Source: an optimization exercise on an open RTL-to-GDS flow (aim: small area and a short achievable clock period). Production flows keep margins and buffers that such runs may drop. RTL that was checked went through simulation tests only; none was proved equivalent to the original. Not every run is shown, and edits may drop behaviour that the tests do not exercise. Function not checked in runs 4 to 6: the RTL went through the layout flow alone. No run shown here takes its clock network from TritonCTS; it comes from the design's own scripts or RTL. The clock input has no modelled driver; a real chip could not lean on it and would need a root buffer or a full tree. Power figures rest on the tool's default switching activity, not on a simulated workload.

## flow/design.v in outline (module list and top-level ports)
// module mac16: 1104 lines
// module mac16_fa: 4 lines
// module mac16_pp: 3 lines
// module mac16_ha: 4 lines
module mac16 (
    input             clk,
    input             rst_n,
    input      [15:0] a,
    input      [15:0] b,
    input      [31:0] acc,
    output reg [31:0] out
);
  // ...
==> flow/flow/run.sh <==
#!/bin/bash
# Own layout flow: the standard ORFS flow (standard.sh, synthesis included)
# with two hooks:
#  - flow/resize_hook.tcl, before the placement resizer: port buffer cells and
#    the drive strength of the operand flip-flops;
#  - flow/cts_hook2.tcl, at the start of CTS: a one-level clock tree of four
#    clkbuf_16 (instead of TritonCTS's two-level H-tree).
set -euo pipefail
here=$(pwd)
export PRE_RESIZE_TCL=$here/flow/resize_hook.tcl
export PRE_CTS_TCL=$here/flow/cts_hook2.tcl
bash standard.sh > $here/standard_flow.log 2>&1
==> flow/flow/cts_hook.tcl <==
# Clock tree: the clock port drives four clkbuf_16 buffers, each placed at the
# centre of one quarter of the flip-flops (split at the median x, then at the
# median y within each half) and driving that quarter's clock pins.  This
# replaces TritonCTS's two-level H-tree; the tree stays balanced (one buffer
# between the port and every flip-flop).
set db [ord::get_db]
set block [ord::get_db_block]
set clk_net [$block findNet clk]
set master [$db findMaster sky130_fd_sc_hd__clkbuf_16]

set sinks {}
foreach it [$clk_net getITerms] {
  if {[$it isInputSignal]} {
    set loc [[$it getInst] getLocation]
    lappend sinks [list $it [lindex $loc 0] [lindex $loc 1]]
  }
}
proc split_half {items idx} {
  set s [lsort -real -index $idx $items]
  set h [expr {[llength $s] / 2}]
  return [list [lrange $s 0 [expr {$h - 1}]] [lrange $s $h end]]
}
set groups {}
foreach half [split_half $sinks 1] {
  foreach q [split_half $half 2] { lappend groups $q }
}
set i 0
foreach g $groups {
  set sx 0; set sy 0
  foreach s $g { set sx [expr {$sx + [lindex $s 1]}]; set sy [expr {$sy + [lindex $s 2]}] }
  set n [llength $g]
  set cx [expr {int($sx / $n)}]
  set cy [expr {int($sy / $n)}]
  set inst [odb::dbInst_create $block $master "clkbuf_q${i}"]
  set net [odb::dbNet_create $block "clknet_q${i}"]
  $net setSigType CLOCK
  [$inst findITerm A] connect $clk_net
  [$inst findITerm X] connect $net
  foreach s $g {
    set it [lindex $s 0]
    $it disconnect
    $it connect $net
  }
  $inst setLocation $cx $cy
  $inst setPlacementStatus PLACED
  puts "cts_hook: clkbuf_q${i} drives $n clock pins"
  incr i
}
$clk_net setSigType CLOCK

# cts.tcl calls clock_tree_synthesis next; the tree is already built.
rename clock_tree_synthesis my_unused_clock_tree_synthesis
proc clock_tree_synthesis {args} { puts "cts_hook: clock tree built by flow/cts_hook.tcl" }
==> flow/flow/cts_hook2.tcl <==
# Clock tree, two levels: the clock port drives four root buffers; each drives
# two leaf buffers, and each leaf buffer drives the clock pins of one eighth of
# the flip-flops (recursive halving at the median, alternating x and y).  Every
# flip-flop sees the same two buffers between it and the port.
set db [ord::get_db]
set block [ord::get_db_block]
set clk_net [$block findNet clk]
set leaf_master [$db findMaster sky130_fd_sc_hd__clkbuf_16]
set root_master [$db findMaster sky130_fd_sc_hd__clkbuf_8]

set sinks {}
foreach it [$clk_net getITerms] {
  if {[$it isInputSignal]} {
    set loc [[$it getInst] getLocation]
    lappend sinks [list $it [lindex $loc 0] [lindex $loc 1]]
  }
}
proc bisect {items idx depth} {
  if {$depth == 0} { return [list $items] }
  set s [lsort -real -index $idx $items]
  set h [expr {[llength $s] / 2}]
  set nidx [expr {$idx == 1 ? 2 : 1}]
  return [concat [bisect [lrange $s 0 [expr {$h - 1}]] $nidx [expr {$depth - 1}]] \
                 [bisect [lrange $s $h end] $nidx [expr {$depth - 1}]]]
}
proc centre {items} {
  set sx 0; set sy 0
  foreach s $items { set sx [expr {$sx + [lindex $s 1]}]; set sy [expr {$sy + [lindex $s 2]}] }
  set n [llength $items]
  return [list [expr {int($sx / $n)}] [expr {int($sy / $n)}]]
}
set groups [bisect $sinks 1 3]
for {set r 0} {$r < 4} {incr r} {
  set rinst [odb::dbInst_create $block $root_master "clkbuf_r${r}"]
  set rnet [odb::dbNet_create $block "clknet_r${r}"]
  $rnet setSigType CLOCK
  [$rinst findITerm A] connect $clk_net
  [$rinst findITerm X] connect $rnet
  set both [concat [lindex $groups [expr {2 * $r}]] [lindex $groups [expr {2 * $r + 1}]]]
  lassign [centre $both] cx cy
  $rinst setLocation $cx $cy
  $rinst setPlacementStatus PLACED
  foreach k {0 1} {
    set l [expr {2 * $r + $k}]
    set g [lindex $groups $l]
    set inst [odb::dbInst_create $block $leaf_master "clkbuf_l${l}"]
    set net [odb::dbNet_create $block "clknet_l${l}"]
    $net setSigType CLOCK
    [$inst findITerm A] connect $rnet
    [$inst findITerm X] connect $net
    foreach s $g {
      set it [lindex $s 0]
      $it disconnect
      $it connect $net
    }
    lassign [centre $g] cx cy
    $inst setLocation $cx $cy
    $inst setPlacementStatus PLACED
    puts "cts_hook: clkbuf_l${l} drives [llength $g] clock pins"
  }
}
$clk_net setSigType CLOCK

# cts.tcl calls clock_tree_synthesis next; the tree is already built.
rename clock_tree_synthesis my_unused_clock_tree_synthesis
proc clock_tree_synthesis {args} { puts "cts_hook: clock tree built by flow/cts_hook2.tcl" }
==> flow/flow/cts_hook3.tcl <==
# Clock tree of inverter pairs: the clock port drives four small clock
# inverters; each drives one clkinv_16, which drives the clock pins of one
# quarter of the flip-flops (halved at the median x, then at the median y).
# Every flip-flop sees the same two inverters between it and the port, so the
# clock keeps its polarity and the tree is balanced.
set db [ord::get_db]
set block [ord::get_db_block]
set clk_net [$block findNet clk]
set leaf_master [$db findMaster sky130_fd_sc_hd__clkinv_16]
set root_master [$db findMaster sky130_fd_sc_hd__clkinv_4]

set sinks {}
foreach it [$clk_net getITerms] {
  if {[$it isInputSignal]} {
    set loc [[$it getInst] getLocation]
    lappend sinks [list $it [lindex $loc 0] [lindex $loc 1]]
  }
}
proc bisect {items idx depth} {
  if {$depth == 0} { return [list $items] }
  set s [lsort -real -index $idx $items]
  set h [expr {[llength $s] / 2}]
  set nidx [expr {$idx == 1 ? 2 : 1}]
  return [concat [bisect [lrange $s 0 [expr {$h - 1}]] $nidx [expr {$depth - 1}]] \
                 [bisect [lrange $s $h end] $nidx [expr {$depth - 1}]]]
}
proc centre {items} {
  set sx 0; set sy 0
  foreach s $items { set sx [expr {$sx + [lindex $s 1]}]; set sy [expr {$sy + [lindex $s 2]}] }
  set n [llength $items]
  return [list [expr {int($sx / $n)}] [expr {int($sy / $n)}]]
}
set i 0
foreach g [bisect $sinks 1 2] {
  lassign [centre $g] cx cy
  set rinst [odb::dbInst_create $block $root_master "clkinv_r${i}"]
  set rnet [odb::dbNet_create $block "clknet_r${i}"]
  $rnet setSigType CLOCK
  [$rinst findITerm A] connect $clk_net
  [$rinst findITerm Y] connect $rnet
  $rinst setLocation $cx $cy
  $rinst setPlacementStatus PLACED
  set inst [odb::dbInst_create $block $leaf_master "clkinv_l${i}"]
  set net [odb::dbNet_create $block "clknet_l${i}"]
  $net setSigType CLOCK
  [$inst findITerm A] connect $rnet
  [$inst findITerm Y] connect $net
  foreach s $g {
    set it [lindex $s 0]
    $it disconnect
    $it connect $net
  }
  $inst setLocation $cx $cy
  $inst setPlacementStatus PLACED
  puts "cts_hook: clkinv_l${i} drives [llength $g] clock pins"
  incr i
}
$clk_net setSigType CLOCK

# cts.tcl calls clock_tree_synthesis next; the tree is already built.
rename clock_tree_synthesis my_unused_clock_tree_synthesis
proc clock_tree_synthesis {args} { puts "cts_hook: clock tree built by flow/cts_hook3.tcl" }
==> flow/flow/resize_hook.tcl <==
# Port buffers: a small buffer on inputs, a faster one on outputs (out[*] drives
# the 10 fF load and sits on the output timing path).
set n_in 0
set n_out 0
foreach inst [get_cells *] {
  set name [get_property $inst name]
  set ref [get_property $inst ref_name]
  if {[regexp {^input[0-9]+$} $name] && [string match "*buf*" $ref]
      && [get_property [get_nets -of_objects [get_pins $name/A]] name] ne "rst_n"} {
    replace_cell $inst sky130_fd_sc_hd__buf_1
    incr n_in
  } elseif {[regexp {^output[0-9]+$} $name] && [string match "*buf*" $ref]} {
    replace_cell $inst sky130_fd_sc_hd__buf_2
    incr n_out
  } elseif {[regexp {^[ab]_r\[[0-9]+\]} $name] && $ref eq "sky130_fd_sc_hd__dfxtp_1"} {
    replace_cell $inst sky130_fd_sc_hd__dfxtp_4
  }
}
puts "resize_hook: $n_in input and $n_out output buffers replaced"
==> flow/standard.sh <==
#!/bin/bash
# synth_recipe.tcl (not shown) runs the flow's synth.tcl, then flattens the netlist and writes it again
# the make line also repeats each setting of config.mk as NAME=value (left out here)
make -C /OpenROAD-flow-scripts/flow DESIGN_CONFIG=/design/flow/config.mk WORK_HOME=/design/flow/orfs CLKGATE_MAP_FILE= SYNTH_SCRIPT=/design/flow/synth_recipe.tcl "${@:-finish}"
==> flow/config.mk <==
export PLATFORM = sky130hd
export DESIGN_NAME = mac16
export DESIGN_NICKNAME = mac16
export VERILOG_FILES = /design/flow/design.v
export SDC_FILE = /design/flow/constraint.sdc
export NUM_CORES = 4
export LEC_CHECK = 0
export CAP_MARGIN = 20
export CORE_MARGIN = 2
export CORE_UTILIZATION = 65
export SLEW_MARGIN = 20
export SYNTH_HIERARCHICAL = 1
export SYNTH_MINIMUM_KEEP_SIZE = 0
==> flow/constraint.sdc <==
create_clock -name core_clock -period 15.0 [get_ports {clk}]
set_input_delay 3.0000 -clock core_clock [delete_from_list [all_inputs] [get_ports {clk}]]
set_output_delay 3.0000 -clock core_clock [all_outputs]
set_load 0.01 [all_outputs]
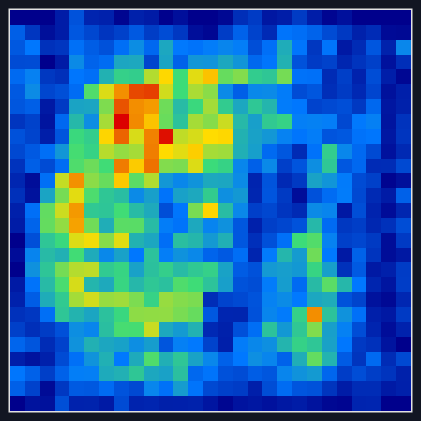
Fig. 1. Wiring heat map (run 1).
Drawn at 3 px/µm. 27 x 27 tiles, from dark blue (low) to red (high), scaled to the fullest tile. Values are wire area over tile area, all layers added.
fullest tile	0.80
tiles over half the peak	16%
nearly empty tiles	3.8%
mean over tiles	0.23
emptiest ninth of the die	north-east
densest ninth of the die	west

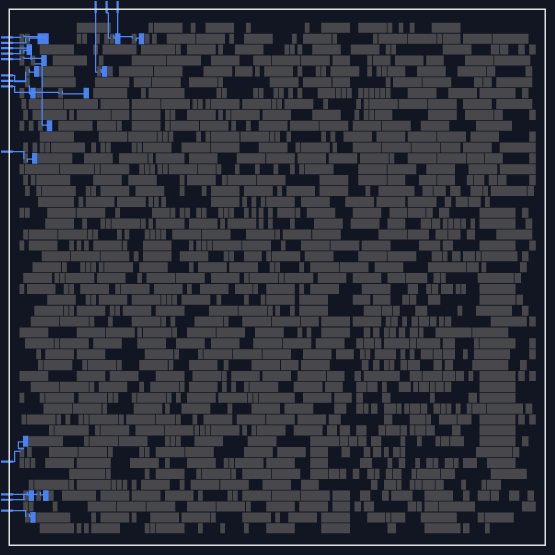
Fig. 2. Nets reached from selected ports (run 1).
Drawn at 4 px/µm.
port	color	bits	direction	edge	end cells	wire
`b`	blue	16	input	13 west, 3 north	16	165 µm

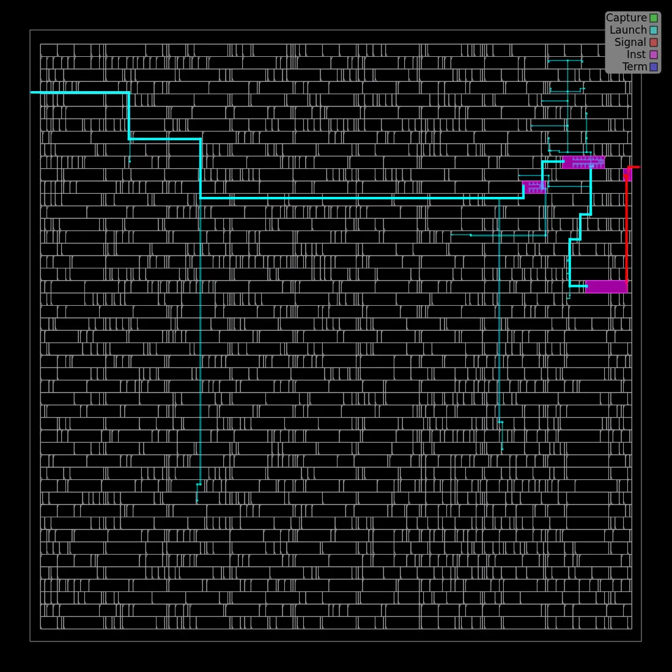
Fig. 3. Worst path highlighted (run 1).
fin crit period: 3.79 ns
Final WS setup: 11.21 ns
post-route non-filler standard cell count: 1253
Setup TNS: 0 ns
fin util: 72.2%

==> results.json, run 1 <==
{
  "start_util_pct": 66.1,
  "status": "finished clean",
  "synth_xor_area_share_pct": 1.04,
  "yosysWarnings": 7,
  "rr_worst_depth": 7,
  "async_flop_share_pct": 21.7,
  "wl_per_cell_um": 19.3,
  "holdCritPathClass": "reg -> reg",
  "slew_violations": 0,
  "whs_ns": 0.346,
  "synth.area.mux_share_pct": 0.824,
  "grt_first_pass_wirelength_um": 38600,
  "power_mw": 2.05,
  "routed-via-count": 7272,
  "drtIter0Drc": 748,
  "critPathArrivalTime_ns": 0.79,
  "dieArea_mm2": 0.0179,
  "critical_path_buf_inv_count": 1,
  "p_per_area_mw_per_mm2": 172,
  "avgSynthCellArea_um2": 11.7,
  "critPathMaxFanout": 1,
  "critPathLaunchType": "register",
  "cts_hold_buf": 0,
  "post-synth-top-area-cell": "fa_1",
  "grt_pass1_vias": 7433,
  "synth_fa_ha_area_share_pct": 47.0,
  "hold_depth": 0,
  "via_per_inst": 5.80,
  "post-place-ws_ns": 11.28,
  "synth_top_family_by_area": "adder cells"
}
-- run 1: metal layers --
layer	track usage, %	share of wire (%)	routed length [µm]	up-vias
met5	0	0	0	-
li1	-	-	-	3159
met4	6.68	2.7	658	0
met1	41.4	41	10000	3597
met3	5.21	10	2420	71
met2	43.8	46	11100	445
-- run 1: report_power, final --
part / internal [mW] / switching [mW] / total, mW / leakage [nW]
clock: 0.120 / 0.122 / 0.242 / 0.127
combinational: 0.530 / 0.662 / 1.19 / 3.87
sequential: 0.546 / 0.0663 / 0.612 / 1.48
-- run 1: area by class of cell --
| type | instances | area, µm² | area share [%] |
|---|---|---|---|
| Tap cell | 220 | 275 | 2.31 |
| Sequential cell | 157 | 3430 | 28.8 |
| Antenna cell | 1 | 2.50 | 0.0210 |
| Multi-Input combinational cell | 728 | 7400 | 62.1 |
| Timing Repair Buffer | 98 | 418 | 3.51 |
| Inverter | 37 | 139 | 1.16 |
| Buffer | 12 | 255 | 2.14 |
==> run 2, diff against run 1 <==
--- a/flow/flow/run.sh
+++ b/flow/flow/run.sh
@@ -5,3 +5,3 @@
 #    the drive strength of the operand flip-flops;
-#  - flow/cts_hook2.tcl, at the start of CTS: a one-level clock tree of four
+#  - flow/cts_hook3.tcl, at the start of CTS: a one-level clock tree of four
 #    clkbuf_16 (instead of TritonCTS's two-level H-tree).
@@ -10,3 +10,3 @@
 export PRE_RESIZE_TCL=$here/flow/resize_hook.tcl
-export PRE_CTS_TCL=$here/flow/cts_hook2.tcl
+export PRE_CTS_TCL=$here/flow/cts_hook3.tcl
 bash standard.sh > $here/standard_flow.log 2>&1
--- a/flow/flow/cts_hook3.tcl
+++ b/flow/flow/cts_hook3.tcl
@@ -59,3 +59,6 @@
 
-# cts.tcl calls clock_tree_synthesis next; the tree is already built.
+# cts.tcl calls repair_clock_inverters and clock_tree_synthesis next; the tree
+# is already built (and its inverters must not be cloned per flip-flop).
+rename repair_clock_inverters my_unused_repair_clock_inverters
+proc repair_clock_inverters {args} { puts "cts_hook: clock inverters kept as built" }
 rename clock_tree_synthesis my_unused_clock_tree_synthesis
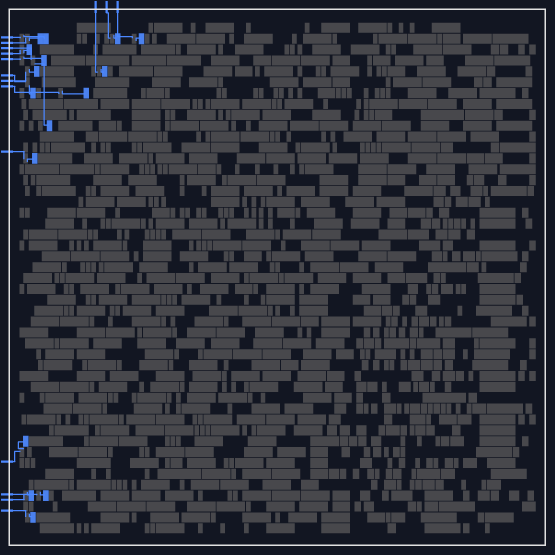
Fig. 4. Nets reached from selected ports (run 2).
Drawn at 4 px/µm.
port	color	bits	direction	edge	end cells	wire
`b`	blue	16	input	13 west, 3 north	16	165 µm
IO Pins: 98
Port Buffers: 97

==> run 2 against run 1 <==
  * Synthesized cell count did not move
  * Sequential share of layout area grew 0.24 points
  * First-iteration DRC count is 14% lower
  * Area after synthesis did not move
  * Total power down 4.0%
  * Final area fell by 0.84%
  * Critical path type unchanged
  * Flip-flop and latch count is the same
  * Combinational power is essentially flat
  * Via count is 1.0% lower
  * Sequential power about the same
==> results.json, run 2 <==
{
  "post-synth-top-area-cell": "fa_1",
  "status": "finished clean",
  "yosysUniqueCellTypes": 54,
  "p_per_area_mw_per_mm2": 166,
  "grt_pass1_vias": 7427,
  "drtIter0Drc": 643,
  "cts_hold_buf": 0,
  "grt_first_pass_wirelength_um": 38200,
  "holdCritPathClass": "reg -> reg",
  "cap_violations": 0,
  "final_common_cell": "nor2_1",
  "rr_worst_depth": 7,
  "post-place-ws_ns": 11.28,
  "start_util_pct": 66.1,
  "critical_path_buf_inv_count": 1,
  "critPathMaxFanout": 1,
  "hold_depth": 0,
  "syn-num-nets": 1273,
  "post_cts_buffers": 0,
  "avgSynthCellArea_um2": 11.7,
  "slew_violations": 0,
  "critPathLaunchType": "register",
  "power_mw": 1.96,
  "via_per_inst": 5.76,
  "yosys-top-cells-count": "nor2_1, fa_1, dfxtp_1, ha_1, inv_1",
  "setup_tns_ns": 0,
  "critPathArrivalTime_ns": 0.68,
  "whs_ns": 0.350,
  "yosysWarnings": 7,
  "layout_min_cycle_time_ns": 3.68,
  "path_cells": "buf_2",
  "fin_ws_ns": 11.32,
  "async_flop_share_pct": 21.7
}
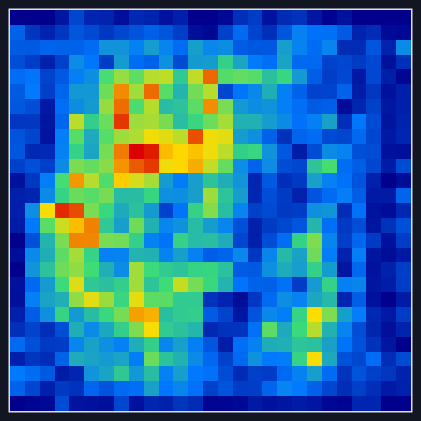
Fig. 5. Wiring heat map (run 2).
Drawn at 3 px/µm. 27 x 27 tiles, from dark blue (low) to red (high), scaled to the fullest tile. Values are wire area over tile area, all layers added.
nearly empty tiles	4.0%
emptiest ninth of the die	north-east
tiles over half the peak	16%
mean over tiles	0.23
wire length per cell: 19.2 µm
via count: 7197

run 2: cell counts after synthesis:
Identical to the previous run, type by type.
run 2: final cells by class:
class                      instances  area [µm²]
fill                            1229        4700
multi-input combinational        728        7400
timing repair buffer              98         418
tap                              220         275
antenna                            1        2.50
sequential                       157        3430
inverter                          45         294
run 2: kinds of logic after synthesis:
kind of cell | count (synthesis) | synth area share, %
fa+ha+maj | 272 | 47.0
flops | 157 | 30.3
compound gates | 82 | 5.87
mux | 9 | 0.824
buf+inv | 50 | 1.96
other cells | 1 | 0.0343
simple gates | 351 | 12.9
xor+xnor | 13 | 1.04
run 2: through the flow:
stage                     std cells  util [%]
after floorplan                 935         -
after global placement         1240      73.3
after detailed placement       1240      70.6
after CTS                      1248      71.5
after global routing           1248      71.5
final                          1249      71.5
run 2: routing by layer:
metal  part of all wire [%]  global-route usage [%]  vias up
li1                       -                       -     3145
met1                     41                    40.7     3553
met2                     46                    43.4      441
met3                     10                    5.59       58
met4                    2.5                    6.21        0
met5                      0                       0        -
run 2: power by group:
part / internal (mW) / total (mW) / switching [mW]
Combinational: 0.528 / 1.19 / 0.658
Sequential: 0.546 / 0.612 / 0.0659
Clock: 0.0284 / 0.166 / 0.137
==> run 3, diff against run 2 <==
--- a/flow/design.v
+++ b/flow/design.v
@@ -741,3 +741,3 @@
     wire s203, c204;
-    mac16_fa us203 (.a(c84), .b(s89), .c(s91), .s(s203), .co(c204));
+    mac16_fa us203 (.a(s89), .b(c84), .c(s91), .s(s203), .co(c204));
     wire s205, c206;
@@ -747,3 +747,3 @@
     wire s209, c210;
-    mac16_fa us209 (.a(s97), .b(c92), .c(s99), .s(s209), .co(c210));
+    mac16_fa us209 (.a(c92), .b(s97), .c(s99), .s(s209), .co(c210));
     wire s211, c212;
@@ -753,3 +753,3 @@
     wire s215, c216;
-    mac16_fa us215 (.a(s105), .b(c100), .c(s107), .s(s215), .co(c216));
+    mac16_fa us215 (.a(c100), .b(s105), .c(s107), .s(s215), .co(c216));
     wire s217, c218;
@@ -761,7 +761,7 @@
     wire s223, c224;
-    mac16_fa us223 (.a(c110), .b(c112), .c(s39), .s(s223), .co(c224));
+    mac16_fa us223 (.a(c110), .b(c112), .c(s117), .s(s223), .co(c224));
     wire s225, c226;
-    mac16_fa us225 (.a(s117), .b(s119), .c(s121), .s(s225), .co(c226));
+    mac16_fa us225 (.a(s119), .b(s121), .c(s39), .s(s225), .co(c226));
     wire s227, c228;
-    mac16_fa us227 (.a(c114), .b(s123), .c(c116), .s(s227), .co(c228));
+    mac16_fa us227 (.a(c114), .b(c116), .c(s123), .s(s227), .co(c228));
     wire s229, c230;
@@ -869,3 +869,3 @@
     wire s331, c332;
-    mac16_fa us331 (.a(c224), .b(s229), .c(c226), .s(s331), .co(c332));
+    mac16_fa us331 (.a(c224), .b(c226), .c(s229), .s(s331), .co(c332));
     wire s333, c334;
@@ -873,3 +873,3 @@
     wire s335, c336;
-    mac16_fa us335 (.a(s235), .b(c230), .c(c232), .s(s335), .co(c336));
+    mac16_fa us335 (.a(c230), .b(s235), .c(c232), .s(s335), .co(c336));
     wire s337, c338;
@@ -877,5 +877,5 @@
     wire s339, c340;
-    mac16_fa us339 (.a(s241), .b(c236), .c(s243), .s(s339), .co(c340));
+    mac16_fa us339 (.a(s241), .b(c236), .c(c238), .s(s339), .co(c340));
     wire s341, c342;
-    mac16_fa us341 (.a(c238), .b(c240), .c(s245), .s(s341), .co(c342));
+    mac16_fa us341 (.a(s243), .b(c240), .c(s245), .s(s341), .co(c342));
     wire s343, c344;
@@ -941,3 +941,3 @@
     wire s403, c404;
-    mac16_fa us403 (.a(s335), .b(c332), .c(s337), .s(s403), .co(c404));
+    mac16_fa us403 (.a(c332), .b(s335), .c(s337), .s(s403), .co(c404));
     wire s405, c406;
@@ -947,5 +947,5 @@
     wire s409, c410;
-    mac16_fa us409 (.a(c344), .b(s347), .c(s349), .s(s409), .co(c410));
+    mac16_fa us409 (.a(c344), .b(s347), .c(c346), .s(s409), .co(c410));
     wire s411, c412;
-    mac16_fa us411 (.a(s351), .b(c348), .c(s353), .s(s411), .co(c412));
+    mac16_fa us411 (.a(c348), .b(s351), .c(s353), .s(s411), .co(c412));
     wire s413, c414;
@@ -985,3 +985,3 @@
     wire s447, c448;
-    mac16_fa us447 (.a(s309), .b(c388), .c(s389), .s(s447), .co(c448));
+    mac16_fa us447 (.a(c388), .b(s309), .c(s389), .s(s447), .co(c448));
     wire s449, c450;
@@ -1005,3 +1005,3 @@
     wire s467, c468;
-    mac16_fa us467 (.a(c346), .b(c408), .c(s409), .s(s467), .co(c468));
+    mac16_fa us467 (.a(s349), .b(c408), .c(s409), .s(s467), .co(c468));
     wire s469, c470;
@@ -1011,3 +1011,3 @@
     wire s473, c474;
-    mac16_fa us473 (.a(c358), .b(c414), .c(s415), .s(s473), .co(c474));
+    mac16_fa us473 (.a(c358), .b(s415), .c(c414), .s(s473), .co(c474));
     wire s475, c476;
@@ -1096,3 +1096,125 @@
     wire [31:6] y_v = {y_r[31], y_r[30], y_r[29], y_r[28], y_r[27], y_r[26], y_r[25], y_r[24], y_r[23], y_r[22], y_r[21], y_r[20], y_r[19], y_r[18], y_r[17], y_r[16], y_r[15], y_r[14], y_r[13], y_r[12], y_r[11], y_r[10], y_r[9], y_r[8], y_r[7], y_r[6]};
-    wire [31:6] hi = x_r + y_v + z_r;
+    wire [31:6] g = x_r & y_v;
+    wire [31:6] p = x_r ^ y_v;
+    wire pg1 = g[6] | (p[6] & z_r);
+    wire pg2 = g[8] | (p[8] & g[7]);
+    wire pp2 = p[8] & p[7];
+    wire pg3 = g[10] | (p[10] & g[9]);
+    wire pp3 = p[10] & p[9];
+    wire pg4 = g[12] | (p[12] & g[11]);
+    wire pp4 = p[12] & p[11];
+    wire pg5 = g[14] | (p[14] & g[13]);
+    wire pp5 = p[14] & p[13];
+    wire pg6 = g[16] | (p[16] & g[15]);
+    wire pp6 = p[16] & p[15];
+    wire pg7 = g[18] | (p[18] & g[17]);
+    wire pp7 = p[18] & p[17];
+    wire pg8 = g[20] | (p[20] & g[19]);
+    wire pp8 = p[20] & p[19];
+    wire pg9 = g[22] | (p[22] & g[21]);
+    wire pp9 = p[22] & p[21];
+    wire pg10 = g[24] | (p[24] & g[23]);
+    wire pp10 = p[24] & p[23];
+    wire pg11 = g[26] | (p[26] & g[25]);
+    wire pp11 = p[26] & p[25];
+    wire pg12 = g[28] | (p[28] & g[27]);
+    wire pp12 = p[28] & p[27];
+    wire pg13 = g[30] | (p[30] & g[29]);
+    wire pp13 = p[30] & p[29];
+    wire pg14 = g[7] | (p[7] & pg1);
+    wire pg15 = pg2 | (pp2 & pg1);
+    wire pg16 = g[11] | (p[11] & pg3);
+    wire pp16 = p[11] & pp3;
+    wire pg17 = pg4 | (pp4 & pg3);
+    wire pp17 = pp4 & pp3;
+    wire pg18 = g[15] | (p[15] & pg5);
+    wire pp18 = p[15] & pp5;
+    wire pg19 = pg6 | (pp6 & pg5);
+    wire pp19 = pp6 & pp5;
+    wire pg20 = g[19] | (p[19] & pg7);
+    wire pp20 = p[19] & pp7;
+    wire pg21 = pg8 | (pp8 & pg7);
+    wire pp21 = pp8 & pp7;
+    wire pg22 = g[23] | (p[23] & pg9);
+    wire pp22 = p[23] & pp9;
+    wire pg23 = pg10 | (pp10 & pg9);
+    wire pp23 = pp10 & pp9;
+    wire pg24 = g[27] | (p[27] & pg11);
+    wire pp24 = p[27] & pp11;
+    wire pg25 = pg12 | (pp12 & pg11);
+    wire pp25 = pp12 & pp11;
+    wire pg26 = g[31] | (p[31] & pg13);
+    wire pp26 = p[31] & pp13;
+    wire pg27 = g[9] | (p[9] & pg15);
+    wire pg28 = pg3 | (pp3 & pg15);
+    wire pg29 = pg16 | (pp16 & pg15);
+    wire pg30 = pg17 | (pp17 & pg15);
+    wire pg31 = g[17] | (p[17] & pg19);
+    wire pp31 = p[17] & pp19;
+    wire pg32 = pg7 | (pp7 & pg19);
+    wire pp32 = pp7 & pp19;
+    wire pg33 = pg20 | (pp20 & pg19);
+    wire pp33 = pp20 & pp19;
+    wire pg34 = pg21 | (pp21 & pg19);
+    wire pp34 = pp21 & pp19;
+    wire pg35 = g[25] | (p[25] & pg23);
+    wire pp35 = p[25] & pp23;
+    wire pg36 = pg11 | (pp11 & pg23);
+    wire pp36 = pp11 & pp23;
+    wire pg37 = pg24 | (pp24 & pg23);
+    wire pp37 = pp24 & pp23;
+    wire pg38 = pg25 | (pp25 & pg23);
+    wire pp38 = pp25 & pp23;
+    wire pg39 = g[13] | (p[13] & pg30);
+    wire pg40 = pg5 | (pp5 & pg30);
+    wire pg41 = pg18 | (pp18 & pg30);
+    wire pg42 = pg19 | (pp19 & pg30);
+    wire pg43 = pg31 | (pp31 & pg30);
+    wire pg44 = pg32 | (pp32 & pg30);
+    wire pg45 = pg33 | (pp33 & pg30);
+    wire pg46 = pg34 | (pp34 & pg30);
+    wire pg47 = g[29] | (p[29] & pg38);
+    wire pp47 = p[29] & pp38;
+    wire pg48 = pg13 | (pp13 & pg38);
+    wire pp48 = pp13 & pp38;
+    wire pg49 = pg26 | (pp26 & pg38);
+    wire pp49 = pp26 & pp38;
+    wire pg50 = g[21] | (p[21] & pg46);
+    wire pg51 = pg9 | (pp9 & pg46);
+    wire pg52 = pg22 | (pp22 & pg46);
+    wire pg53 = pg23 | (pp23 & pg46);
+    wire pg54 = pg35 | (pp35 & pg46);
+    wire pg55 = pg36 | (pp36 & pg46);
+    wire pg56 = pg37 | (pp37 & pg46);
+    wire pg57 = pg38 | (pp38 & pg46);
+    wire pg58 = pg47 | (pp47 & pg46);
+    wire pg59 = pg48 | (pp48 & pg46);
+    wire pg60 = pg49 | (pp49 & pg46);
+    wire [31:6] hi;
+    assign hi[6] = p[6] ^ z_r;
+    assign hi[7] = p[7] ^ pg1;
+    assign hi[8] = p[8] ^ pg14;
+    assign hi[9] = p[9] ^ pg15;
+    assign hi[10] = p[10] ^ pg27;
+    assign hi[11] = p[11] ^ pg28;
+    assign hi[12] = p[12] ^ pg29;
+    assign hi[13] = p[13] ^ pg30;
+    assign hi[14] = p[14] ^ pg39;
+    assign hi[15] = p[15] ^ pg40;
+    assign hi[16] = p[16] ^ pg41;
+    assign hi[17] = p[17] ^ pg42;
+    assign hi[18] = p[18] ^ pg43;
+    assign hi[19] = p[19] ^ pg44;
+    assign hi[20] = p[20] ^ pg45;
+    assign hi[21] = p[21] ^ pg46;
+    assign hi[22] = p[22] ^ pg50;
+    assign hi[23] = p[23] ^ pg51;
+    assign hi[24] = p[24] ^ pg52;
+    assign hi[25] = p[25] ^ pg53;
+    assign hi[26] = p[26] ^ pg54;
+    assign hi[27] = p[27] ^ pg55;
+    assign hi[28] = p[28] ^ pg56;
+    assign hi[29] = p[29] ^ pg57;
+    assign hi[30] = p[30] ^ pg58;
+    assign hi[31] = p[31] ^ pg59;
     wire [31:0] sum = {hi, lo_r};
--- a/flow/flow/run.sh
+++ b/flow/flow/run.sh
@@ -5,4 +5,5 @@
 #    the drive strength of the operand flip-flops;
-#  - flow/cts_hook3.tcl, at the start of CTS: a one-level clock tree of four
-#    clkbuf_16 (instead of TritonCTS's two-level H-tree).
+#  - flow/cts_hook3.tcl, at the start of CTS: a balanced clock tree of
+#    inverter pairs (port -> 4 x clkinv_4 -> 4 x clkinv_16 -> flip-flops)
+#    instead of TritonCTS's two-level H-tree of buffers.
 set -euo pipefail
removed: flow/flow/cts_hook.tcl
removed: flow/flow/cts_hook2.tcl
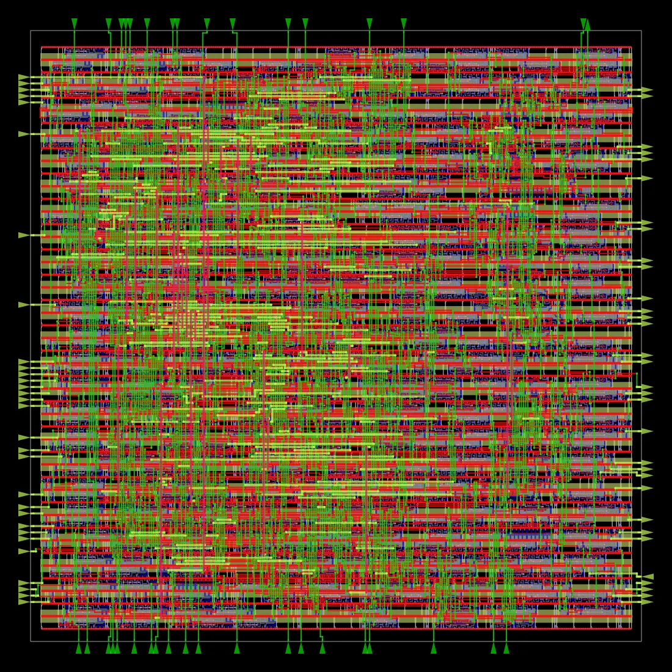
Fig. 6. The routed nets (run 3).
DR WL met3: 2340 µm
WL met2: 11300 µm

==> run 3 against run 2 <==
  * Clock skew up 0.00078 ns
  * Via count is 4.1% lower
  * Area after synthesis decreased by 3.4%
  * Total power fell by 8.0%
  * Cell count down 4.4%
  * Flip-flop and latch count unchanged
  * Register-to-register slack about the same
==> results.json, run 3 <==
{
  "start_util_pct": 66.4,
  "rr_worst_depth": 7,
  "p_per_area_mw_per_mm2": 157,
  "critPathMaxFanout": 1,
  "async_flop_share_pct": 21.7,
  "critPathArrivalTime_ns": 0.67,
  "die_h_um": 131,
  "clkTransAtPathRegs_ns": 0.08,
  "path_cells": "buf_2",
  "holdCritPathClass": "reg -> reg",
  "yosysWarnings": 7,
  "avgSynthCellArea_um2": 12.1,
  "p_leak_nw": 5.29,
  "grt_pass1_vias": 7581,
  "syn-num-nets": 1216,
  "layout_min_cycle_time_ns": 3.67,
  "finalWirelength_um": 23900,
  "post_cts_buffers": 0,
  "area_growth_pct": 9.03,
  "io_buffers": 97,
  "antenna_cells": 0,
  "grt_max_degree": 41,
  "synth-seq-cells": 157,
  "final_common_cell": "nor2_1",
  "gp_congestion": 0.930,
  "grt_setup_unrepaired": "false",
  "grt_first_pass_wirelength_um": 38800,
  "drc": 0,
  "via_per_inst": 5.78,
  "clk_latency_ns": 0.18,
  "power_mw": 1.81,
  "critical_path_buf_inv_count": 1,
  "slew_violations": 0,
  "dpl.hpwl_um": 18200,
  "setup_tns_ns": 0,
  "status": "finished clean",
  "yosysUniqueCellTypes": 39,
  "grt_overflow": 0,
  "post-synth-top-area-cell": "fa_1",
  "drive_gt1_share_pct": 8.28,
  "yosys-top-cells-count": "nor2_1, fa_1, dfxtp_1, inv_1, ha_1",
  "drtIter0Drc": 562,
  "dr.pass1.iters": 4,
  "wl_per_cell_um": 20.1,
  "placed_cell_area_mm2": 0.0113,
  "critPathLaunchType": "register",
  "dp.cells": 1186,
  "core_area_mm2": 0.0159,
  "fin_ws_ns": 11.33,
  "hold_depth": 0,
  "cap_violations": 0,
  "worstMarginPinSlew_ns": 0.671,
  "routed-via-count": 6903,
  "post-place-ws_ns": 11.28,
  "io_pins": 98,
  "cts_hold_buf": 0,
  "whs_ns": 0.336
}
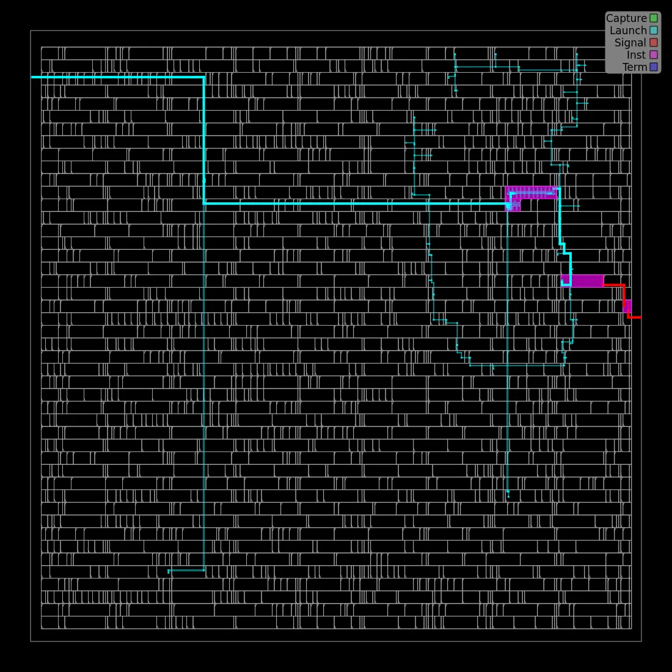
Fig. 7. Worst path highlighted (run 3).
post-route non-filler standard cell count: 1194
fin util: 72.4%

## run 3: cell types whose count changed in the layout (fill, tap and decap cells not counted), sizes merged, moves of 3 or more
cell	previous run	this run
a21oi	29	10
mux2i	9	5
inv	37	46
xnor2	9	6
o21a	3	0
nand2	33	11
fa	231	234
and2	11	8
a21o	10	7
## run 3: logic make-up after synthesis
logic type / share of synthesized area, %
xor+xnor: 0.913
other cells: 0.0355
buf+inv: 1.78
compound gates: 3.42
simple gates: 12.7
mux: 0.474
flops: 31.4
fa+ha+maj: 49.3
## run 3: per-layer routing
metal	up-vias	track usage, %	share of wire, %
met4	0	9.24	3.1
met2	453	46.1	47
met3	63	5.44	9.8
li1	2936	-	-
met5	-	0	0
met1	3451	40.7	40
## run 3: power breakdown
part / total (mW) / internal (mW) / switching (mW)
registers: 0.616 / 0.546 / 0.0697
clock network: 0.161 / 0.0283 / 0.133
logic: 1.03 / 0.470 / 0.559
total: 1.81 / 1.04 / 0.762
## run 3: layout make-up
class,count,area [µm²]
Fill cell,1196,4380
Inverter,55,332
Multi-Input combinational cell,668,7050
Sequential cell,157,3430
Tap cell,216,270
Timing Repair Buffer,98,418
==> run 4, diff against run 3 <==
--- a/flow/design.v
+++ b/flow/design.v
@@ -9,10 +9,10 @@
 );
-    reg v1, v2;
+    reg v1, v2n;
     always @(posedge clk or negedge rst_n) begin
         if (!rst_n) begin
-            v1 <= 1'b0;
-            v2 <= 1'b0;
+            v1  <= 1'b0;
+            v2n <= 1'b1;
         end else begin
-            v1 <= 1'b1;
-            v2 <= v1;
+            v1  <= 1'b1;
+            v2n <= ~v1;
         end
@@ -1030,5 +1030,8 @@
     mac16_fa us491 (.a(c428), .b(s429), .c(c490), .s(s491), .co(c492));
+    wire s493, c494;
+    mac16_ha us493 (.a(s479), .b(c478), .s(s493), .co(c494));
+    wire s495 = acc_r[31] ^ c480 ^ c494;
     reg [5:0] lo_r;
     reg [31:6] x_r;
-    reg [31:6] y_r;
+    reg [29:6] y_r;
     reg z_r;
@@ -1065,4 +1068,4 @@
         x_r[29] <= s477;
-        x_r[30] <= s479;
-        x_r[31] <= acc_r[31];
+        x_r[30] <= s493;
+        x_r[31] <= s495;
         y_r[6] <= s431;
@@ -1091,7 +1094,5 @@
         y_r[29] <= c476;
-        y_r[30] <= c478;
-        y_r[31] <= c480;
         z_r <= c492;
     end
-    wire [31:6] y_v = {y_r[31], y_r[30], y_r[29], y_r[28], y_r[27], y_r[26], y_r[25], y_r[24], y_r[23], y_r[22], y_r[21], y_r[20], y_r[19], y_r[18], y_r[17], y_r[16], y_r[15], y_r[14], y_r[13], y_r[12], y_r[11], y_r[10], y_r[9], y_r[8], y_r[7], y_r[6]};
+    wire [31:6] y_v = {1'b0, 1'b0, y_r[29], y_r[28], y_r[27], y_r[26], y_r[25], y_r[24], y_r[23], y_r[22], y_r[21], y_r[20], y_r[19], y_r[18], y_r[17], y_r[16], y_r[15], y_r[14], y_r[13], y_r[12], y_r[11], y_r[10], y_r[9], y_r[8], y_r[7], y_r[6]};
     wire [31:6] g = x_r & y_v;
@@ -1224,3 +1225,3 @@
         else
-            out <= v2 ? sum : 32'd0;
+            out <= ~(~sum | {32{v2n}});
     end
--- a/flow/flow/run.sh
+++ b/flow/flow/run.sh
@@ -6,3 +6,3 @@
 #  - flow/cts_hook3.tcl, at the start of CTS: a balanced clock tree of
-#    inverter pairs (port -> 4 x clkinv_4 -> 4 x clkinv_16 -> flip-flops)
+#    inverter pairs (port -> 4 x clkinv_8 -> 4 x clkinv_16 -> flip-flops)
 #    instead of TritonCTS's two-level H-tree of buffers.
--- a/flow/flow/cts_hook3.tcl
+++ b/flow/flow/cts_hook3.tcl
@@ -1,2 +1,2 @@
-# Clock tree of inverter pairs: the clock port drives four small clock
+# Clock tree of inverter pairs: the clock port drives four clkinv_8 clock
 # inverters; each drives one clkinv_16, which drives the clock pins of one
@@ -9,3 +9,3 @@
 set leaf_master [$db findMaster sky130_fd_sc_hd__clkinv_16]
-set root_master [$db findMaster sky130_fd_sc_hd__clkinv_4]
+set root_master [$db findMaster sky130_fd_sc_hd__clkinv_8]
 
--- a/flow/flow/resize_hook.tcl
+++ b/flow/flow/resize_hook.tcl
@@ -19 +19,21 @@
 puts "resize_hook: $n_in input and $n_out output buffers replaced"
+
+# Logic cells that synthesis sized up (_2, _4, ...) go back to their smallest
+# drive strength: the clock period leaves every such path far from critical.
+set n_down 0
+foreach inst [get_cells *] {
+  set ref [get_property $inst ref_name]
+  if {[regexp {^(sky130_fd_sc_hd__([a-z0-9]+))_([0-9]+)$} $ref -> base func drive]
+      && $drive > 1
+      && ![regexp {^(df|sdf|edf|dl|buf|clk|inv|bufinv|conb|tap|fill|decap|fa|ha)} $func]} {
+    foreach small {1 0} {
+      set lib_cell [get_lib_cells -quiet */${base}_${small}]
+      if {$lib_cell ne ""} {
+        replace_cell $inst [get_property $lib_cell name]
+        incr n_down
+        break
+      }
+    }
+  }
+}
+puts "resize_hook: $n_down logic cells set to their smallest size"
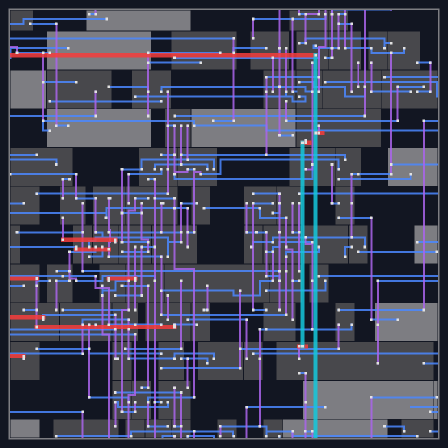
Fig. 8. Zoomed window (run 4).
Window x 83 to 113, y 83 to 113 µm. Cells in gray, sequential cells in the stronger gray; small squares are vias.
layer	color
metal 4	cyan
metal 1	blue
metal 3	red
metal 2	purple
sequential cells in the window	5
most frequent	nor2_1 (8), a21oi_1 (5)
cells with their middle in the window	62

==> run 4 against run 3 <==
  * Final area shrank 1.2%
  * Flip-flop and latch count shrank 2
  * Area after synthesis shrank 1.2%
  * Sequential share of layout area is essentially flat
==> results.json, run 4 <==
{
  "grt_max_degree": 40,
  "drt-met1-wl_um": 9310,
  "critical_path_buf_inv_count": 1,
  "setup_tns_ns": 0,
  "final_util_pct": 72.1,
  "fin_ws_ns": 11.35,
  "highest_layer": "met4",
  "post-place-ws_ns": 11.24,
  "grt_pass1_vias": 7389,
  "yosysUniqueCellTypes": 41,
  "dr.pass1.iters": 5,
  "power_leader": "combinational logic",
  "met1_usage_pct": 40.8,
  "gr-usage-met2_pct": 47.2,
  "p_seq_mw": 0.612,
  "drive_gt1_share_pct": 7.68,
  "p_comb_mw": 0.955,
  "nFillCells": 1178,
  "dpl.hpwl_um": 17500,
  "critPathLaunchType": "register",
  "grt_use_met3_pct": 7.04,
  "start_util_pct": 66.1,
  "power.switching_mw": 0.720,
  "p_comb_share_pct": 55.0,
  "status": "finished clean",
  "routed-via-count": 6750,
  "grt_overflow": 0
}
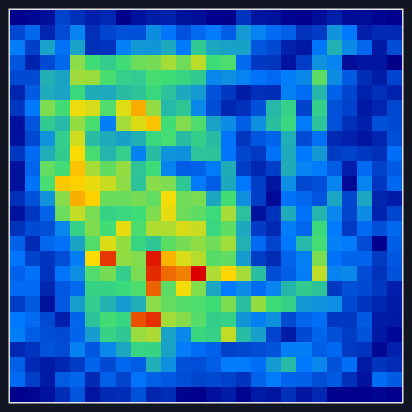
Fig. 9. Wiring heat map (run 4).
Drawn at 3 px/µm. 26 x 26 tiles, from dark blue (low) to red (high), scaled to the fullest tile. Values are wire area over tile area, all layers added.
tiles over half the peak	19%
nearly empty tiles	3.6%
fullest tile	0.78
mean over tiles	0.23
wire length per cell: 19.9 µm
final wirelength: 23400 µm

## run 4: changes by cell type in the layout (fill, tap and decap cells not counted), sizes merged, moves of 5 or more
cell,before,now
and2,8,1
nor2,276,283
nand2b,6,1
nor2b,2,12
nand2,11,5
mux2,0,5
mux2i,5,0
## run 4: per-stage QoR
step	power [mW]	std cells
after floorplan	1.30	862
after global placement	1.58	1172
after detailed placement	1.57	1172
after CTS	1.71	1180
after global routing	1.91	1180
final	1.74	1180
## run 4: worst register-to-register path, stage by stage (launching register included)
cell and delay, ns:
dfxtp_4 0.50, nor2_1 0.13, fa_1 0.57, fa_1 0.44, fa_1 0.48, fa_1 0.41
fa_1 0.51, fa_1 0.41
## run 4: kinds of logic after synthesis
group / after synthesis / share of synthesized area [%]
AOI/OAI and AO/OA: 44 / 3.06
xor gates and xnor gates: 15 / 1.26
adders and majority gates: 275 / 49.9
buffers and inverters: 51 / 1.84
DFF: 155 / 31.4
muxes: 5 / 0.540
other: 1 / 0.0360
and+or+nand+nor: 316 / 12.0
## run 4: layout make-up
type	instances	area, µm²	area share, %
flip-flops and latches	155	3390	29.9
well taps	216	270	2.38
repair buffers	98	418	3.68
inverters	55	362	3.18
multi-input cells	656	6920	60.9
==> run 5, diff against run 4 <==
--- a/flow/design.v
+++ b/flow/design.v
@@ -9,10 +9,10 @@
 );
-    reg v1, v2n;
+    reg v1, v2;
     always @(posedge clk or negedge rst_n) begin
         if (!rst_n) begin
-            v1  <= 1'b0;
-            v2n <= 1'b1;
+            v1 <= 1'b0;
+            v2 <= 1'b0;
         end else begin
-            v1  <= 1'b1;
-            v2n <= ~v1;
+            v1 <= 1'b1;
+            v2 <= v1;
         end
@@ -1031,7 +1031,9 @@
     wire s493, c494;
-    mac16_ha us493 (.a(s479), .b(c478), .s(s493), .co(c494));
-    wire s495 = acc_r[31] ^ c480 ^ c494;
-    reg [5:0] lo_r;
-    reg [31:6] x_r;
-    reg [29:6] y_r;
+    mac16_fa us493 (.a(c430), .b(s431), .c(c492), .s(s493), .co(c494));
+    wire s495, c496;
+    mac16_ha us495 (.a(s479), .b(c478), .s(s495), .co(c496));
+    wire s497 = acc_r[31] ^ c480 ^ c496;
+    reg [6:0] lo_r;
+    reg [31:7] x_r;
+    reg [29:7] y_r;
     reg z_r;
@@ -1044,4 +1046,4 @@
         lo_r[5] <= s491;
-        x_r[6] <= c430;
-        x_r[7] <= s433;
+        lo_r[6] <= s493;
+        x_r[7] <= c432;
         x_r[8] <= s435;
@@ -1068,6 +1070,5 @@
         x_r[29] <= s477;
-        x_r[30] <= s493;
-        x_r[31] <= s495;
-        y_r[6] <= s431;
-        y_r[7] <= c432;
+        x_r[30] <= s495;
+        x_r[31] <= s497;
+        y_r[7] <= s433;
         y_r[8] <= c434;
@@ -1094,128 +1095,96 @@
         y_r[29] <= c476;
-        z_r <= c492;
+        z_r <= c494;
     end
-    wire [31:6] y_v = {1'b0, 1'b0, y_r[29], y_r[28], y_r[27], y_r[26], y_r[25], y_r[24], y_r[23], y_r[22], y_r[21], y_r[20], y_r[19], y_r[18], y_r[17], y_r[16], y_r[15], y_r[14], y_r[13], y_r[12], y_r[11], y_r[10], y_r[9], y_r[8], y_r[7], y_r[6]};
-    wire [31:6] g = x_r & y_v;
-    wire [31:6] p = x_r ^ y_v;
-    wire pg1 = g[6] | (p[6] & z_r);
-    wire pg2 = g[8] | (p[8] & g[7]);
-    wire pp2 = p[8] & p[7];
-    wire pg3 = g[10] | (p[10] & g[9]);
-    wire pp3 = p[10] & p[9];
-    wire pg4 = g[12] | (p[12] & g[11]);
-    wire pp4 = p[12] & p[11];
-    wire pg5 = g[14] | (p[14] & g[13]);
-    wire pp5 = p[14] & p[13];
-    wire pg6 = g[16] | (p[16] & g[15]);
-    wire pp6 = p[16] & p[15];
-    wire pg7 = g[18] | (p[18] & g[17]);
-    wire pp7 = p[18] & p[17];
-    wire pg8 = g[20] | (p[20] & g[19]);
-    wire pp8 = p[20] & p[19];
-    wire pg9 = g[22] | (p[22] & g[21]);
-    wire pp9 = p[22] & p[21];
-    wire pg10 = g[24] | (p[24] & g[23]);
-    wire pp10 = p[24] & p[23];
-    wire pg11 = g[26] | (p[26] & g[25]);
-    wire pp11 = p[26] & p[25];
-    wire pg12 = g[28] | (p[28] & g[27]);
-    wire pp12 = p[28] & p[27];
-    wire pg13 = g[30] | (p[30] & g[29]);
-    wire pp13 = p[30] & p[29];
-    wire pg14 = g[7] | (p[7] & pg1);
-    wire pg15 = pg2 | (pp2 & pg1);
-    wire pg16 = g[11] | (p[11] & pg3);
-    wire pp16 = p[11] & pp3;
-    wire pg17 = pg4 | (pp4 & pg3);
-    wire pp17 = pp4 & pp3;
-    wire pg18 = g[15] | (p[15] & pg5);
-    wire pp18 = p[15] & pp5;
-    wire pg19 = pg6 | (pp6 & pg5);
-    wire pp19 = pp6 & pp5;
-    wire pg20 = g[19] | (p[19] & pg7);
-    wire pp20 = p[19] & pp7;
-    wire pg21 = pg8 | (pp8 & pg7);
-    wire pp21 = pp8 & pp7;
-    wire pg22 = g[23] | (p[23] & pg9);
-    wire pp22 = p[23] & pp9;
-    wire pg23 = pg10 | (pp10 & pg9);
-    wire pp23 = pp10 & pp9;
-    wire pg24 = g[27] | (p[27] & pg11);
-    wire pp24 = p[27] & pp11;
-    wire pg25 = pg12 | (pp12 & pg11);
-    wire pp25 = pp12 & pp11;
-    wire pg26 = g[31] | (p[31] & pg13);
-    wire pp26 = p[31] & pp13;
-    wire pg27 = g[9] | (p[9] & pg15);
-    wire pg28 = pg3 | (pp3 & pg15);
-    wire pg29 = pg16 | (pp16 & pg15);
-    wire pg30 = pg17 | (pp17 & pg15);
-    wire pg31 = g[17] | (p[17] & pg19);
-    wire pp31 = p[17] & pp19;
-    wire pg32 = pg7 | (pp7 & pg19);
-    wire pp32 = pp7 & pp19;
-    wire pg33 = pg20 | (pp20 & pg19);
-    wire pp33 = pp20 & pp19;
-    wire pg34 = pg21 | (pp21 & pg19);
-    wire pp34 = pp21 & pp19;
-    wire pg35 = g[25] | (p[25] & pg23);
-    wire pp35 = p[25] & pp23;
-    wire pg36 = pg11 | (pp11 & pg23);
-    wire pp36 = pp11 & pp23;
-    wire pg37 = pg24 | (pp24 & pg23);
-    wire pp37 = pp24 & pp23;
-    wire pg38 = pg25 | (pp25 & pg23);
-    wire pp38 = pp25 & pp23;
-    wire pg39 = g[13] | (p[13] & pg30);
-    wire pg40 = pg5 | (pp5 & pg30);
-    wire pg41 = pg18 | (pp18 & pg30);
-    wire pg42 = pg19 | (pp19 & pg30);
-    wire pg43 = pg31 | (pp31 & pg30);
-    wire pg44 = pg32 | (pp32 & pg30);
-    wire pg45 = pg33 | (pp33 & pg30);
-    wire pg46 = pg34 | (pp34 & pg30);
-    wire pg47 = g[29] | (p[29] & pg38);
-    wire pp47 = p[29] & pp38;
-    wire pg48 = pg13 | (pp13 & pg38);
-    wire pp48 = pp13 & pp38;
-    wire pg49 = pg26 | (pp26 & pg38);
-    wire pp49 = pp26 & pp38;
-    wire pg50 = g[21] | (p[21] & pg46);
-    wire pg51 = pg9 | (pp9 & pg46);
-    wire pg52 = pg22 | (pp22 & pg46);
-    wire pg53 = pg23 | (pp23 & pg46);
-    wire pg54 = pg35 | (pp35 & pg46);
-    wire pg55 = pg36 | (pp36 & pg46);
-    wire pg56 = pg37 | (pp37 & pg46);
-    wire pg57 = pg38 | (pp38 & pg46);
-    wire pg58 = pg47 | (pp47 & pg46);
-    wire pg59 = pg48 | (pp48 & pg46);
-    wire pg60 = pg49 | (pp49 & pg46);
-    wire [31:6] hi;
-    assign hi[6] = p[6] ^ z_r;
-    assign hi[7] = p[7] ^ pg1;
-    assign hi[8] = p[8] ^ pg14;
-    assign hi[9] = p[9] ^ pg15;
-    assign hi[10] = p[10] ^ pg27;
-    assign hi[11] = p[11] ^ pg28;
-    assign hi[12] = p[12] ^ pg29;
-    assign hi[13] = p[13] ^ pg30;
-    assign hi[14] = p[14] ^ pg39;
-    assign hi[15] = p[15] ^ pg40;
-    assign hi[16] = p[16] ^ pg41;
-    assign hi[17] = p[17] ^ pg42;
-    assign hi[18] = p[18] ^ pg43;
-    assign hi[19] = p[19] ^ pg44;
-    assign hi[20] = p[20] ^ pg45;
-    assign hi[21] = p[21] ^ pg46;
-    assign hi[22] = p[22] ^ pg50;
-    assign hi[23] = p[23] ^ pg51;
-    assign hi[24] = p[24] ^ pg52;
-    assign hi[25] = p[25] ^ pg53;
-    assign hi[26] = p[26] ^ pg54;
-    assign hi[27] = p[27] ^ pg55;
-    assign hi[28] = p[28] ^ pg56;
-    assign hi[29] = p[29] ^ pg57;
-    assign hi[30] = p[30] ^ pg58;
-    assign hi[31] = p[31] ^ pg59;
+    wire [31:7] y_v = {1'b0, 1'b0, y_r[29], y_r[28], y_r[27], y_r[26], y_r[25], y_r[24], y_r[23], y_r[22], y_r[21], y_r[20], y_r[19], y_r[18], y_r[17], y_r[16], y_r[15], y_r[14], y_r[13], y_r[12], y_r[11], y_r[10], y_r[9], y_r[8], y_r[7]};
+    wire [31:7] g = x_r & y_v;
+    wire [31:7] p = x_r ^ y_v;
+    wire pg1 = g[7] | (p[7] & z_r);
+    wire pg2 = g[9] | (p[9] & g[8]);
+    wire pp2 = p[9] & p[8];
+    wire pg3 = g[11] | (p[11] & g[10]);
+    wire pp3 = p[11] & p[10];
+    wire pg4 = g[13] | (p[13] & g[12]);
+    wire pp4 = p[13] & p[12];
+    wire pg5 = g[15] | (p[15] & g[14]);
+    wire pp5 = p[15] & p[14];
+    wire pg6 = g[17] | (p[17] & g[16]);
+    wire pp6 = p[17] & p[16];
+    wire pg7 = g[19] | (p[19] & g[18]);
+    wire pp7 = p[19] & p[18];
+    wire pg8 = g[21] | (p[21] & g[20]);
+    wire pp8 = p[21] & p[20];
+    wire pg9 = g[23] | (p[23] & g[22]);
+    wire pp9 = p[23] & p[22];
+    wire pg10 = g[25] | (p[25] & g[24]);
+    wire pp10 = p[25] & p[24];
+    wire pg11 = g[27] | (p[27] & g[26]);
+    wire pp11 = p[27] & p[26];
+    wire pg12 = g[29] | (p[29] & g[28]);
+    wire pp12 = p[29] & p[28];
+    wire pg13 = g[31] | (p[31] & g[30]);
+    wire pp13 = p[31] & p[30];
+    wire pg14 = pg2 | (pp2 & pg1);
+    wire pg15 = pg4 | (pp4 & pg3);
+    wire pp15 = pp4 & pp3;
+    wire pg16 = pg6 | (pp6 & pg5);
+    wire pp16 = pp6 & pp5;
+    wire pg17 = pg8 | (pp8 & pg7);
+    wire pp17 = pp8 & pp7;
+    wire pg18 = pg10 | (pp10 & pg9);
+    wire pp18 = pp10 & pp9;
+    wire pg19 = pg12 | (pp12 & pg11);
+    wire pp19 = pp12 & pp11;
+    wire pg20 = pg15 | (pp15 & pg14);
+    wire pg21 = pg17 | (pp17 & pg16);
+    wire pp21 = pp17 & pp16;
+    wire pg22 = pg19 | (pp19 & pg18);
+    wire pp22 = pp19 & pp18;
+    wire pg23 = pg21 | (pp21 & pg20);
+    wire pg24 = pg22 | (pp22 & pg23);
+    wire pg25 = pg16 | (pp16 & pg20);
+    wire pg26 = pg18 | (pp18 & pg23);
+    wire pg27 = pg3 | (pp3 & pg14);
+    wire pg28 = pg5 | (pp5 & pg20);
+    wire pg29 = pg7 | (pp7 & pg25);
+    wire pg30 = pg9 | (pp9 & pg23);
+    wire pg31 = pg11 | (pp11 & pg26);
+    wire pg32 = pg13 | (pp13 & pg24);
+    wire pg33 = g[8] | (p[8] & pg1);
+    wire pg34 = g[10] | (p[10] & pg14);
+    wire pg35 = g[12] | (p[12] & pg27);
+    wire pg36 = g[14] | (p[14] & pg20);
+    wire pg37 = g[16] | (p[16] & pg28);
+    wire pg38 = g[18] | (p[18] & pg25);
+    wire pg39 = g[20] | (p[20] & pg29);
+    wire pg40 = g[22] | (p[22] & pg23);
+    wire pg41 = g[24] | (p[24] & pg30);
+    wire pg42 = g[26] | (p[26] & pg26);
+    wire pg43 = g[28] | (p[28] & pg31);
+    wire pg44 = g[30] | (p[30] & pg24);
+    wire [31:7] hi;
+    assign hi[7] = p[7] ^ z_r;
+    assign hi[8] = p[8] ^ pg1;
+    assign hi[9] = p[9] ^ pg33;
+    assign hi[10] = p[10] ^ pg14;
+    assign hi[11] = p[11] ^ pg34;
+    assign hi[12] = p[12] ^ pg27;
+    assign hi[13] = p[13] ^ pg35;
+    assign hi[14] = p[14] ^ pg20;
+    assign hi[15] = p[15] ^ pg36;
+    assign hi[16] = p[16] ^ pg28;
+    assign hi[17] = p[17] ^ pg37;
+    assign hi[18] = p[18] ^ pg25;
+    assign hi[19] = p[19] ^ pg38;
+    assign hi[20] = p[20] ^ pg29;
+    assign hi[21] = p[21] ^ pg39;
+    assign hi[22] = p[22] ^ pg23;
+    assign hi[23] = p[23] ^ pg40;
+    assign hi[24] = p[24] ^ pg30;
+    assign hi[25] = p[25] ^ pg41;
+    assign hi[26] = p[26] ^ pg26;
+    assign hi[27] = p[27] ^ pg42;
+    assign hi[28] = p[28] ^ pg31;
+    assign hi[29] = p[29] ^ pg43;
+    assign hi[30] = p[30] ^ pg24;
+    assign hi[31] = p[31] ^ pg44;
     wire [31:0] sum = {hi, lo_r};
@@ -1225,3 +1194,3 @@
         else
-            out <= ~(~sum | {32{v2n}});
+            out <= v2 ? sum : 32'd0;
     end
--- a/flow/flow/run.sh
+++ b/flow/flow/run.sh
@@ -6,3 +6,3 @@
 #  - flow/cts_hook3.tcl, at the start of CTS: a balanced clock tree of
-#    inverter pairs (port -> 4 x clkinv_8 -> 4 x clkinv_16 -> flip-flops)
+#    inverter pairs (port -> 4 x clkinv_4 -> 4 x clkinv_16 -> flip-flops)
 #    instead of TritonCTS's two-level H-tree of buffers.
--- a/flow/flow/cts_hook3.tcl
+++ b/flow/flow/cts_hook3.tcl
@@ -1,2 +1,2 @@
-# Clock tree of inverter pairs: the clock port drives four clkinv_8 clock
+# Clock tree of inverter pairs: the clock port drives four small clock
 # inverters; each drives one clkinv_16, which drives the clock pins of one
@@ -9,3 +9,3 @@
 set leaf_master [$db findMaster sky130_fd_sc_hd__clkinv_16]
-set root_master [$db findMaster sky130_fd_sc_hd__clkinv_8]
+set root_master [$db findMaster sky130_fd_sc_hd__clkinv_4]
 
==> flow/flow/resize_hook.tcl (replaced) <==
# Port buffers: a small buffer on inputs, a faster one on outputs (out[*] drives
# the 10 fF load and sits on the output timing path).
set n_in 0
set n_out 0
foreach inst [get_cells *] {
  set name [get_property $inst name]
  set ref [get_property $inst ref_name]
  if {[regexp {^input[0-9]+$} $name] && [string match "*buf*" $ref]
      && [get_property [get_nets -of_objects [get_pins $name/A]] name] ne "rst_n"} {
    replace_cell $inst sky130_fd_sc_hd__buf_1
    incr n_in
  } elseif {[regexp {^output[0-9]+$} $name] && [string match "*buf*" $ref]} {
    replace_cell $inst sky130_fd_sc_hd__buf_2
    incr n_out
  } elseif {[regexp {^[ab]_r\[[0-9]+\]} $name] && $ref eq "sky130_fd_sc_hd__dfxtp_1"} {
    replace_cell $inst sky130_fd_sc_hd__dfxtp_4
  }
}
puts "resize_hook: $n_in input and $n_out output buffers replaced"
--- a/flow/config.mk
+++ b/flow/config.mk
@@ -7,2 +7,3 @@
 export LEC_CHECK = 0
+export ABC_AREA = 1
 export CAP_MARGIN = 20
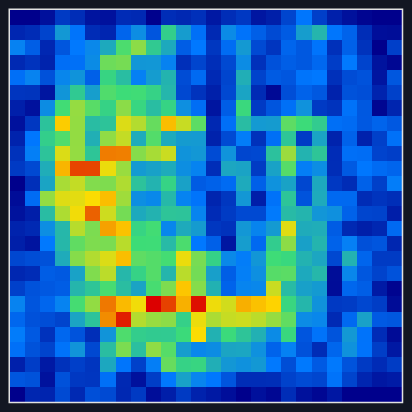
Fig. 10. Wiring heat map (run 5).
Drawn at 3 px/µm. 26 x 26 tiles, from dark blue (low) to red (high), scaled to the fullest tile. Values are wire area over tile area, all layers added.
densest ninth of the die	west
tiles over half the peak	18%
fullest tile	0.77
emptiest ninth of the die	north-east
GRT Util Overall: 28.7%
wire length per cell: 19.4 µm
via count: 6695
final wirelength: 23300 µm

==> run 5 against run 4 <==
  * Combinational power is 1% lower
  * Sequential power hardly changed
  * Sequential share of layout area is 0.23 points lower
  * First-iteration DRC count fell by 15%
  * Core utilization grew 0.10 points
  * Total power shrank 1.3%
  * Global-route usage is 0.49 points lower
  * Register-to-register slack worse by 0.08 ns
  * Flip-flop and latch count down 1
  * Die area fell by 0.11%
  * Clock skew fell by 0.0018 ns
  * Critical endpoint is now out[8]
  * Largest power group unchanged
==> results.json, run 5 <==
{
  "status": "finished clean",
  "netlist_instances": 877,
  "p_comb_mw": 0.941,
  "peakVddDrop_v": 0.000106,
  "critical_path_buf_inv_count": 1,
  "power_leader": "combinational logic",
  "setup_tns_ns": 0,
  "grt_max_degree": 40,
  "final_util_pct": 72.2,
  "avgSynthCellArea_um2": 11.9,
  "synth_compound_area_share_pct": 1.33,
  "dpl.hpwl_um": 17500,
  "drive_gt1_share_pct": 9.36,
  "placed_cell_area_mm2": 0.0112,
  "critPathArrivalTime_ns": 0.68,
  "p_comb_share_pct": 54.9,
  "clk_latency_ns": 0.17,
  "power_frac_clock_pct": 9.6,
  "dr.pass1.iters": 5,
  "yosysWarnings": 7,
  "ys_top_cells_by_area": "fa_1, dfxtp_1, nor2_1, dfrtp_1, ha_1",
  "yosysUniqueCellTypes": 26,
  "synth_xor_area_share_pct": 0.841,
  "synth_top_area_share_pct": 46.5,
  "final_cell_mix": "nor2_1, fa_1, dfxtp_1",
  "synth_top_family_by_area": "adder cells",
  "power.switching_mw": 0.728,
  "grt_setup_unrepaired": "false",
  "crit_family": "flip-flops",
  "start_util_pct": 66.0,
  "crit_cells": 1,
  "period_share_pct": 24.5,
  "synthSimpleGateAreaFrac_pct": 12.3,
  "yosys-top-cells-count": "nor2_1, fa_1, dfxtp_1, inv_1, ha_1",
  "p_seq_mw": 0.609,
  "syn_area_mm2": 0.0104,
  "cap_violations": 0,
  "slew_headroom_pct": 65.1,
  "grt_pass1_vias": 7468,
  "critPathMaxFanout": 1,
  "synth_fa_ha_area_share_pct": 51.5,
  "critPathLaunchType": "register",
  "holdCritPathClass": "reg -> reg",
  "yosysMostFrequentCell": "nor2_1",
  "intPower_mw": 0.987,
  "grt_overflow": 0,
  "synth.area.mux_share_pct": 0,
  "p_seq_share_pct": 35.5,
  "final_area_mm2": 0.0114
}
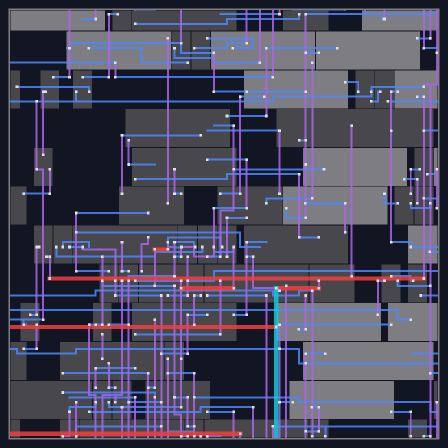
Fig. 11. Zoomed window (run 5).
Window x 83 to 113, y 83 to 113 µm. Cells in gray, sequential cells in the stronger gray; small squares are vias.
layer	color
metal 4	cyan
metal 2	purple
metal 3	red
metal 1	blue
most frequent	nor2_1 (10), fa_1 (9), dfxtp_1 (9)
sequential cells in the window	11
cells with their middle in the window	52

run 5: cell count changes in the layout (fill, tap and decap cells not counted), sizes merged, moves of 5 or more:
cell	delta
inv	+28
nor2b	-12
mux2	-5
nand2	+39
fa	+8
xnor2	-5
a21o	-5
run 5: through the flow:
stage	instances	setup slack (ns)	power, mW	hold slack (ns)
6_report	1199	11.32	1.71	0.359
5_1_grt	1199	11.25	1.88	0.375
4_1_cts	1199	11.25	1.69	0.345
3_5_place_dp	1191	11.25	1.56	0.347
3_3_place_gp	1191	11.11	1.54	0.342
2_1_floorplan	877	11.52	1.26	0.331
run 5: final cells by class:
| class | count | area [µm²] |
|---|---|---|
| well taps | 216 | 270 |
| fillers | 1144 | 4390 |
| flip-flops and latches | 154 | 3370 |
| inverters | 83 | 437 |
| multi-input cells | 645 | 6860 |
| repair buffers | 101 | 440 |
run 5: metal layers:
layer | track usage, % | vias up | share of wire (%)
met5 | 0 | - | 0
met4 | 8.32 | 0 | 3.1
met3 | 5.82 | 64 | 9.8
met2 | 49.8 | 371 | 49
met1 | 37.3 | 3422 | 38
li1 | - | 2838 | -
==> run 6, diff against run 5 <==
--- a/flow/flow/run.sh
+++ b/flow/flow/run.sh
@@ -6,3 +6,3 @@
 #  - flow/cts_hook3.tcl, at the start of CTS: a balanced clock tree of
-#    inverter pairs (port -> 4 x clkinv_4 -> 4 x clkinv_16 -> flip-flops)
+#    inverter pairs (port -> 4 x clkinv_8 -> 4 x clkinv_16 -> flip-flops)
 #    instead of TritonCTS's two-level H-tree of buffers.
--- a/flow/flow/cts_hook3.tcl
+++ b/flow/flow/cts_hook3.tcl
@@ -1,2 +1,2 @@
-# Clock tree of inverter pairs: the clock port drives four small clock
+# Clock tree of inverter pairs: the clock port drives four clkinv_8 clock
 # inverters; each drives one clkinv_16, which drives the clock pins of one
@@ -9,3 +9,3 @@
 set leaf_master [$db findMaster sky130_fd_sc_hd__clkinv_16]
-set root_master [$db findMaster sky130_fd_sc_hd__clkinv_4]
+set root_master [$db findMaster sky130_fd_sc_hd__clkinv_8]
 
--- a/flow/flow/resize_hook.tcl
+++ b/flow/flow/resize_hook.tcl
@@ -19 +19,21 @@
 puts "resize_hook: $n_in input and $n_out output buffers replaced"
+
+# Logic cells that synthesis sized up (_2, _4, ...) go back to their smallest
+# drive strength: the clock period leaves every such path far from critical.
+set n_down 0
+foreach inst [get_cells *] {
+  set ref [get_property $inst ref_name]
+  if {[regexp {^(sky130_fd_sc_hd__([a-z0-9]+))_([0-9]+)$} $ref -> base func drive]
+      && $drive > 1
+      && ![regexp {^(df|sdf|edf|dl|buf|clk|inv|bufinv|conb|tap|fill|decap|fa|ha)} $func]} {
+    foreach small {1 0} {
+      set lib_cell [get_lib_cells -quiet */${base}_${small}]
+      if {$lib_cell ne ""} {
+        replace_cell $inst [get_property $lib_cell name]
+        incr n_down
+        break
+      }
+    }
+  }
+}
+puts "resize_hook: $n_down logic cells set to their smallest size"
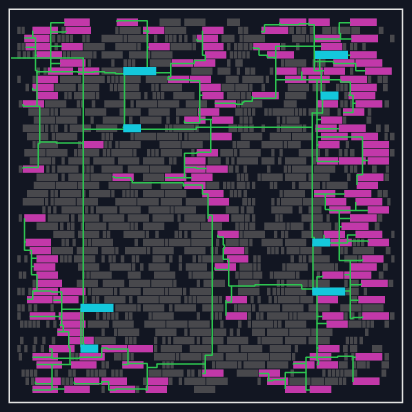
Fig. 12. Clock distribution (run 6).
Drawn at 3 px/µm.
[clock drivers] cyan | count: 8
[flip-flops] magenta | count: 154
[clock wires] green | length: 1540 µm
flops lie	spread over the die

==> run 6 against run 5 <==
  * Still clean on timing, DRC and antenna
  * Critical path depth unchanged
  * Hold slack got worse by 0.0019 ns
  * Area after synthesis unchanged
  * Sequential power about the same
  * Synthesized cell count unchanged
  * Wire length increased by 0.74%
  * Core utilization decreased by 0.16 points
  * Combinational power decreased by 2.6%
  * Clock power increased by 5%
  * Final area decreased by 0.22%
  * Cell count unchanged
  * Critical path type unchanged
  * Critical endpoint is now out[25]
==> results.json, run 6 <==
{
  "status": "finished clean",
  "nFillCells": 1167,
  "drive_gt1_share_pct": 8.24,
  "multi_input_area_share_pct": 59.9,
  "grt_pass1_vias": 7504,
  "clk_latency_ns": 0.15,
  "peakVddDrop_v": 0.0000627,
  "syn_area_mm2": 0.0104,
  "synth.yosys.seq_area_share_pct": 31.3,
  "synth-seq-cells": 154,
  "inv_count": 83,
  "critPathLaunchType": "register",
  "seq_cells": 154,
  "multi_input_cells": 645,
  "antenna_cells": 0,
  "yosysWarnings": 7,
  "dpl.hpwl_um": 17500,
  "multiInputGateArea_mm2": 0.00681,
  "tap_cells": 216,
  "grt_setup_unrepaired": "false",
  "final_cell_mix": "nor2_1, fa_1, dfxtp_1",
  "seq_area_share_pct": 29.7,
  "synth_top_area_share_pct": 46.5,
  "cts_hold_buf": 0,
  "avgSynthCellArea_um2": 11.9,
  "netlist_instances": 877,
  "holdCritPathClass": "reg -> reg",
  "layout_min_cycle_time_ns": 3.65,
  "grt_overflow": 0,
  "whs_ns": 0.357,
  "setup_tns_ns": 0,
  "wl_per_cell_um": 19.6,
  "ys_top_cells_by_area": "fa_1, dfxtp_1, nor2_1, dfrtp_1, ha_1",
  "yosys-top-cells-count": "nor2_1, fa_1, dfxtp_1, inv_1, ha_1",
  "slew_violations": 0,
  "finalWirelength_um": 23500,
  "start_util_pct": 66.0,
  "finalHoldViolCount": 0,
  "routed-via-count": 6734,
  "largest_cell_class": "multi-input gates",
  "yosysMostFrequentCell": "nor2_1",
  "regArea_mm2": 0.00337,
  "grt_use_total_pct": 29.1,
  "crit_family": "flip-flops",
  "dr.pass1.iters": 7,
  "critPathArrivalTime_ns": 0.65,
  "dieArea_mm2": 0.0170,
  "critPathMaxFanout": 1,
  "yosysUniqueCellTypes": 26
}
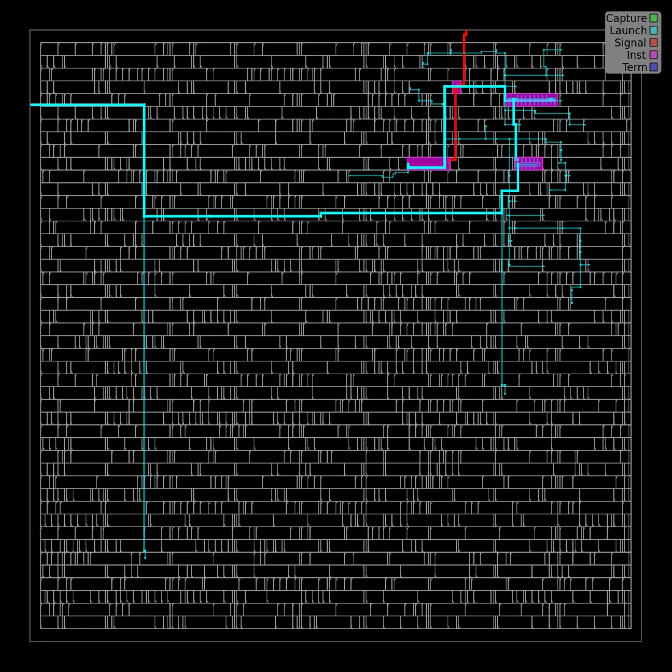
Fig. 13. Worst path highlighted (run 6).
post-route non-filler standard cell count: 1199
Final WS setup: 11.35 ns

[run 6: cell counts after synthesis]
No cell type changed its count.
[run 6: cell families after synthesis]
| family | synth area share (%) |
|---|---|
| AND/OR/NAND/NOR | 12.3 |
| adder cells (fa/ha/maj) | 51.5 |
| flip-flops | 31.3 |
| buffers and inverters | 2.81 |
| AO/OA/AOI/OAI | 1.33 |
| XOR/XNOR | 0.841 |
| other | 0.0360 |
[run 6: where the power goes]
part / switching, mW / total [mW] / leakage (nW) / internal [mW]
registers: 0.0713 / 0.609 / 1.46 / 0.538
clock network: 0.137 / 0.173 / 0.0732 / 0.0360
logic: 0.506 / 0.917 / 3.85 / 0.411
total: 0.714 / 1.70 / 5.38 / 0.985
[run 6: layer usage]
layer  share of wire [%]  GRT usage, %
met1                  38          39.0
met2                  50          50.0
met3                 8.8          4.48
met4                 3.0          9.14
met5                   0             0
[run 6: through the flow]
step	setup WS (ns)	instance area (µm²)	total power, mW	util (%)
finish	11.35	11400	1.70	72.0
global route	11.26	11400	1.87	72.0
CTS	11.24	11400	1.67	72.0
detailed placement	11.24	11200	1.53	70.9
global placement	11.11	11700	1.54	74.0
floorplan	11.52	10400	1.26	-
==> run 7, diff against run 6 <==
--- a/flow/design.v
+++ b/flow/design.v
@@ -1125,40 +1125,66 @@
     wire pp13 = p[31] & p[30];
-    wire pg14 = pg2 | (pp2 & pg1);
-    wire pg15 = pg4 | (pp4 & pg3);
-    wire pp15 = pp4 & pp3;
-    wire pg16 = pg6 | (pp6 & pg5);
-    wire pp16 = pp6 & pp5;
-    wire pg17 = pg8 | (pp8 & pg7);
-    wire pp17 = pp8 & pp7;
-    wire pg18 = pg10 | (pp10 & pg9);
-    wire pp18 = pp10 & pp9;
-    wire pg19 = pg12 | (pp12 & pg11);
-    wire pp19 = pp12 & pp11;
-    wire pg20 = pg15 | (pp15 & pg14);
-    wire pg21 = pg17 | (pp17 & pg16);
-    wire pp21 = pp17 & pp16;
-    wire pg22 = pg19 | (pp19 & pg18);
-    wire pp22 = pp19 & pp18;
-    wire pg23 = pg21 | (pp21 & pg20);
-    wire pg24 = pg22 | (pp22 & pg23);
-    wire pg25 = pg16 | (pp16 & pg20);
-    wire pg26 = pg18 | (pp18 & pg23);
-    wire pg27 = pg3 | (pp3 & pg14);
-    wire pg28 = pg5 | (pp5 & pg20);
-    wire pg29 = pg7 | (pp7 & pg25);
-    wire pg30 = pg9 | (pp9 & pg23);
-    wire pg31 = pg11 | (pp11 & pg26);
-    wire pg32 = pg13 | (pp13 & pg24);
-    wire pg33 = g[8] | (p[8] & pg1);
-    wire pg34 = g[10] | (p[10] & pg14);
-    wire pg35 = g[12] | (p[12] & pg27);
-    wire pg36 = g[14] | (p[14] & pg20);
-    wire pg37 = g[16] | (p[16] & pg28);
-    wire pg38 = g[18] | (p[18] & pg25);
-    wire pg39 = g[20] | (p[20] & pg29);
-    wire pg40 = g[22] | (p[22] & pg23);
-    wire pg41 = g[24] | (p[24] & pg30);
-    wire pg42 = g[26] | (p[26] & pg26);
-    wire pg43 = g[28] | (p[28] & pg31);
-    wire pg44 = g[30] | (p[30] & pg24);
+    wire pg14 = g[8] | (p[8] & pg1);
+    wire pg15 = pg2 | (pp2 & pg1);
+    wire pg16 = g[12] | (p[12] & pg3);
+    wire pp16 = p[12] & pp3;
+    wire pg17 = pg4 | (pp4 & pg3);
+    wire pp17 = pp4 & pp3;
+    wire pg18 = g[16] | (p[16] & pg5);
+    wire pp18 = p[16] & pp5;
+    wire pg19 = pg6 | (pp6 & pg5);
+    wire pp19 = pp6 & pp5;
+    wire pg20 = g[20] | (p[20] & pg7);
+    wire pp20 = p[20] & pp7;
+    wire pg21 = pg8 | (pp8 & pg7);
+    wire pp21 = pp8 & pp7;
+    wire pg22 = g[24] | (p[24] & pg9);
+    wire pp22 = p[24] & pp9;
+    wire pg23 = pg10 | (pp10 & pg9);
+    wire pp23 = pp10 & pp9;
+    wire pg24 = g[28] | (p[28] & pg11);
+    wire pp24 = p[28] & pp11;
+    wire pg25 = pg12 | (pp12 & pg11);
+    wire pp25 = pp12 & pp11;
+    wire pg26 = g[10] | (p[10] & pg15);
+    wire pg27 = pg3 | (pp3 & pg15);
+    wire pg28 = pg16 | (pp16 & pg15);
+    wire pg29 = pg17 | (pp17 & pg15);
+    wire pg30 = g[18] | (p[18] & pg19);
+    wire pp30 = p[18] & pp19;
+    wire pg31 = pg7 | (pp7 & pg19);
+    wire pp31 = pp7 & pp19;
+    wire pg32 = pg20 | (pp20 & pg19);
+    wire pp32 = pp20 & pp19;
+    wire pg33 = pg21 | (pp21 & pg19);
+    wire pp33 = pp21 & pp19;
+    wire pg34 = g[26] | (p[26] & pg23);
+    wire pp34 = p[26] & pp23;
+    wire pg35 = pg11 | (pp11 & pg23);
+    wire pp35 = pp11 & pp23;
+    wire pg36 = pg24 | (pp24 & pg23);
+    wire pp36 = pp24 & pp23;
+    wire pg37 = pg25 | (pp25 & pg23);
+    wire pp37 = pp25 & pp23;
+    wire pg38 = g[14] | (p[14] & pg29);
+    wire pg39 = pg5 | (pp5 & pg29);
+    wire pg40 = pg18 | (pp18 & pg29);
+    wire pg41 = pg19 | (pp19 & pg29);
+    wire pg42 = pg30 | (pp30 & pg29);
+    wire pg43 = pg31 | (pp31 & pg29);
+    wire pg44 = pg32 | (pp32 & pg29);
+    wire pg45 = pg33 | (pp33 & pg29);
+    wire pg46 = g[30] | (p[30] & pg37);
+    wire pp46 = p[30] & pp37;
+    wire pg47 = pg13 | (pp13 & pg37);
+    wire pp47 = pp13 & pp37;
+    wire pg48 = g[22] | (p[22] & pg45);
+    wire pg49 = pg9 | (pp9 & pg45);
+    wire pg50 = pg22 | (pp22 & pg45);
+    wire pg51 = pg23 | (pp23 & pg45);
+    wire pg52 = pg34 | (pp34 & pg45);
+    wire pg53 = pg35 | (pp35 & pg45);
+    wire pg54 = pg36 | (pp36 & pg45);
+    wire pg55 = pg37 | (pp37 & pg45);
+    wire pg56 = pg46 | (pp46 & pg45);
+    wire pg57 = pg47 | (pp47 & pg45);
     wire [31:7] hi;
@@ -1166,25 +1192,25 @@
     assign hi[8] = p[8] ^ pg1;
-    assign hi[9] = p[9] ^ pg33;
-    assign hi[10] = p[10] ^ pg14;
-    assign hi[11] = p[11] ^ pg34;
+    assign hi[9] = p[9] ^ pg14;
+    assign hi[10] = p[10] ^ pg15;
+    assign hi[11] = p[11] ^ pg26;
     assign hi[12] = p[12] ^ pg27;
-    assign hi[13] = p[13] ^ pg35;
-    assign hi[14] = p[14] ^ pg20;
-    assign hi[15] = p[15] ^ pg36;
-    assign hi[16] = p[16] ^ pg28;
-    assign hi[17] = p[17] ^ pg37;
-    assign hi[18] = p[18] ^ pg25;
-    assign hi[19] = p[19] ^ pg38;
-    assign hi[20] = p[20] ^ pg29;
-    assign hi[21] = p[21] ^ pg39;
-    assign hi[22] = p[22] ^ pg23;
-    assign hi[23] = p[23] ^ pg40;
-    assign hi[24] = p[24] ^ pg30;
-    assign hi[25] = p[25] ^ pg41;
-    assign hi[26] = p[26] ^ pg26;
-    assign hi[27] = p[27] ^ pg42;
-    assign hi[28] = p[28] ^ pg31;
-    assign hi[29] = p[29] ^ pg43;
-    assign hi[30] = p[30] ^ pg24;
-    assign hi[31] = p[31] ^ pg44;
+    assign hi[13] = p[13] ^ pg28;
+    assign hi[14] = p[14] ^ pg29;
+    assign hi[15] = p[15] ^ pg38;
+    assign hi[16] = p[16] ^ pg39;
+    assign hi[17] = p[17] ^ pg40;
+    assign hi[18] = p[18] ^ pg41;
+    assign hi[19] = p[19] ^ pg42;
+    assign hi[20] = p[20] ^ pg43;
+    assign hi[21] = p[21] ^ pg44;
+    assign hi[22] = p[22] ^ pg45;
+    assign hi[23] = p[23] ^ pg48;
+    assign hi[24] = p[24] ^ pg49;
+    assign hi[25] = p[25] ^ pg50;
+    assign hi[26] = p[26] ^ pg51;
+    assign hi[27] = p[27] ^ pg52;
+    assign hi[28] = p[28] ^ pg53;
+    assign hi[29] = p[29] ^ pg54;
+    assign hi[30] = p[30] ^ pg55;
+    assign hi[31] = p[31] ^ pg56;
     wire [31:0] sum = {hi, lo_r};
--- a/flow/flow/run.sh
+++ b/flow/flow/run.sh
@@ -6,3 +6,3 @@
 #  - flow/cts_hook3.tcl, at the start of CTS: a balanced clock tree of
-#    inverter pairs (port -> 4 x clkinv_8 -> 4 x clkinv_16 -> flip-flops)
+#    inverter pairs (port -> 4 x clkinv_4 -> 4 x clkinv_16 -> flip-flops)
 #    instead of TritonCTS's two-level H-tree of buffers.
--- a/flow/flow/cts_hook3.tcl
+++ b/flow/flow/cts_hook3.tcl
@@ -1,2 +1,2 @@
-# Clock tree of inverter pairs: the clock port drives four clkinv_8 clock
+# Clock tree of inverter pairs: the clock port drives four small clock
 # inverters; each drives one clkinv_16, which drives the clock pins of one
@@ -9,3 +9,3 @@
 set leaf_master [$db findMaster sky130_fd_sc_hd__clkinv_16]
-set root_master [$db findMaster sky130_fd_sc_hd__clkinv_8]
+set root_master [$db findMaster sky130_fd_sc_hd__clkinv_4]
 
==> flow/flow/resize_hook.tcl (replaced) <==
# Port buffers: a small buffer on inputs, a faster one on outputs (out[*] drives
# the 10 fF load and sits on the output timing path).
set n_in 0
set n_out 0
foreach inst [get_cells *] {
  set name [get_property $inst name]
  set ref [get_property $inst ref_name]
  if {[regexp {^input[0-9]+$} $name] && [string match "*buf*" $ref]
      && [get_property [get_nets -of_objects [get_pins $name/A]] name] ne "rst_n"} {
    replace_cell $inst sky130_fd_sc_hd__buf_1
    incr n_in
  } elseif {[regexp {^output[0-9]+$} $name] && [string match "*buf*" $ref]} {
    replace_cell $inst sky130_fd_sc_hd__buf_2
    incr n_out
  } elseif {[regexp {^[ab]_r\[[0-9]+\]} $name] && $ref eq "sky130_fd_sc_hd__dfxtp_1"} {
    replace_cell $inst sky130_fd_sc_hd__dfxtp_2
  }
}
puts "resize_hook: $n_in input and $n_out output buffers replaced"
--- a/flow/config.mk
+++ b/flow/config.mk
@@ -7,3 +7,2 @@
 export LEC_CHECK = 0
-export ABC_AREA = 1
 export CAP_MARGIN = 20
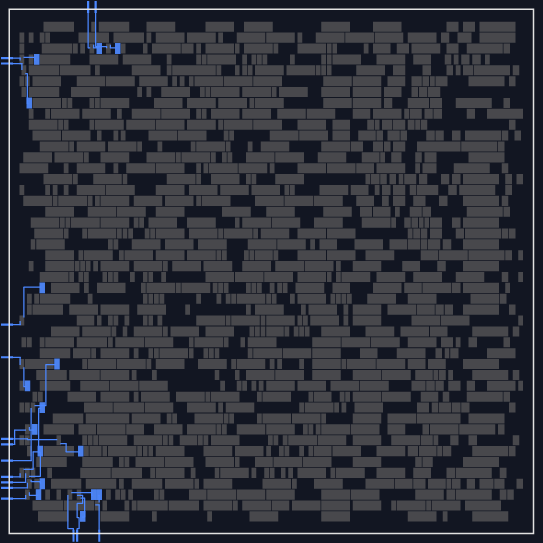
Fig. 14. Nets reached from selected ports (run 7).
Drawn at 4 px/µm.
port	color	bits	direction	edge	end cells	wire
`b`	blue	16	input	11 west, 3 south, 2 north	16	226 µm

==> run 7 against run 6 <==
  * Total power is 4.7% higher
  * Critical endpoint is now x_r[18]
  * Critical path depth is 6 higher
  * Critical path type is now reg -> reg
  * Highest routed layer unchanged
  * Sequential power barely moved
  * Cell count decreased by 2.0%
  * Hold slack improved by 0.0024 ns
  * Combinational power rose by about 10%
  * Maximum frequency down 1.4%
  * Clock skew is 0.0026 ns higher
  * Sequential share of layout area decreased by 0.56 points
==> results.json, run 7 <==
{
  "status": "finished clean",
  "largest_cell_class": "multi-input gates",
  "drive_gt1_share_pct": 9.18,
  "setup_tns_ns": 0,
  "seq_cells": 154,
  "antenna_cells": 0,
  "netlist_instances": 856,
  "met1_usage_pct": 41.9,
  "dpl.hpwl_um": 17600,
  "cts_hold_buf": 0,
  "synth.area.mux_share_pct": 0.192,
  "crit_family": "adder cells",
  "dr.pass1.iters": 5,
  "layout_min_cycle_time_ns": 3.70,
  "slew_violations": 0,
  "synth_compound_area_share_pct": 2.76,
  "grt_use_met3_pct": 4.23,
  "nFillCells": 1191,
  "dr_wl_met2_um": 10700,
  "multiInputGateArea_mm2": 0.00700,
  "grt_pass1_vias": 7145,
  "synth_xor_area_share_pct": 1.51,
  "critPathMaxFanout": 16,
  "highest_layer": "met4",
  "yosysUniqueCellTypes": 40,
  "peakVddDrop_v": 0.0000825,
  "start_util_pct": 66.1,
  "yosys-top-cells-count": "nor2_1, fa_1, dfxtp_1, inv_1, ha_1",
  "avgSynthCellArea_um2": 12.2,
  "yosysWarnings": 7,
  "grt-busiest-layer": "met2",
  "syn_area_mm2": 0.0104,
  "seq_area_share_pct": 29.1,
  "synth_top_area_share_pct": 45.1,
  "finalHoldViolCount": 0,
  "synthSimpleGateAreaFrac_pct": 12.8,
  "multi_input_cells": 656
}
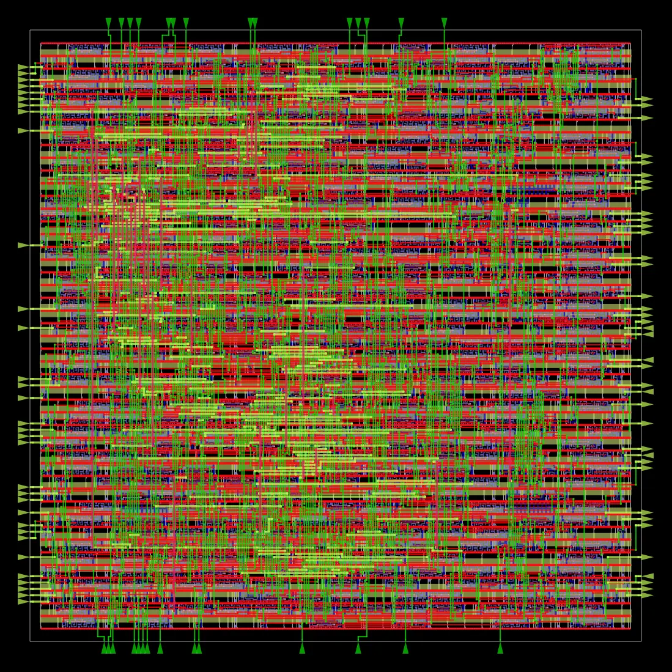
Fig. 15. The routed nets (run 7).
via count: 6637
GRT Util Overall: 28.6%
DR WL met3: 2390 µm
final wirelength: 23200 µm
WL met1: 9550 µm

==> run 7: cell types whose count changed in the layout (fill, tap and decap cells not counted), sizes merged, moves of 6 or more <==
cell | previous run | this run
a21oi | 11 | 18
fa | 242 | 235
nand2 | 44 | 10
inv | 75 | 43
and2 | 0 | 25
xnor2 | 3 | 14
nor2 | 283 | 261
nor2b | 0 | 6
==> run 7: per-stage QoR <==
step           hold slack (ns)  setup WS, ns  cell area (µm²)  util [%]
4_1_cts                  0.348         11.29            11300      71.7
2_1_floorplan            0.331         11.52            10400         -
3_5_place_dp             0.338         11.29            11100      70.7
5_1_grt                  0.376         11.20            11300      71.7
3_3_place_gp             0.342         11.15            11700      74.0
6_report                 0.359         11.30            11300      71.7
==> run 7: kinds of logic after synthesis <==
kind of cell	after synthesis
DFF	154
other	1
xor gates and xnor gates	18
buffers and inverters	46
muxes	2
and+or+nand+nor	320
adders and majority gates	275
AOI/OAI and AO/OA	40
==> run 7: where the power goes <==
group / total, mW / internal, mW / switching [mW]
clock network: 0.162 / 0.0284 / 0.133
logic: 1.01 / 0.475 / 0.530
registers: 0.611 / 0.541 / 0.0699
==> run 8, diff against run 7 <==
--- a/flow/flow/resize_hook.tcl
+++ b/flow/flow/resize_hook.tcl
@@ -15,3 +15,3 @@
   } elseif {[regexp {^[ab]_r\[[0-9]+\]} $name] && $ref eq "sky130_fd_sc_hd__dfxtp_1"} {
-    replace_cell $inst sky130_fd_sc_hd__dfxtp_2
+    replace_cell $inst sky130_fd_sc_hd__dfxtp_4
   }
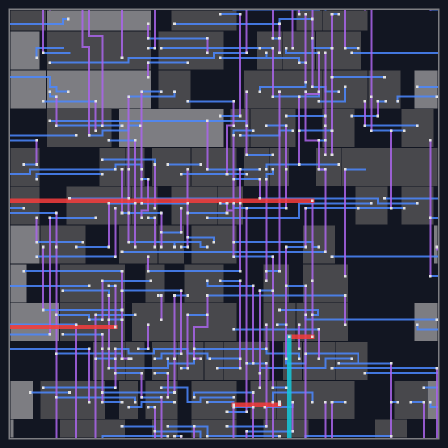
Fig. 16. Zoomed window (run 8).
Window x 83 to 113, y 83 to 113 µm. Cells in gray, sequential cells in the stronger gray; small squares are vias.
layer	color
metal 1	blue
metal 2	purple
metal 3	red
metal 4	cyan
cells with their middle in the window	64
most frequent	and2_1 (7), ha_1 (7)
sequential cells in the window	3

==> run 8 against run 7 <==
  * Area after synthesis did not move
  * Final area up 0.71%
  * Hold slack about the same
  * First-iteration DRC count increased by 3.4%
  * Critical path depth shrank 6
  * Sequential power is essentially flat
  * Sequential share of layout area is 0.50 points higher
  * Largest cell class unchanged
  * Largest power group unchanged
  * Highest routed layer unchanged
==> results.json, run 8 <==
{
  "rr_worst_depth": 7,
  "multiInputGateArea_mm2": 0.00700,
  "placed_cell_area_mm2": 0.0112,
  "post-place-ws_ns": 11.29,
  "area_growth_pct": 9.13,
  "crit_family": "flip-flops",
  "routed-via-count": 6701,
  "grt_first_pass_wirelength_um": 37100,
  "grt_overflow": 0,
  "slowest_delay_ns": 0.37,
  "grt_pass1_vias": 7330,
  "setup_viol": 0,
  "synth_top_area_share_pct": 45.1,
  "nFillCells": 1164,
  "start_util_pct": 66.1,
  "cts_hold_buf": 0,
  "dpl.hpwl_um": 17700,
  "ys_top_cells_by_area": "fa_1, dfxtp_1, nor2_1, dfrtp_1, ha_1",
  "dr.pass1.iters": 5,
  "avgSynthCellArea_um2": 12.2,
  "drive_gt1_share_pct": 9.18,
  "yosysWarnings": 7,
  "peakVddDrop_v": 0.0000875,
  "fin_ws_ns": 11.33,
  "slew_violations": 0,
  "period_share_pct": 24.5,
  "yosys-top-cells-count": "nor2_1, fa_1, dfxtp_1, inv_1, ha_1",
  "p_per_area_mw_per_mm2": 156,
  "io_pins": 98,
  "grt_use_total_pct": 28.8,
  "setup_tns_ns": 0,
  "netlist_instances": 856,
  "final_area_mm2": 0.0114,
  "syn_area_mm2": 0.0104,
  "grt_use_met3_pct": 5.09,
  "regArea_mm2": 0.00337,
  "status": "finished clean",
  "yosysUniqueCellTypes": 40,
  "ant_nets": 0,
  "critical_path_buf_inv_count": 1,
  "r2r_setup_slack_ns": 11.44,
  "power_mw": 1.78,
  "met1_usage_pct": 41.8,
  "ys.flop_type": "dfxtp_1",
  "grt-busiest-layer": "met2",
  "finalHoldViolCount": 0,
  "final_common_cell": "nor2_1",
  "crit_cells": 1,
  "critPathMaxFanout": 1,
  "grt_max_degree": 40,
  "critPathLaunchType": "register",
  "antenna_found_initial": 0,
  "antenna_cells": 0,
  "cap_violations": 0,
  "whs_ns": 0.359,
  "finalWirelength_um": 23400
}
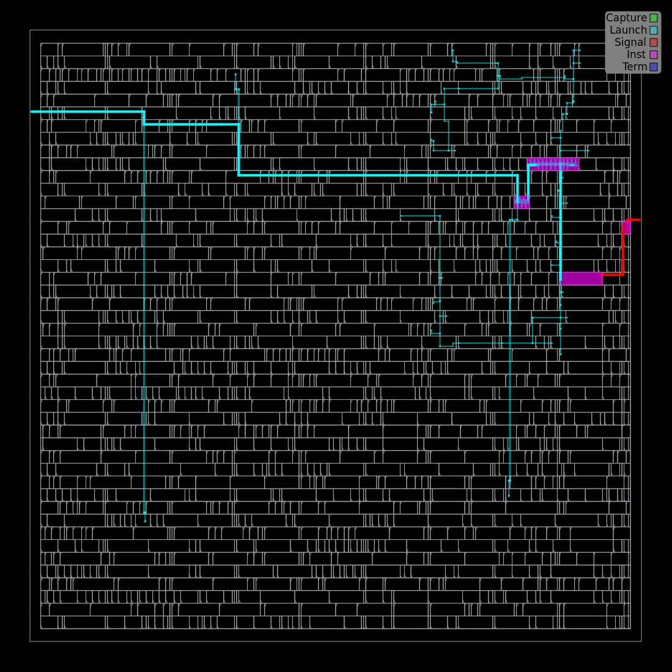
Fig. 17. Worst path highlighted (run 8).
fin util: 72.2%
fin crit period: 3.67 ns

[run 8: cell counts after synthesis]
Identical to the previous run, type by type.
[run 8: kinds of logic after synthesis]
group,count (synthesis),share of synthesized area (%)
other,1,0.0360
buffers and inverters,46,1.66
DFF,154,31.2
AOI/OAI and AO/OA,40,2.76
muxes,2,0.192
adders and majority gates,275,49.9
and+or+nand+nor,320,12.8
xor gates and xnor gates,18,1.51
[run 8: final cells by class]
| type | instances | share of cell area, % |
|---|---|---|
| multi-input cells | 656 | 61.5 |
| flip-flops and latches | 154 | 29.6 |
| repair buffers | 98 | 3.67 |
| inverters | 51 | 2.78 |
| well taps | 216 | 2.37 |
[run 8: routing by layer]
layer	up-vias	part of all wire, %
met2	432	46
met4	0	2.8
met1	3373	40
li1	2843	-
met3	53	11
met5	-	0
[run 8: report_power, final]
group          internal, mW  switching, mW  total (mW)
registers             0.538         0.0694       0.608
logic                 0.477          0.532        1.01
clock network        0.0283          0.133       0.161
==> run 9, diff against run 8 <==
--- a/flow/config.mk
+++ b/flow/config.mk
@@ -9,3 +9,3 @@
 export CORE_MARGIN = 2
-export CORE_UTILIZATION = 65
+export CORE_UTILIZATION = 75
 export SLEW_MARGIN = 20
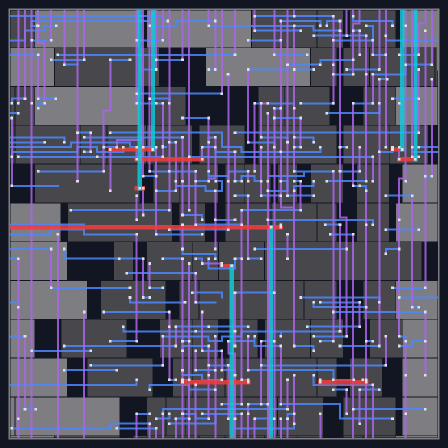
Fig. 18. Zoomed window (run 9).
Window x 76 to 106, y 76 to 106 µm. Cells in gray, sequential cells in the stronger gray; small squares are vias.
layer	color
metal 4	cyan
metal 2	purple
metal 3	red
metal 1	blue
most frequent	dfxtp_1 (8), and2_1 (7)
sequential cells in the window	8
cells with their middle in the window	73

==> run 9 against run 8 <==
  * Largest cell class unchanged
  * Maximum frequency is 0.21% lower
  * Area after synthesis is the same
  * Die area fell by 13%
  * Synthesized cell count did not move
  * Still clean
  * Clock skew fell by 0.0038 ns
  * Critical path depth unchanged
  * Highest routed layer unchanged
  * Total power rose by 2.5%
==> results.json, run 9 <==
{
  "met1_usage_pct": 45.8,
  "io_pins": 98,
  "status": "finished clean",
  "period_share_pct": 24.5,
  "cts_hold_buf": 0,
  "setup_tns_ns": 0,
  "peakVddDrop_v": 0.0000948,
  "yosys-top-cells-count": "nor2_1, fa_1, dfxtp_1, inv_1, ha_1",
  "final_common_cell": "nor2_1",
  "nFillCells": 729,
  "final_util_pct": 82.6,
  "critPathLaunchType": "register",
  "avgSynthCellArea_um2": 12.2,
  "grt_max_degree": 40,
  "multiInputGateArea_mm2": 0.00700,
  "grt_pass1_vias": 7955,
  "syn_area_mm2": 0.0104,
  "cap_violations": 0,
  "antenna_found_initial": 0,
  "fin_ws_ns": 11.32,
  "regArea_mm2": 0.00337,
  "ys.flop_type": "dfxtp_1",
  "grt_overflow": 0,
  "start_util_pct": 76.0,
  "antenna_cells": 0,
  "post-place-ws_ns": 11.29,
  "slowest_delay_ns": 0.38,
  "whs_ns": 0.369,
  "grt-busiest-layer": "met2",
  "ant_nets": 0,
  "crit_cells": 1,
  "critical_path_buf_inv_count": 1,
  "drive_gt1_share_pct": 9.18,
  "r2r_setup_slack_ns": 11.44,
  "ys_top_cells_by_area": "fa_1, dfxtp_1, nor2_1, dfrtp_1, ha_1",
  "rr_worst_depth": 7,
  "final_area_mm2": 0.0113,
  "grt_use_met3_pct": 9.50,
  "placed_cell_area_mm2": 0.0112,
  "netlist_instances": 856,
  "yosysUniqueCellTypes": 40
}
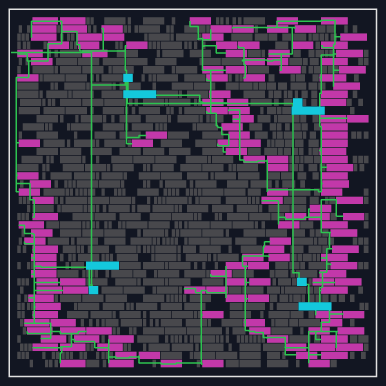
Fig. 19. Clock distribution (run 9).
Drawn at 3 px/µm.
[clock drivers] cyan | count: 8
[clock wires] green | length: 1330 µm
[flip-flops] magenta | count: 154
routed clock nets	9
flops lie	spread over the die

-- run 9: cell counts after synthesis --
Identical to the previous run, type by type.
-- run 9: report_power, final --
| part | internal, mW | total (mW) | switching [mW] |
|---|---|---|---|
| registers | 0.538 | 0.608 | 0.0692 |
| logic | 0.488 | 1.05 | 0.566 |
| clock network | 0.0283 | 0.159 | 0.131 |
-- run 9: layout make-up --
type	count	share of cell area, %
Multi-Input combinational cell	656	61.8
Tap cell	180	1.99
Sequential cell	154	29.8
Timing Repair Buffer	98	3.69
Inverter	51	2.79
-- run 9: logic make-up after synthesis --
family,count (synthesis),share of synthesized area (%)
buffers and inverters,46,1.66
other,1,0.0360
adders and majority gates,275,49.9
DFF,154,31.2
AOI/OAI and AO/OA,40,2.76
xor gates and xnor gates,18,1.51
muxes,2,0.192
and+or+nand+nor,320,12.8
-- run 9: per-layer routing --
metal  up-vias  routed length [µm]
met3       122                2910
met5         -                   0
met2       564               11600
li1       2850                   -
met1      3401                8660
met4         0                1170
==> run 10, diff against run 9 <==
--- a/flow/flow/run.sh
+++ b/flow/flow/run.sh
@@ -6,3 +6,3 @@
 #  - flow/cts_hook3.tcl, at the start of CTS: a balanced clock tree of
-#    inverter pairs (port -> 4 x clkinv_4 -> 4 x clkinv_16 -> flip-flops)
+#    inverter pairs (port -> 4 x clkinv_8 -> 4 x clkinv_16 -> flip-flops)
 #    instead of TritonCTS's two-level H-tree of buffers.
--- a/flow/flow/cts_hook3.tcl
+++ b/flow/flow/cts_hook3.tcl
@@ -1,2 +1,2 @@
-# Clock tree of inverter pairs: the clock port drives four small clock
+# Clock tree of inverter pairs: the clock port drives four clkinv_8 clock
 # inverters; each drives one clkinv_16, which drives the clock pins of one
@@ -9,3 +9,3 @@
 set leaf_master [$db findMaster sky130_fd_sc_hd__clkinv_16]
-set root_master [$db findMaster sky130_fd_sc_hd__clkinv_4]
+set root_master [$db findMaster sky130_fd_sc_hd__clkinv_8]
 
--- a/flow/config.mk
+++ b/flow/config.mk
@@ -9,3 +9,3 @@
 export CORE_MARGIN = 2
-export CORE_UTILIZATION = 75
+export CORE_UTILIZATION = 72
 export SLEW_MARGIN = 20
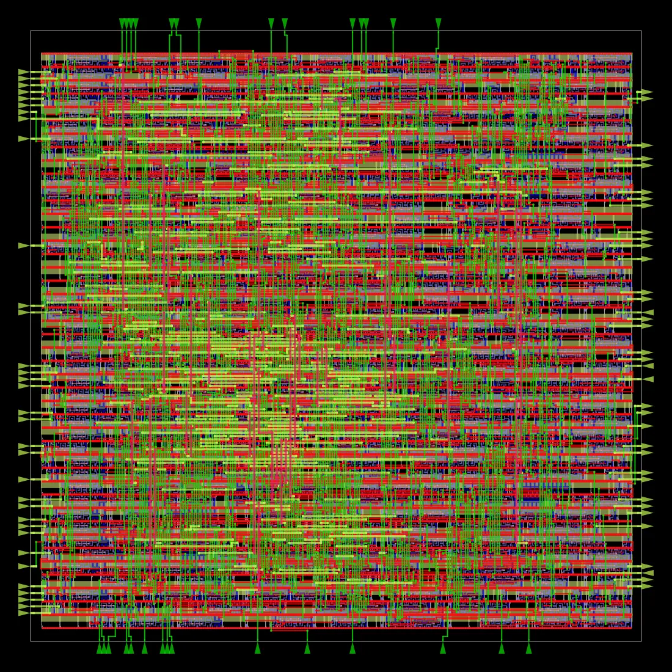
Fig. 20. The routed nets (run 10).
WL met1: 8810 µm
wire length per cell: 20.7 µm
DR top layer: met4
DR WL met3: 2820 µm
via count: 6844

==> run 10 against run 9 <==
  * Still clean on timing, DRC and antenna
  * Sequential power about the same
  * Cell count unchanged
  * Critical path depth unchanged
  * Largest cell class unchanged
==> results.json, run 10 <==
{
  "status": "finished clean",
  "ant_nets": 0,
  "antenna_cells": 0,
  "rr_worst_depth": 7,
  "yosys-top-cells-count": "nor2_1, fa_1, dfxtp_1, inv_1, ha_1",
  "period_share_pct": 24.3,
  "syn_area_mm2": 0.0104,
  "critical_path_buf_inv_count": 1,
  "whs_ns": 0.357,
  "final_util_pct": 80.9,
  "io_pins": 98,
  "r2r_setup_slack_ns": 11.45,
  "grt_overflow": 0,
  "drive_gt1_share_pct": 9.18,
  "antenna_found_initial": 0,
  "netlist_instances": 856,
  "grt_max_degree": 40,
  "start_util_pct": 74.3,
  "ys.flop_type": "dfxtp_1",
  "peakVddDrop_v": 0.0000896,
  "cap_violations": 0,
  "fin_ws_ns": 11.36,
  "cts_hold_buf": 0,
  "crit_cells": 1,
  "grt_pass1_vias": 7829,
  "avgSynthCellArea_um2": 12.2,
  "placed_cell_area_mm2": 0.0112
}
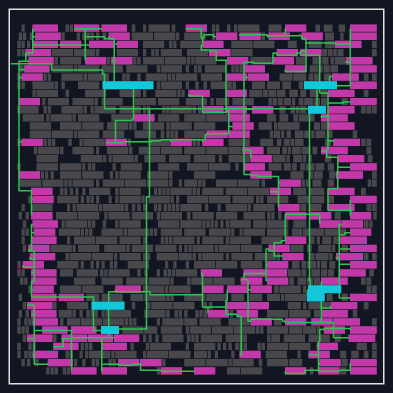
Fig. 21. Clock distribution (run 10).
Drawn at 3 px/µm.
[clock drivers] cyan | count: 8
[clock wires] green | length: 1400 µm
[flip-flops] magenta | count: 154
flops lie	spread over the die
clock skew: 0.0101 ns
clock network power: 0.169 mW
Clk Latency, worst-skew pair: 0.14 ns
clock share of power: 9.4%

## run 10: area by class of cell
class,count,area [µm²]
flip-flops and latches,154,3370
fillers,819,2680
well taps,180,225
inverters,51,347
repair buffers,98,418
multi-input cells,656,7000
## run 10: report_power, final
part	internal, mW	total, mW	switching (mW)	leakage (nW)
sequential	0.538	0.607	0.0681	1.46
clock	0.0358	0.169	0.133	0.0732
combinational	0.479	1.02	0.544	3.64
## run 10: per-layer routing
metal / wire (µm) / up-vias / GRT usage (%) / share of wire [%]
li1: - / 2848 / - / -
met1: 8810 / 3377 / 44.0 / 37
met2: 11100 / 535 / 52.1 / 47
met3: 2820 / 84 / 7.26 / 12
met4: 786 / 0 / 10.1 / 3.3
met5: 0 / - / 0 / 0
## run 10: logic make-up after synthesis
| kind of cell | Yosys count | synth area share (%) |
|---|---|---|
| compound gates | 40 | 2.76 |
| xor+xnor | 18 | 1.51 |
| fa+ha+maj | 275 | 49.9 |
| buf+inv | 46 | 1.66 |
| flops | 154 | 31.2 |
| mux | 2 | 0.192 |
| other cells | 1 | 0.0360 |
| simple gates | 320 | 12.8 |
==> run 11, diff against run 10 <==
--- a/flow/config.mk
+++ b/flow/config.mk
@@ -9,3 +9,3 @@
 export CORE_MARGIN = 2
-export CORE_UTILIZATION = 72
+export CORE_UTILIZATION = 58
 export SLEW_MARGIN = 20
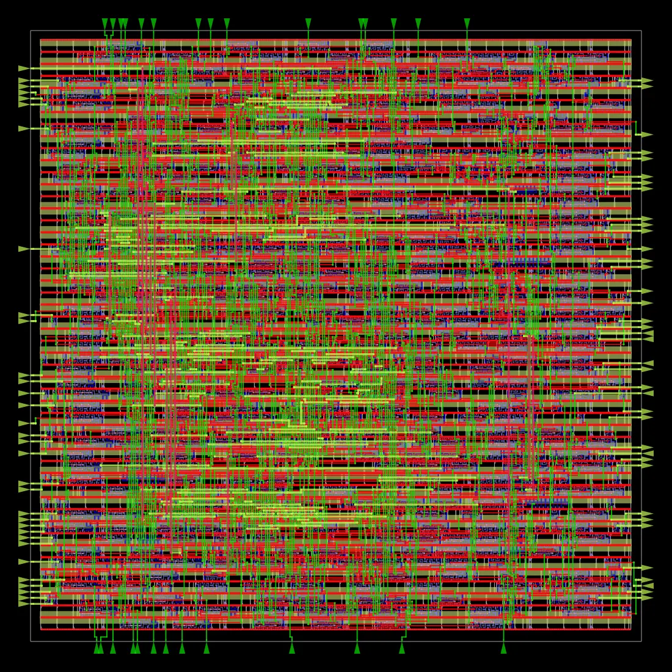
Fig. 22. The routed nets (run 11).
WL met2: 10400 µm
WL met1: 9650 µm
DR WL met3: 2270 µm
wire length per cell: 19.3 µm

==> run 11 against run 10 <==
  * Synthesized cell count unchanged
  * Hold slack better by 0.0099 ns
  * Sequential power about the same
  * Via count down 5.6%
  * Die area up 23%
  * Sequential share of layout area down 0.17 points
  * Clock skew up 0.0054 ns
  * Wire length down 2.2%
  * Area after synthesis unchanged
  * Critical endpoint is now out[8]
  * Highest routed layer unchanged
==> results.json, run 11 <==
{
  "routed-via-count": 6463,
  "p_seq_mw": 0.607,
  "netlist_instances": 856,
  "crit_family": "flip-flops",
  "syn_area_mm2": 0.0104,
  "grt_pass1_vias": 7293,
  "critPathArrivalTime_ns": 0.64,
  "yosys-top-cells-count": "nor2_1, fa_1, dfxtp_1, inv_1, ha_1",
  "drive_gt1_share_pct": 9.18,
  "p_comb_share_pct": 56.3,
  "switching_share_pct": 40.9,
  "synth-seq-cells": 154,
  "crit_cells": 1,
  "grt_overflow": 0,
  "start_util_pct": 58.7,
  "power_leader": "combinational logic",
  "grt_max_degree": 40,
  "status": "finished clean",
  "intPower_mw": 1.05,
  "peakVddDrop_v": 0.0000889,
  "cts_hold_buf": 0,
  "cap_violations": 0,
  "r2r_setup_slack_ns": 11.43,
  "grt_use_total_pct": 24.7,
  "antenna_found_initial": 1,
  "slew_headroom_pct": 47.1,
  "placed_cell_area_mm2": 0.0112,
  "power.switching_mw": 0.726,
  "ant_nets": 0,
  "avgSynthCellArea_um2": 12.2,
  "powerClk_mw": 0.169,
  "rr_worst_depth": 7,
  "power_frac_clock_pct": 9.5,
  "ys.flop_type": "dfxtp_1",
  "highest_layer": "met4",
  "p_seq_share_pct": 34.2,
  "p_comb_mw": 1.00
}
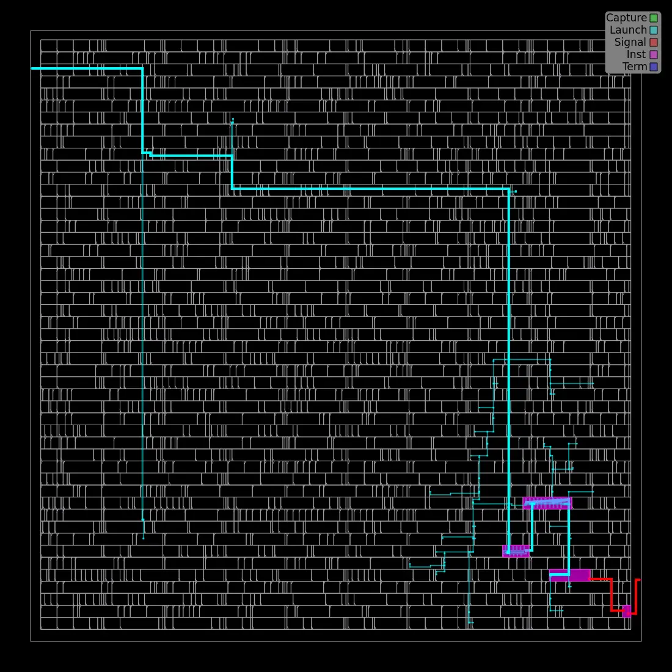
Fig. 23. Worst path highlighted (run 11).
post-route non-filler standard cell count: 1189
fin util: 64.3%
fin crit period: 3.64 ns
Final WS setup: 11.36 ns

## run 11: cell type report
type	count	area (µm²)
Fill cell	1402	6350
Timing Repair Buffer	98	418
Multi-Input combinational cell	656	7000
Tap cell	229	287
Inverter	51	347
Sequential cell	154	3370
Antenna cell	1	2.50
## run 11: routing by layer
metal  up-vias  GRT usage (%)
met1      3237           35.0
met3        37           6.06
met4         0           6.02
met5         -              0
li1       2843              -
met2       346           39.3
## run 11: metrics by stage
stage	setup slack, ns	instances	utilization, %	hold WS, ns
5_1_grt	11.32	1188	64.3	0.379
2_1_floorplan	11.52	856	-	0.331
3_5_place_dp	11.27	1180	63.2	0.343
3_3_place_gp	11.17	1180	65.7	0.344
4_1_cts	11.27	1188	64.3	0.352
6_report	11.36	1189	64.3	0.367
## run 11: cell families (layout without fill, tap and decap cells)
logic type / after synthesis / in the layout / share of synthesized area (%)
XOR/XNOR: 18 / 18 / 1.51
adder cells (fa/ha/maj): 275 / 275 / 49.9
AO/OA/AOI/OAI: 40 / 40 / 2.76
other: 1 / 2 / 0.0360
buffers and inverters: 46 / 149 / 1.66
AND/OR/NAND/NOR: 320 / 320 / 12.8
flip-flops: 154 / 154 / 31.2
multiplexers: 2 / 2 / 0.192
==> run 12, diff against run 11 <==
--- a/flow/config.mk
+++ b/flow/config.mk
@@ -9,3 +9,3 @@
 export CORE_MARGIN = 2
-export CORE_UTILIZATION = 58
+export CORE_UTILIZATION = 65
 export SLEW_MARGIN = 20
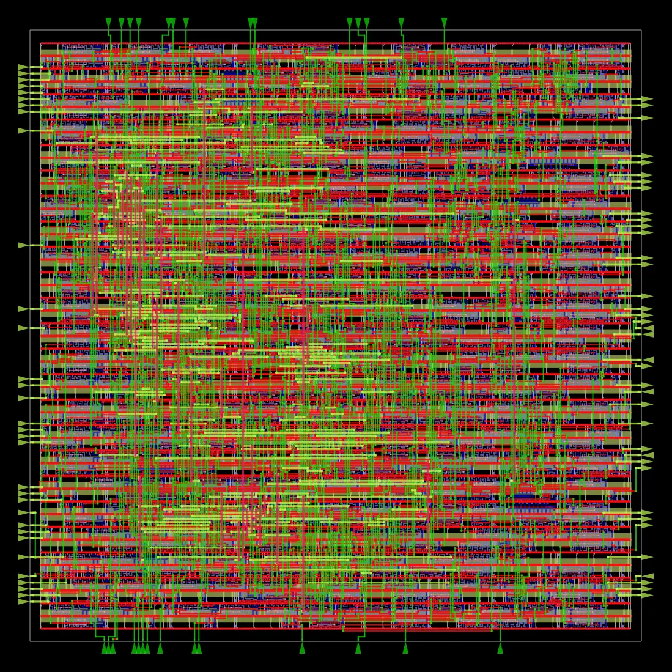
Fig. 24. The routed nets (run 12).
wire length per cell: 19.9 µm
GRT Util Overall: 28.8%
WL met2: 10700 µm
WL met1: 9480 µm
DR WL met3: 2410 µm

==> run 12 against run 11 <==
  * Still clean on timing, DRC and antenna
  * Wire length rose by 1.6%
  * Global-route usage rose by 4.1 points
  * Core utilization rose by 8.1 points
  * Sequential power barely moved
  * Critical path depth did not move
  * Worst setup slack improved by 0.0040 ns
  * Critical path type unchanged
  * Critical endpoint is now out[22]
  * Highest routed layer unchanged
==> results.json, run 12 <==
{
  "status": "finished clean",
  "crit_family": "flip-flops",
  "start_util_pct": 66.1,
  "multi_input_cells": 656,
  "post-place-ws_ns": 11.29,
  "slew_headroom_pct": 48.3,
  "multiInputGateArea_mm2": 0.00700,
  "critical_path_buf_inv_count": 1,
  "final_cell_mix": "nor2_1, fa_1, dfxtp_1",
  "layout_min_cycle_time_ns": 3.64,
  "grt_max_degree": 40,
  "fp-row-count": 46,
  "yosys-top-cells-count": "nor2_1, fa_1, dfxtp_1, inv_1, ha_1",
  "setup_tns_ns": 0,
  "io_pins": 98,
  "final_util_pct": 72.4,
  "inv_count": 51,
  "grt_overflow": 0,
  "cap_violations": 0,
  "cts_hold_buf": 0,
  "placed_cell_area_mm2": 0.0112,
  "seq_area_share_pct": 29.6,
  "avgSynthCellArea_um2": 12.2,
  "fin_ws_ns": 11.36,
  "netlist_instances": 856,
  "routed-via-count": 6682,
  "antenna_cells": 0,
  "via_per_inst": 5.69,
  "antenna_found_initial": 0,
  "worstMarginPinSlew_ns": 0.776,
  "ys.flop_type": "dfxtp_1",
  "dr.pass1.iters": 5,
  "synth-seq-cells": 154,
  "tap_cells": 216,
  "critPathArrivalTime_ns": 0.64,
  "crit_cells": 1,
  "peakVddDrop_v": 0.0000878,
  "seq_cells": 154,
  "multi_input_area_share_pct": 61.4,
  "regArea_mm2": 0.00337,
  "drive_gt1_share_pct": 9.18,
  "largest_cell_class": "multi-input gates",
  "r2r_setup_slack_ns": 11.42,
  "syn_area_mm2": 0.0104
}
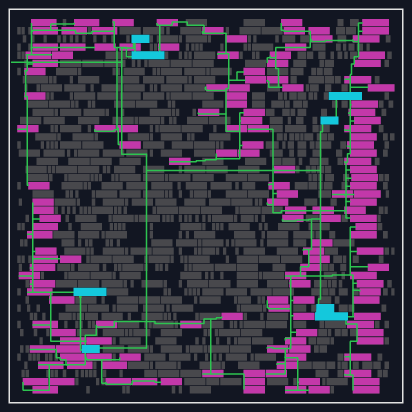
Fig. 25. Clock distribution (run 12).
Drawn at 3 px/µm.
[flip-flops] magenta | count: 154
[clock wires] green | length: 1460 µm
[clock drivers] cyan | count: 8
flops lie	spread over the die
Clk Latency, worst-skew pair: 0.15 ns
clock share of power: 9.5%
clock skew: 0.0163 ns

## run 12: cell count changes in the layout (fill, tap and decap cells not counted), sizes merged
cell   before  now
diode       1    0
## run 12: routing by layer
layer  part of all wire, %  GRT usage (%)  wire length [µm]
met5                     0              0                 0
met4                   3.1           7.57               729
met3                    10           4.80              2410
met2                    46           46.3             10700
met1                    41           41.8              9480
## run 12: through the flow
| step | hold WS, ns | power (mW) | std cells |
|---|---|---|---|
| floorplan | 0.331 | 1.31 | 856 |
| global placement | 0.342 | 1.60 | 1167 |
| detailed placement | 0.338 | 1.62 | 1167 |
| CTS | 0.348 | 1.76 | 1175 |
| global route | 0.376 | 1.95 | 1175 |
| finish | 0.359 | 1.78 | 1175 |
## run 12: cell families after synthesis
logic type | after synthesis | synth area share, %
other cells | 1 | 0.0360
fa+ha+maj | 275 | 49.9
simple gates | 320 | 12.8
compound gates | 40 | 2.76
mux | 2 | 0.192
xor+xnor | 18 | 1.51
flops | 154 | 31.2
buf+inv | 46 | 1.66
## run 12: report_power, final
group,internal (mW),switching (mW)
Sequential,0.538,0.0694
Combinational,0.475,0.528
Clock,0.0360,0.133
==> run 13, diff against run 12 <==
--- a/flow/flow/resize_hook.tcl
+++ b/flow/flow/resize_hook.tcl
@@ -19 +19,21 @@
 puts "resize_hook: $n_in input and $n_out output buffers replaced"
+
+# Logic cells that synthesis sized up (_2, _4, ...) go back to their smallest
+# drive strength: the clock period leaves every such path far from critical.
+set n_down 0
+foreach inst [get_cells *] {
+  set ref [get_property $inst ref_name]
+  if {[regexp {^(sky130_fd_sc_hd__([a-z0-9]+))_([0-9]+)$} $ref -> base func drive]
+      && $drive > 1
+      && ![regexp {^(df|sdf|edf|dl|buf|clk|inv|bufinv|conb|tap|fill|decap|fa|ha)} $func]} {
+    foreach small {1 0} {
+      set lib_cell [get_lib_cells -quiet */${base}_${small}]
+      if {$lib_cell ne ""} {
+        replace_cell $inst [get_property $lib_cell name]
+        incr n_down
+        break
+      }
+    }
+  }
+}
+puts "resize_hook: $n_down logic cells set to their smallest size"
--- a/flow/config.mk
+++ b/flow/config.mk
@@ -7,2 +7,3 @@
 export LEC_CHECK = 0
+export ABC_AREA = 1
 export CAP_MARGIN = 20
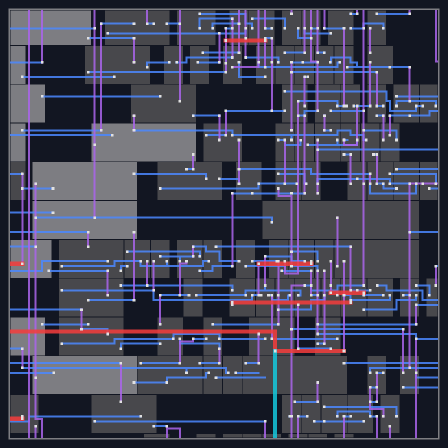
Fig. 26. Zoomed window (run 13).
Window x 84 to 114, y 84 to 114 µm. Cells in gray, sequential cells in the stronger gray; small squares are vias.
layer	color
metal 4	cyan
metal 2	purple
metal 1	blue
metal 3	red
sequential cells in the window	5
most frequent	nand2_1 (17), a21oi_1 (16), inv_1 (15)
cells with their middle in the window	84

==> run 13 against run 12 <==
  * Worst setup slack better by 0.0057 ns
  * Critical path depth stayed put
  * Combinational power is 6% lower
  * Cell count is 6.2% higher
  * Sequential share of layout area is 0.068 points lower
  * Sequential power is 0.8% lower
  * Via count is 0.75% lower
  * Core utilization is 0.36 points lower
  * Clock power hardly changed
  * Maximum frequency is 0.16% higher
  * Highest routed layer unchanged
==> results.json, run 13 <==
{
  "ys.flop_type": "dfxtp_1",
  "syn_area_mm2": 0.0106,
  "avgSynthCellArea_um2": 11.4,
  "drt-met1-wl_um": 9180,
  "clk_latency_ns": 0.15,
  "start_util_pct": 66.6,
  "crit_family": "flip-flops",
  "via_per_inst": 5.31,
  "fp-row-count": 46,
  "status": "finished clean",
  "regArea_mm2": 0.00337,
  "grt_max_degree": 40,
  "dr.pass1.iters": 5,
  "grt_use_met3_pct": 6.10,
  "grt-busiest-layer": "met2",
  "routed-via-count": 6632,
  "fin_ws_ns": 11.37,
  "setup_tns_ns": 0,
  "fin_skew_ns": 0.0103,
  "instances_no_fill": 1248,
  "dr_wl_met2_um": 9720,
  "critPathArrivalTime_ns": 0.63,
  "gr-usage-met2_pct": 40.5,
  "antenna_cells": 0,
  "whs_ns": 0.373,
  "io_pins": 98,
  "multiInputGateArea_mm2": 0.00688,
  "crit_cells": 1,
  "highest_layer": "met4",
  "synth-seq-cells": 154,
  "critical_path_buf_inv_count": 1,
  "antenna_found_initial": 0,
  "met1_usage_pct": 39.8,
  "yosys-top-cells-count": "nor2_1, fa_1, dfxtp_1, inv_1, nand2_1"
}
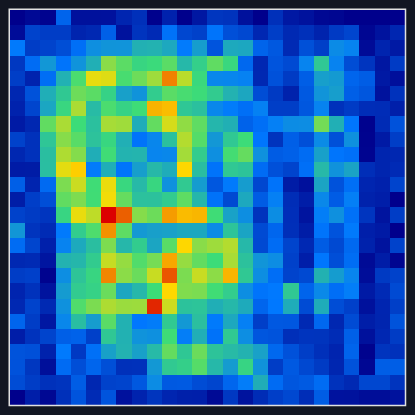
Fig. 27. Wiring heat map (run 13).
Drawn at 3 px/µm. 26 x 26 tiles, from dark blue (low) to red (high), scaled to the fullest tile. Values are wire area over tile area, all layers added.
tiles over half the peak	16%
fullest tile	0.75
nearly empty tiles	3.6%
mean over tiles	0.21

==> run 13: area by class of cell <==
type / instances / share of cell area (%)
repair buffers: 99 / 3.72
multi-input cells: 690 / 60.2
flip-flops and latches: 154 / 29.5
inverters: 89 / 4.28
well taps: 216 / 2.36
==> run 13: cells by family (layout without fill, tap and decap cells) <==
kind of cell | Yosys count | count (layout) | share of synthesized area (%)
compound gates | 36 | 36 | 1.98
xor+xnor | 7 | 7 | 0.580
fa+ha+maj | 275 | 275 | 49.2
buf+inv | 84 | 188 | 3.00
flops | 154 | 154 | 30.8
other cells | 1 | 1 | 0.0355
simple gates | 371 | 371 | 14.4
==> run 13: per-stage QoR <==
step	util, %	power [mW]	area, µm²
2_1_floorplan	-	1.32	10600
3_3_place_gp	74.4	1.61	11800
3_5_place_dp	70.8	1.55	11300
4_1_cts	72.0	1.69	11400
5_1_grt	72.0	1.90	11400
6_report	72.0	1.71	11400
==> run 13: power breakdown <==
group	switching [mW]	internal, mW
clock network	0.131	0.0358
registers	0.0650	0.538
logic	0.526	0.414
==> run 14, diff against run 13 <==
--- a/flow/config.mk
+++ b/flow/config.mk
@@ -7,3 +7,2 @@
 export LEC_CHECK = 0
-export ABC_AREA = 1
 export CAP_MARGIN = 20
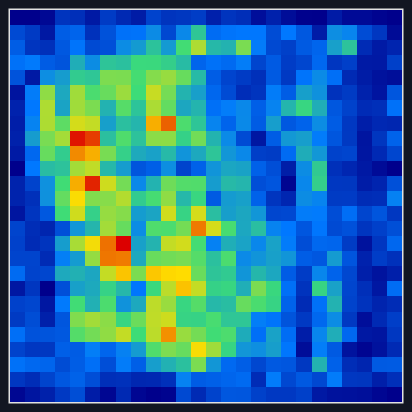
Fig. 28. Wiring heat map (run 14).
Drawn at 3 px/µm. 26 x 26 tiles, from dark blue (low) to red (high), scaled to the fullest tile. Values are wire area over tile area, all layers added.
nearly empty tiles	2.8%
fullest tile	0.78
tiles over half the peak	19%
final wirelength: 23300 µm
via count: 6611
wire length per cell: 19.9 µm
GRT Util Overall: 28.8%

==> run 14 against run 13 <==
  * Still clean
  * Final area fell by 0.80%
  * Core utilization fell by 0.054 points
  * Via count fell by 0.32%
  * Register-to-register slack worse by 0.02 ns
  * Global-route usage is 2.3 points higher
  * Hold slack worse by 0.014 ns
  * Synthesized cell count is 7.8% lower
  * Worst setup slack better by 0.0013 ns
  * Clock skew increased by 0.0058 ns
  * Sequential power grew 1%
  * Critical path depth did not move
  * Critical path type unchanged
==> results.json, run 14 <==
{
  "seq_area_share_pct": 29.7,
  "switching_share_pct": 40.8,
  "synth-edff-count": 0,
  "cts_resized": 0,
  "area_growth_pct": 8.79,
  "clkTransAtPathRegs_ns": 0.08,
  "cts_hold_buf": 0,
  "p_seq_share_pct": 34.6,
  "yosys-top-cells-count": "nor2_1, fa_1, dfxtp_1, inv_1, ha_1",
  "ys.flop_type": "dfxtp_1",
  "fmax_mhz": 275,
  "tap_cells": 216,
  "regArea_mm2": 0.00337,
  "whs_ns": 0.359,
  "power.switching_mw": 0.717,
  "met1_usage_pct": 40.5,
  "largest_cell_class": "multi-input gates",
  "post_cts_buffers": 0,
  "seq_cells": 154,
  "status": "finished clean",
  "setup_tns_ns": 0,
  "inv_count": 51,
  "multiInputGateArea_mm2": 0.00694,
  "gr-usage-met2_pct": 46.2,
  "multi_input_area_share_pct": 61.2,
  "p_comb_share_pct": 55.8,
  "dieWidth_um": 131,
  "critical_path_buf_inv_count": 1,
  "intPower_mw": 1.04,
  "antenna_found_initial": 0,
  "multi_input_cells": 656,
  "syn_area_mm2": 0.0104,
  "core_area_mm2": 0.0158,
  "dr.pass1.iters": 6,
  "antenna_cells": 0,
  "clk_latency_ns": 0.14,
  "via_per_inst": 5.63,
  "fp-row-count": 46,
  "fin_skew_ns": 0.0161,
  "avgSynthCellArea_um2": 12.2,
  "power_mw": 1.76,
  "critPathArrivalTime_ns": 0.63,
  "grt-busiest-layer": "met2",
  "crit_family": "flip-flops",
  "start_util_pct": 66.1,
  "highest_layer": "met4",
  "synth-seq-cells": 154,
  "power_frac_clock_pct": 9.6,
  "crit_cells": 1,
  "drtIter0Drc": 504,
  "io_pins": 98,
  "grt_max_degree": 40,
  "grt_use_met3_pct": 6.76,
  "final_common_cell": "nor2_1",
  "final_util_pct": 72.0
}
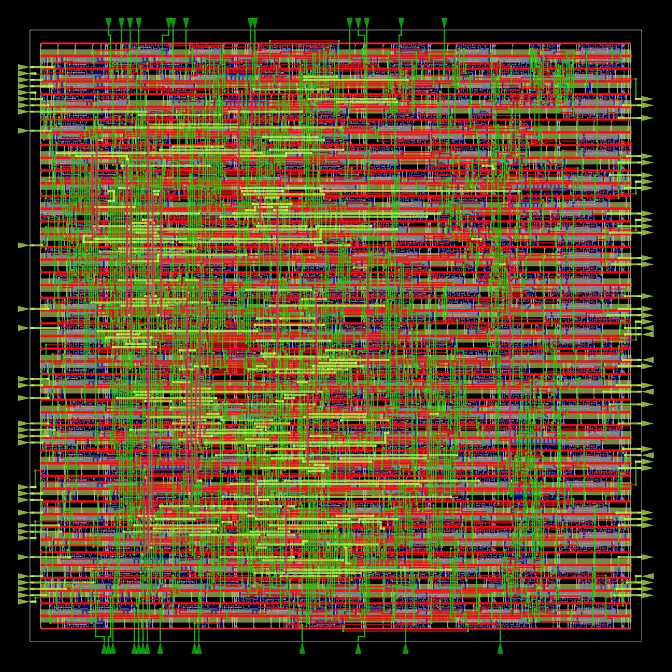
Fig. 29. The routed nets (run 14).
DR WL met3: 2390 µm
WL met2: 10800 µm
WL met1: 9510 µm

run 14: through the flow:
step / setup slack, ns / cells / cell area [µm²]
5_1_grt: 11.33 / 1175 / 11300
3_3_place_gp: 11.15 / 1167 / 11700
3_5_place_dp: 11.29 / 1167 / 11200
4_1_cts: 11.29 / 1175 / 11300
2_1_floorplan: 11.52 / 856 / 10400
6_report: 11.37 / 1175 / 11300
run 14: power groups by stage:
stage,combinational (mW),sequential (mW),clock [mW]
after floorplan,0.705,0.609,0
after global placement,0.989,0.615,0
after detailed placement,0.969,0.616,0
after CTS,0.975,0.617,0.137
after global routing,1.12,0.620,0.192
final,0.981,0.609,0.169
run 14: cells by family (layout without fill, tap and decap cells):
logic type | after synthesis | in the layout | share of synthesized area [%]
AO/OA/AOI/OAI | 40 | 40 | 2.76
XOR/XNOR | 18 | 18 | 1.51
adder cells (fa/ha/maj) | 275 | 275 | 49.9
buffers and inverters | 46 | 149 | 1.66
flip-flops | 154 | 154 | 31.2
multiplexers | 2 | 2 | 0.192
other | 1 | 1 | 0.0360
AND/OR/NAND/NOR | 320 | 320 | 12.8

-- separate check: timing with driven ports --
The results above use ideal ports. As a check the final layouts listed here were re-extracted and re-timed, cells and wires unchanged.
Step 1 assumes that a clkbuf_16 drives the clock port and a buf_2 every other input.
Step 2 adds t to the input delays and takes it off the output delays; t is the mean of the earliest and latest rising clock arrival at the registers after step 1. Input paths then give back, and output paths get back, about the clock's delay inside the block.
a / b / c = no drivers / after step 1 / after step 2; a / b = the first two.
run	t (ns)	setup slack, ns	worst setup path after step 2	worst register clock-pin slew, ns
run 1	0.369	11.213 / 11.130 / 11.295	input, reset recovery	0.09 / 0.09
run 2	0.288	11.322 / 11.209 / 11.305	input, reset recovery	0.09 / 0.09
run 3	0.288	11.331 / 11.217 / 11.308	input, reset recovery	0.09 / 0.09
run 4	0.295	11.351 / 11.192 / 11.264	input, reset recovery	0.08 / 0.09
run 5	0.286	11.323 / 11.208 / 11.283	input, reset recovery	0.09 / 0.09
run 6	0.289	11.349 / 11.199 / 11.268	input, reset recovery	0.09 / 0.09
run 7	0.291	11.297 / 11.213 / 11.297	register to register	0.09 / 0.09
run 8	0.289	11.328 / 11.209 / 11.306	input, reset recovery	0.09 / 0.09
run 9	0.280	11.320 / 11.211 / 11.300	input, reset recovery	0.09 / 0.09
run 10	0.294	11.356 / 11.200 / 11.296	input, reset recovery	0.08 / 0.08
run 11	0.300	11.358 / 11.198 / 11.290	input, reset recovery	0.09 / 0.09
run 12	0.294	11.362 / 11.204 / 11.305	input, reset recovery	0.09 / 0.09
run 13	0.297	11.368 / 11.210 / 11.298	input, reset recovery	0.09 / 0.09
run 14	0.298	11.369 / 11.207 / 11.307	input, reset recovery	0.09 / 0.09
After both steps every run listed still meets setup and hold. The setup slack of run 4, which loses most, moves by -0.159 ns with the drivers and by -0.087 ns with both steps. The worst setup slack also covers recovery checks on asynchronous resets.
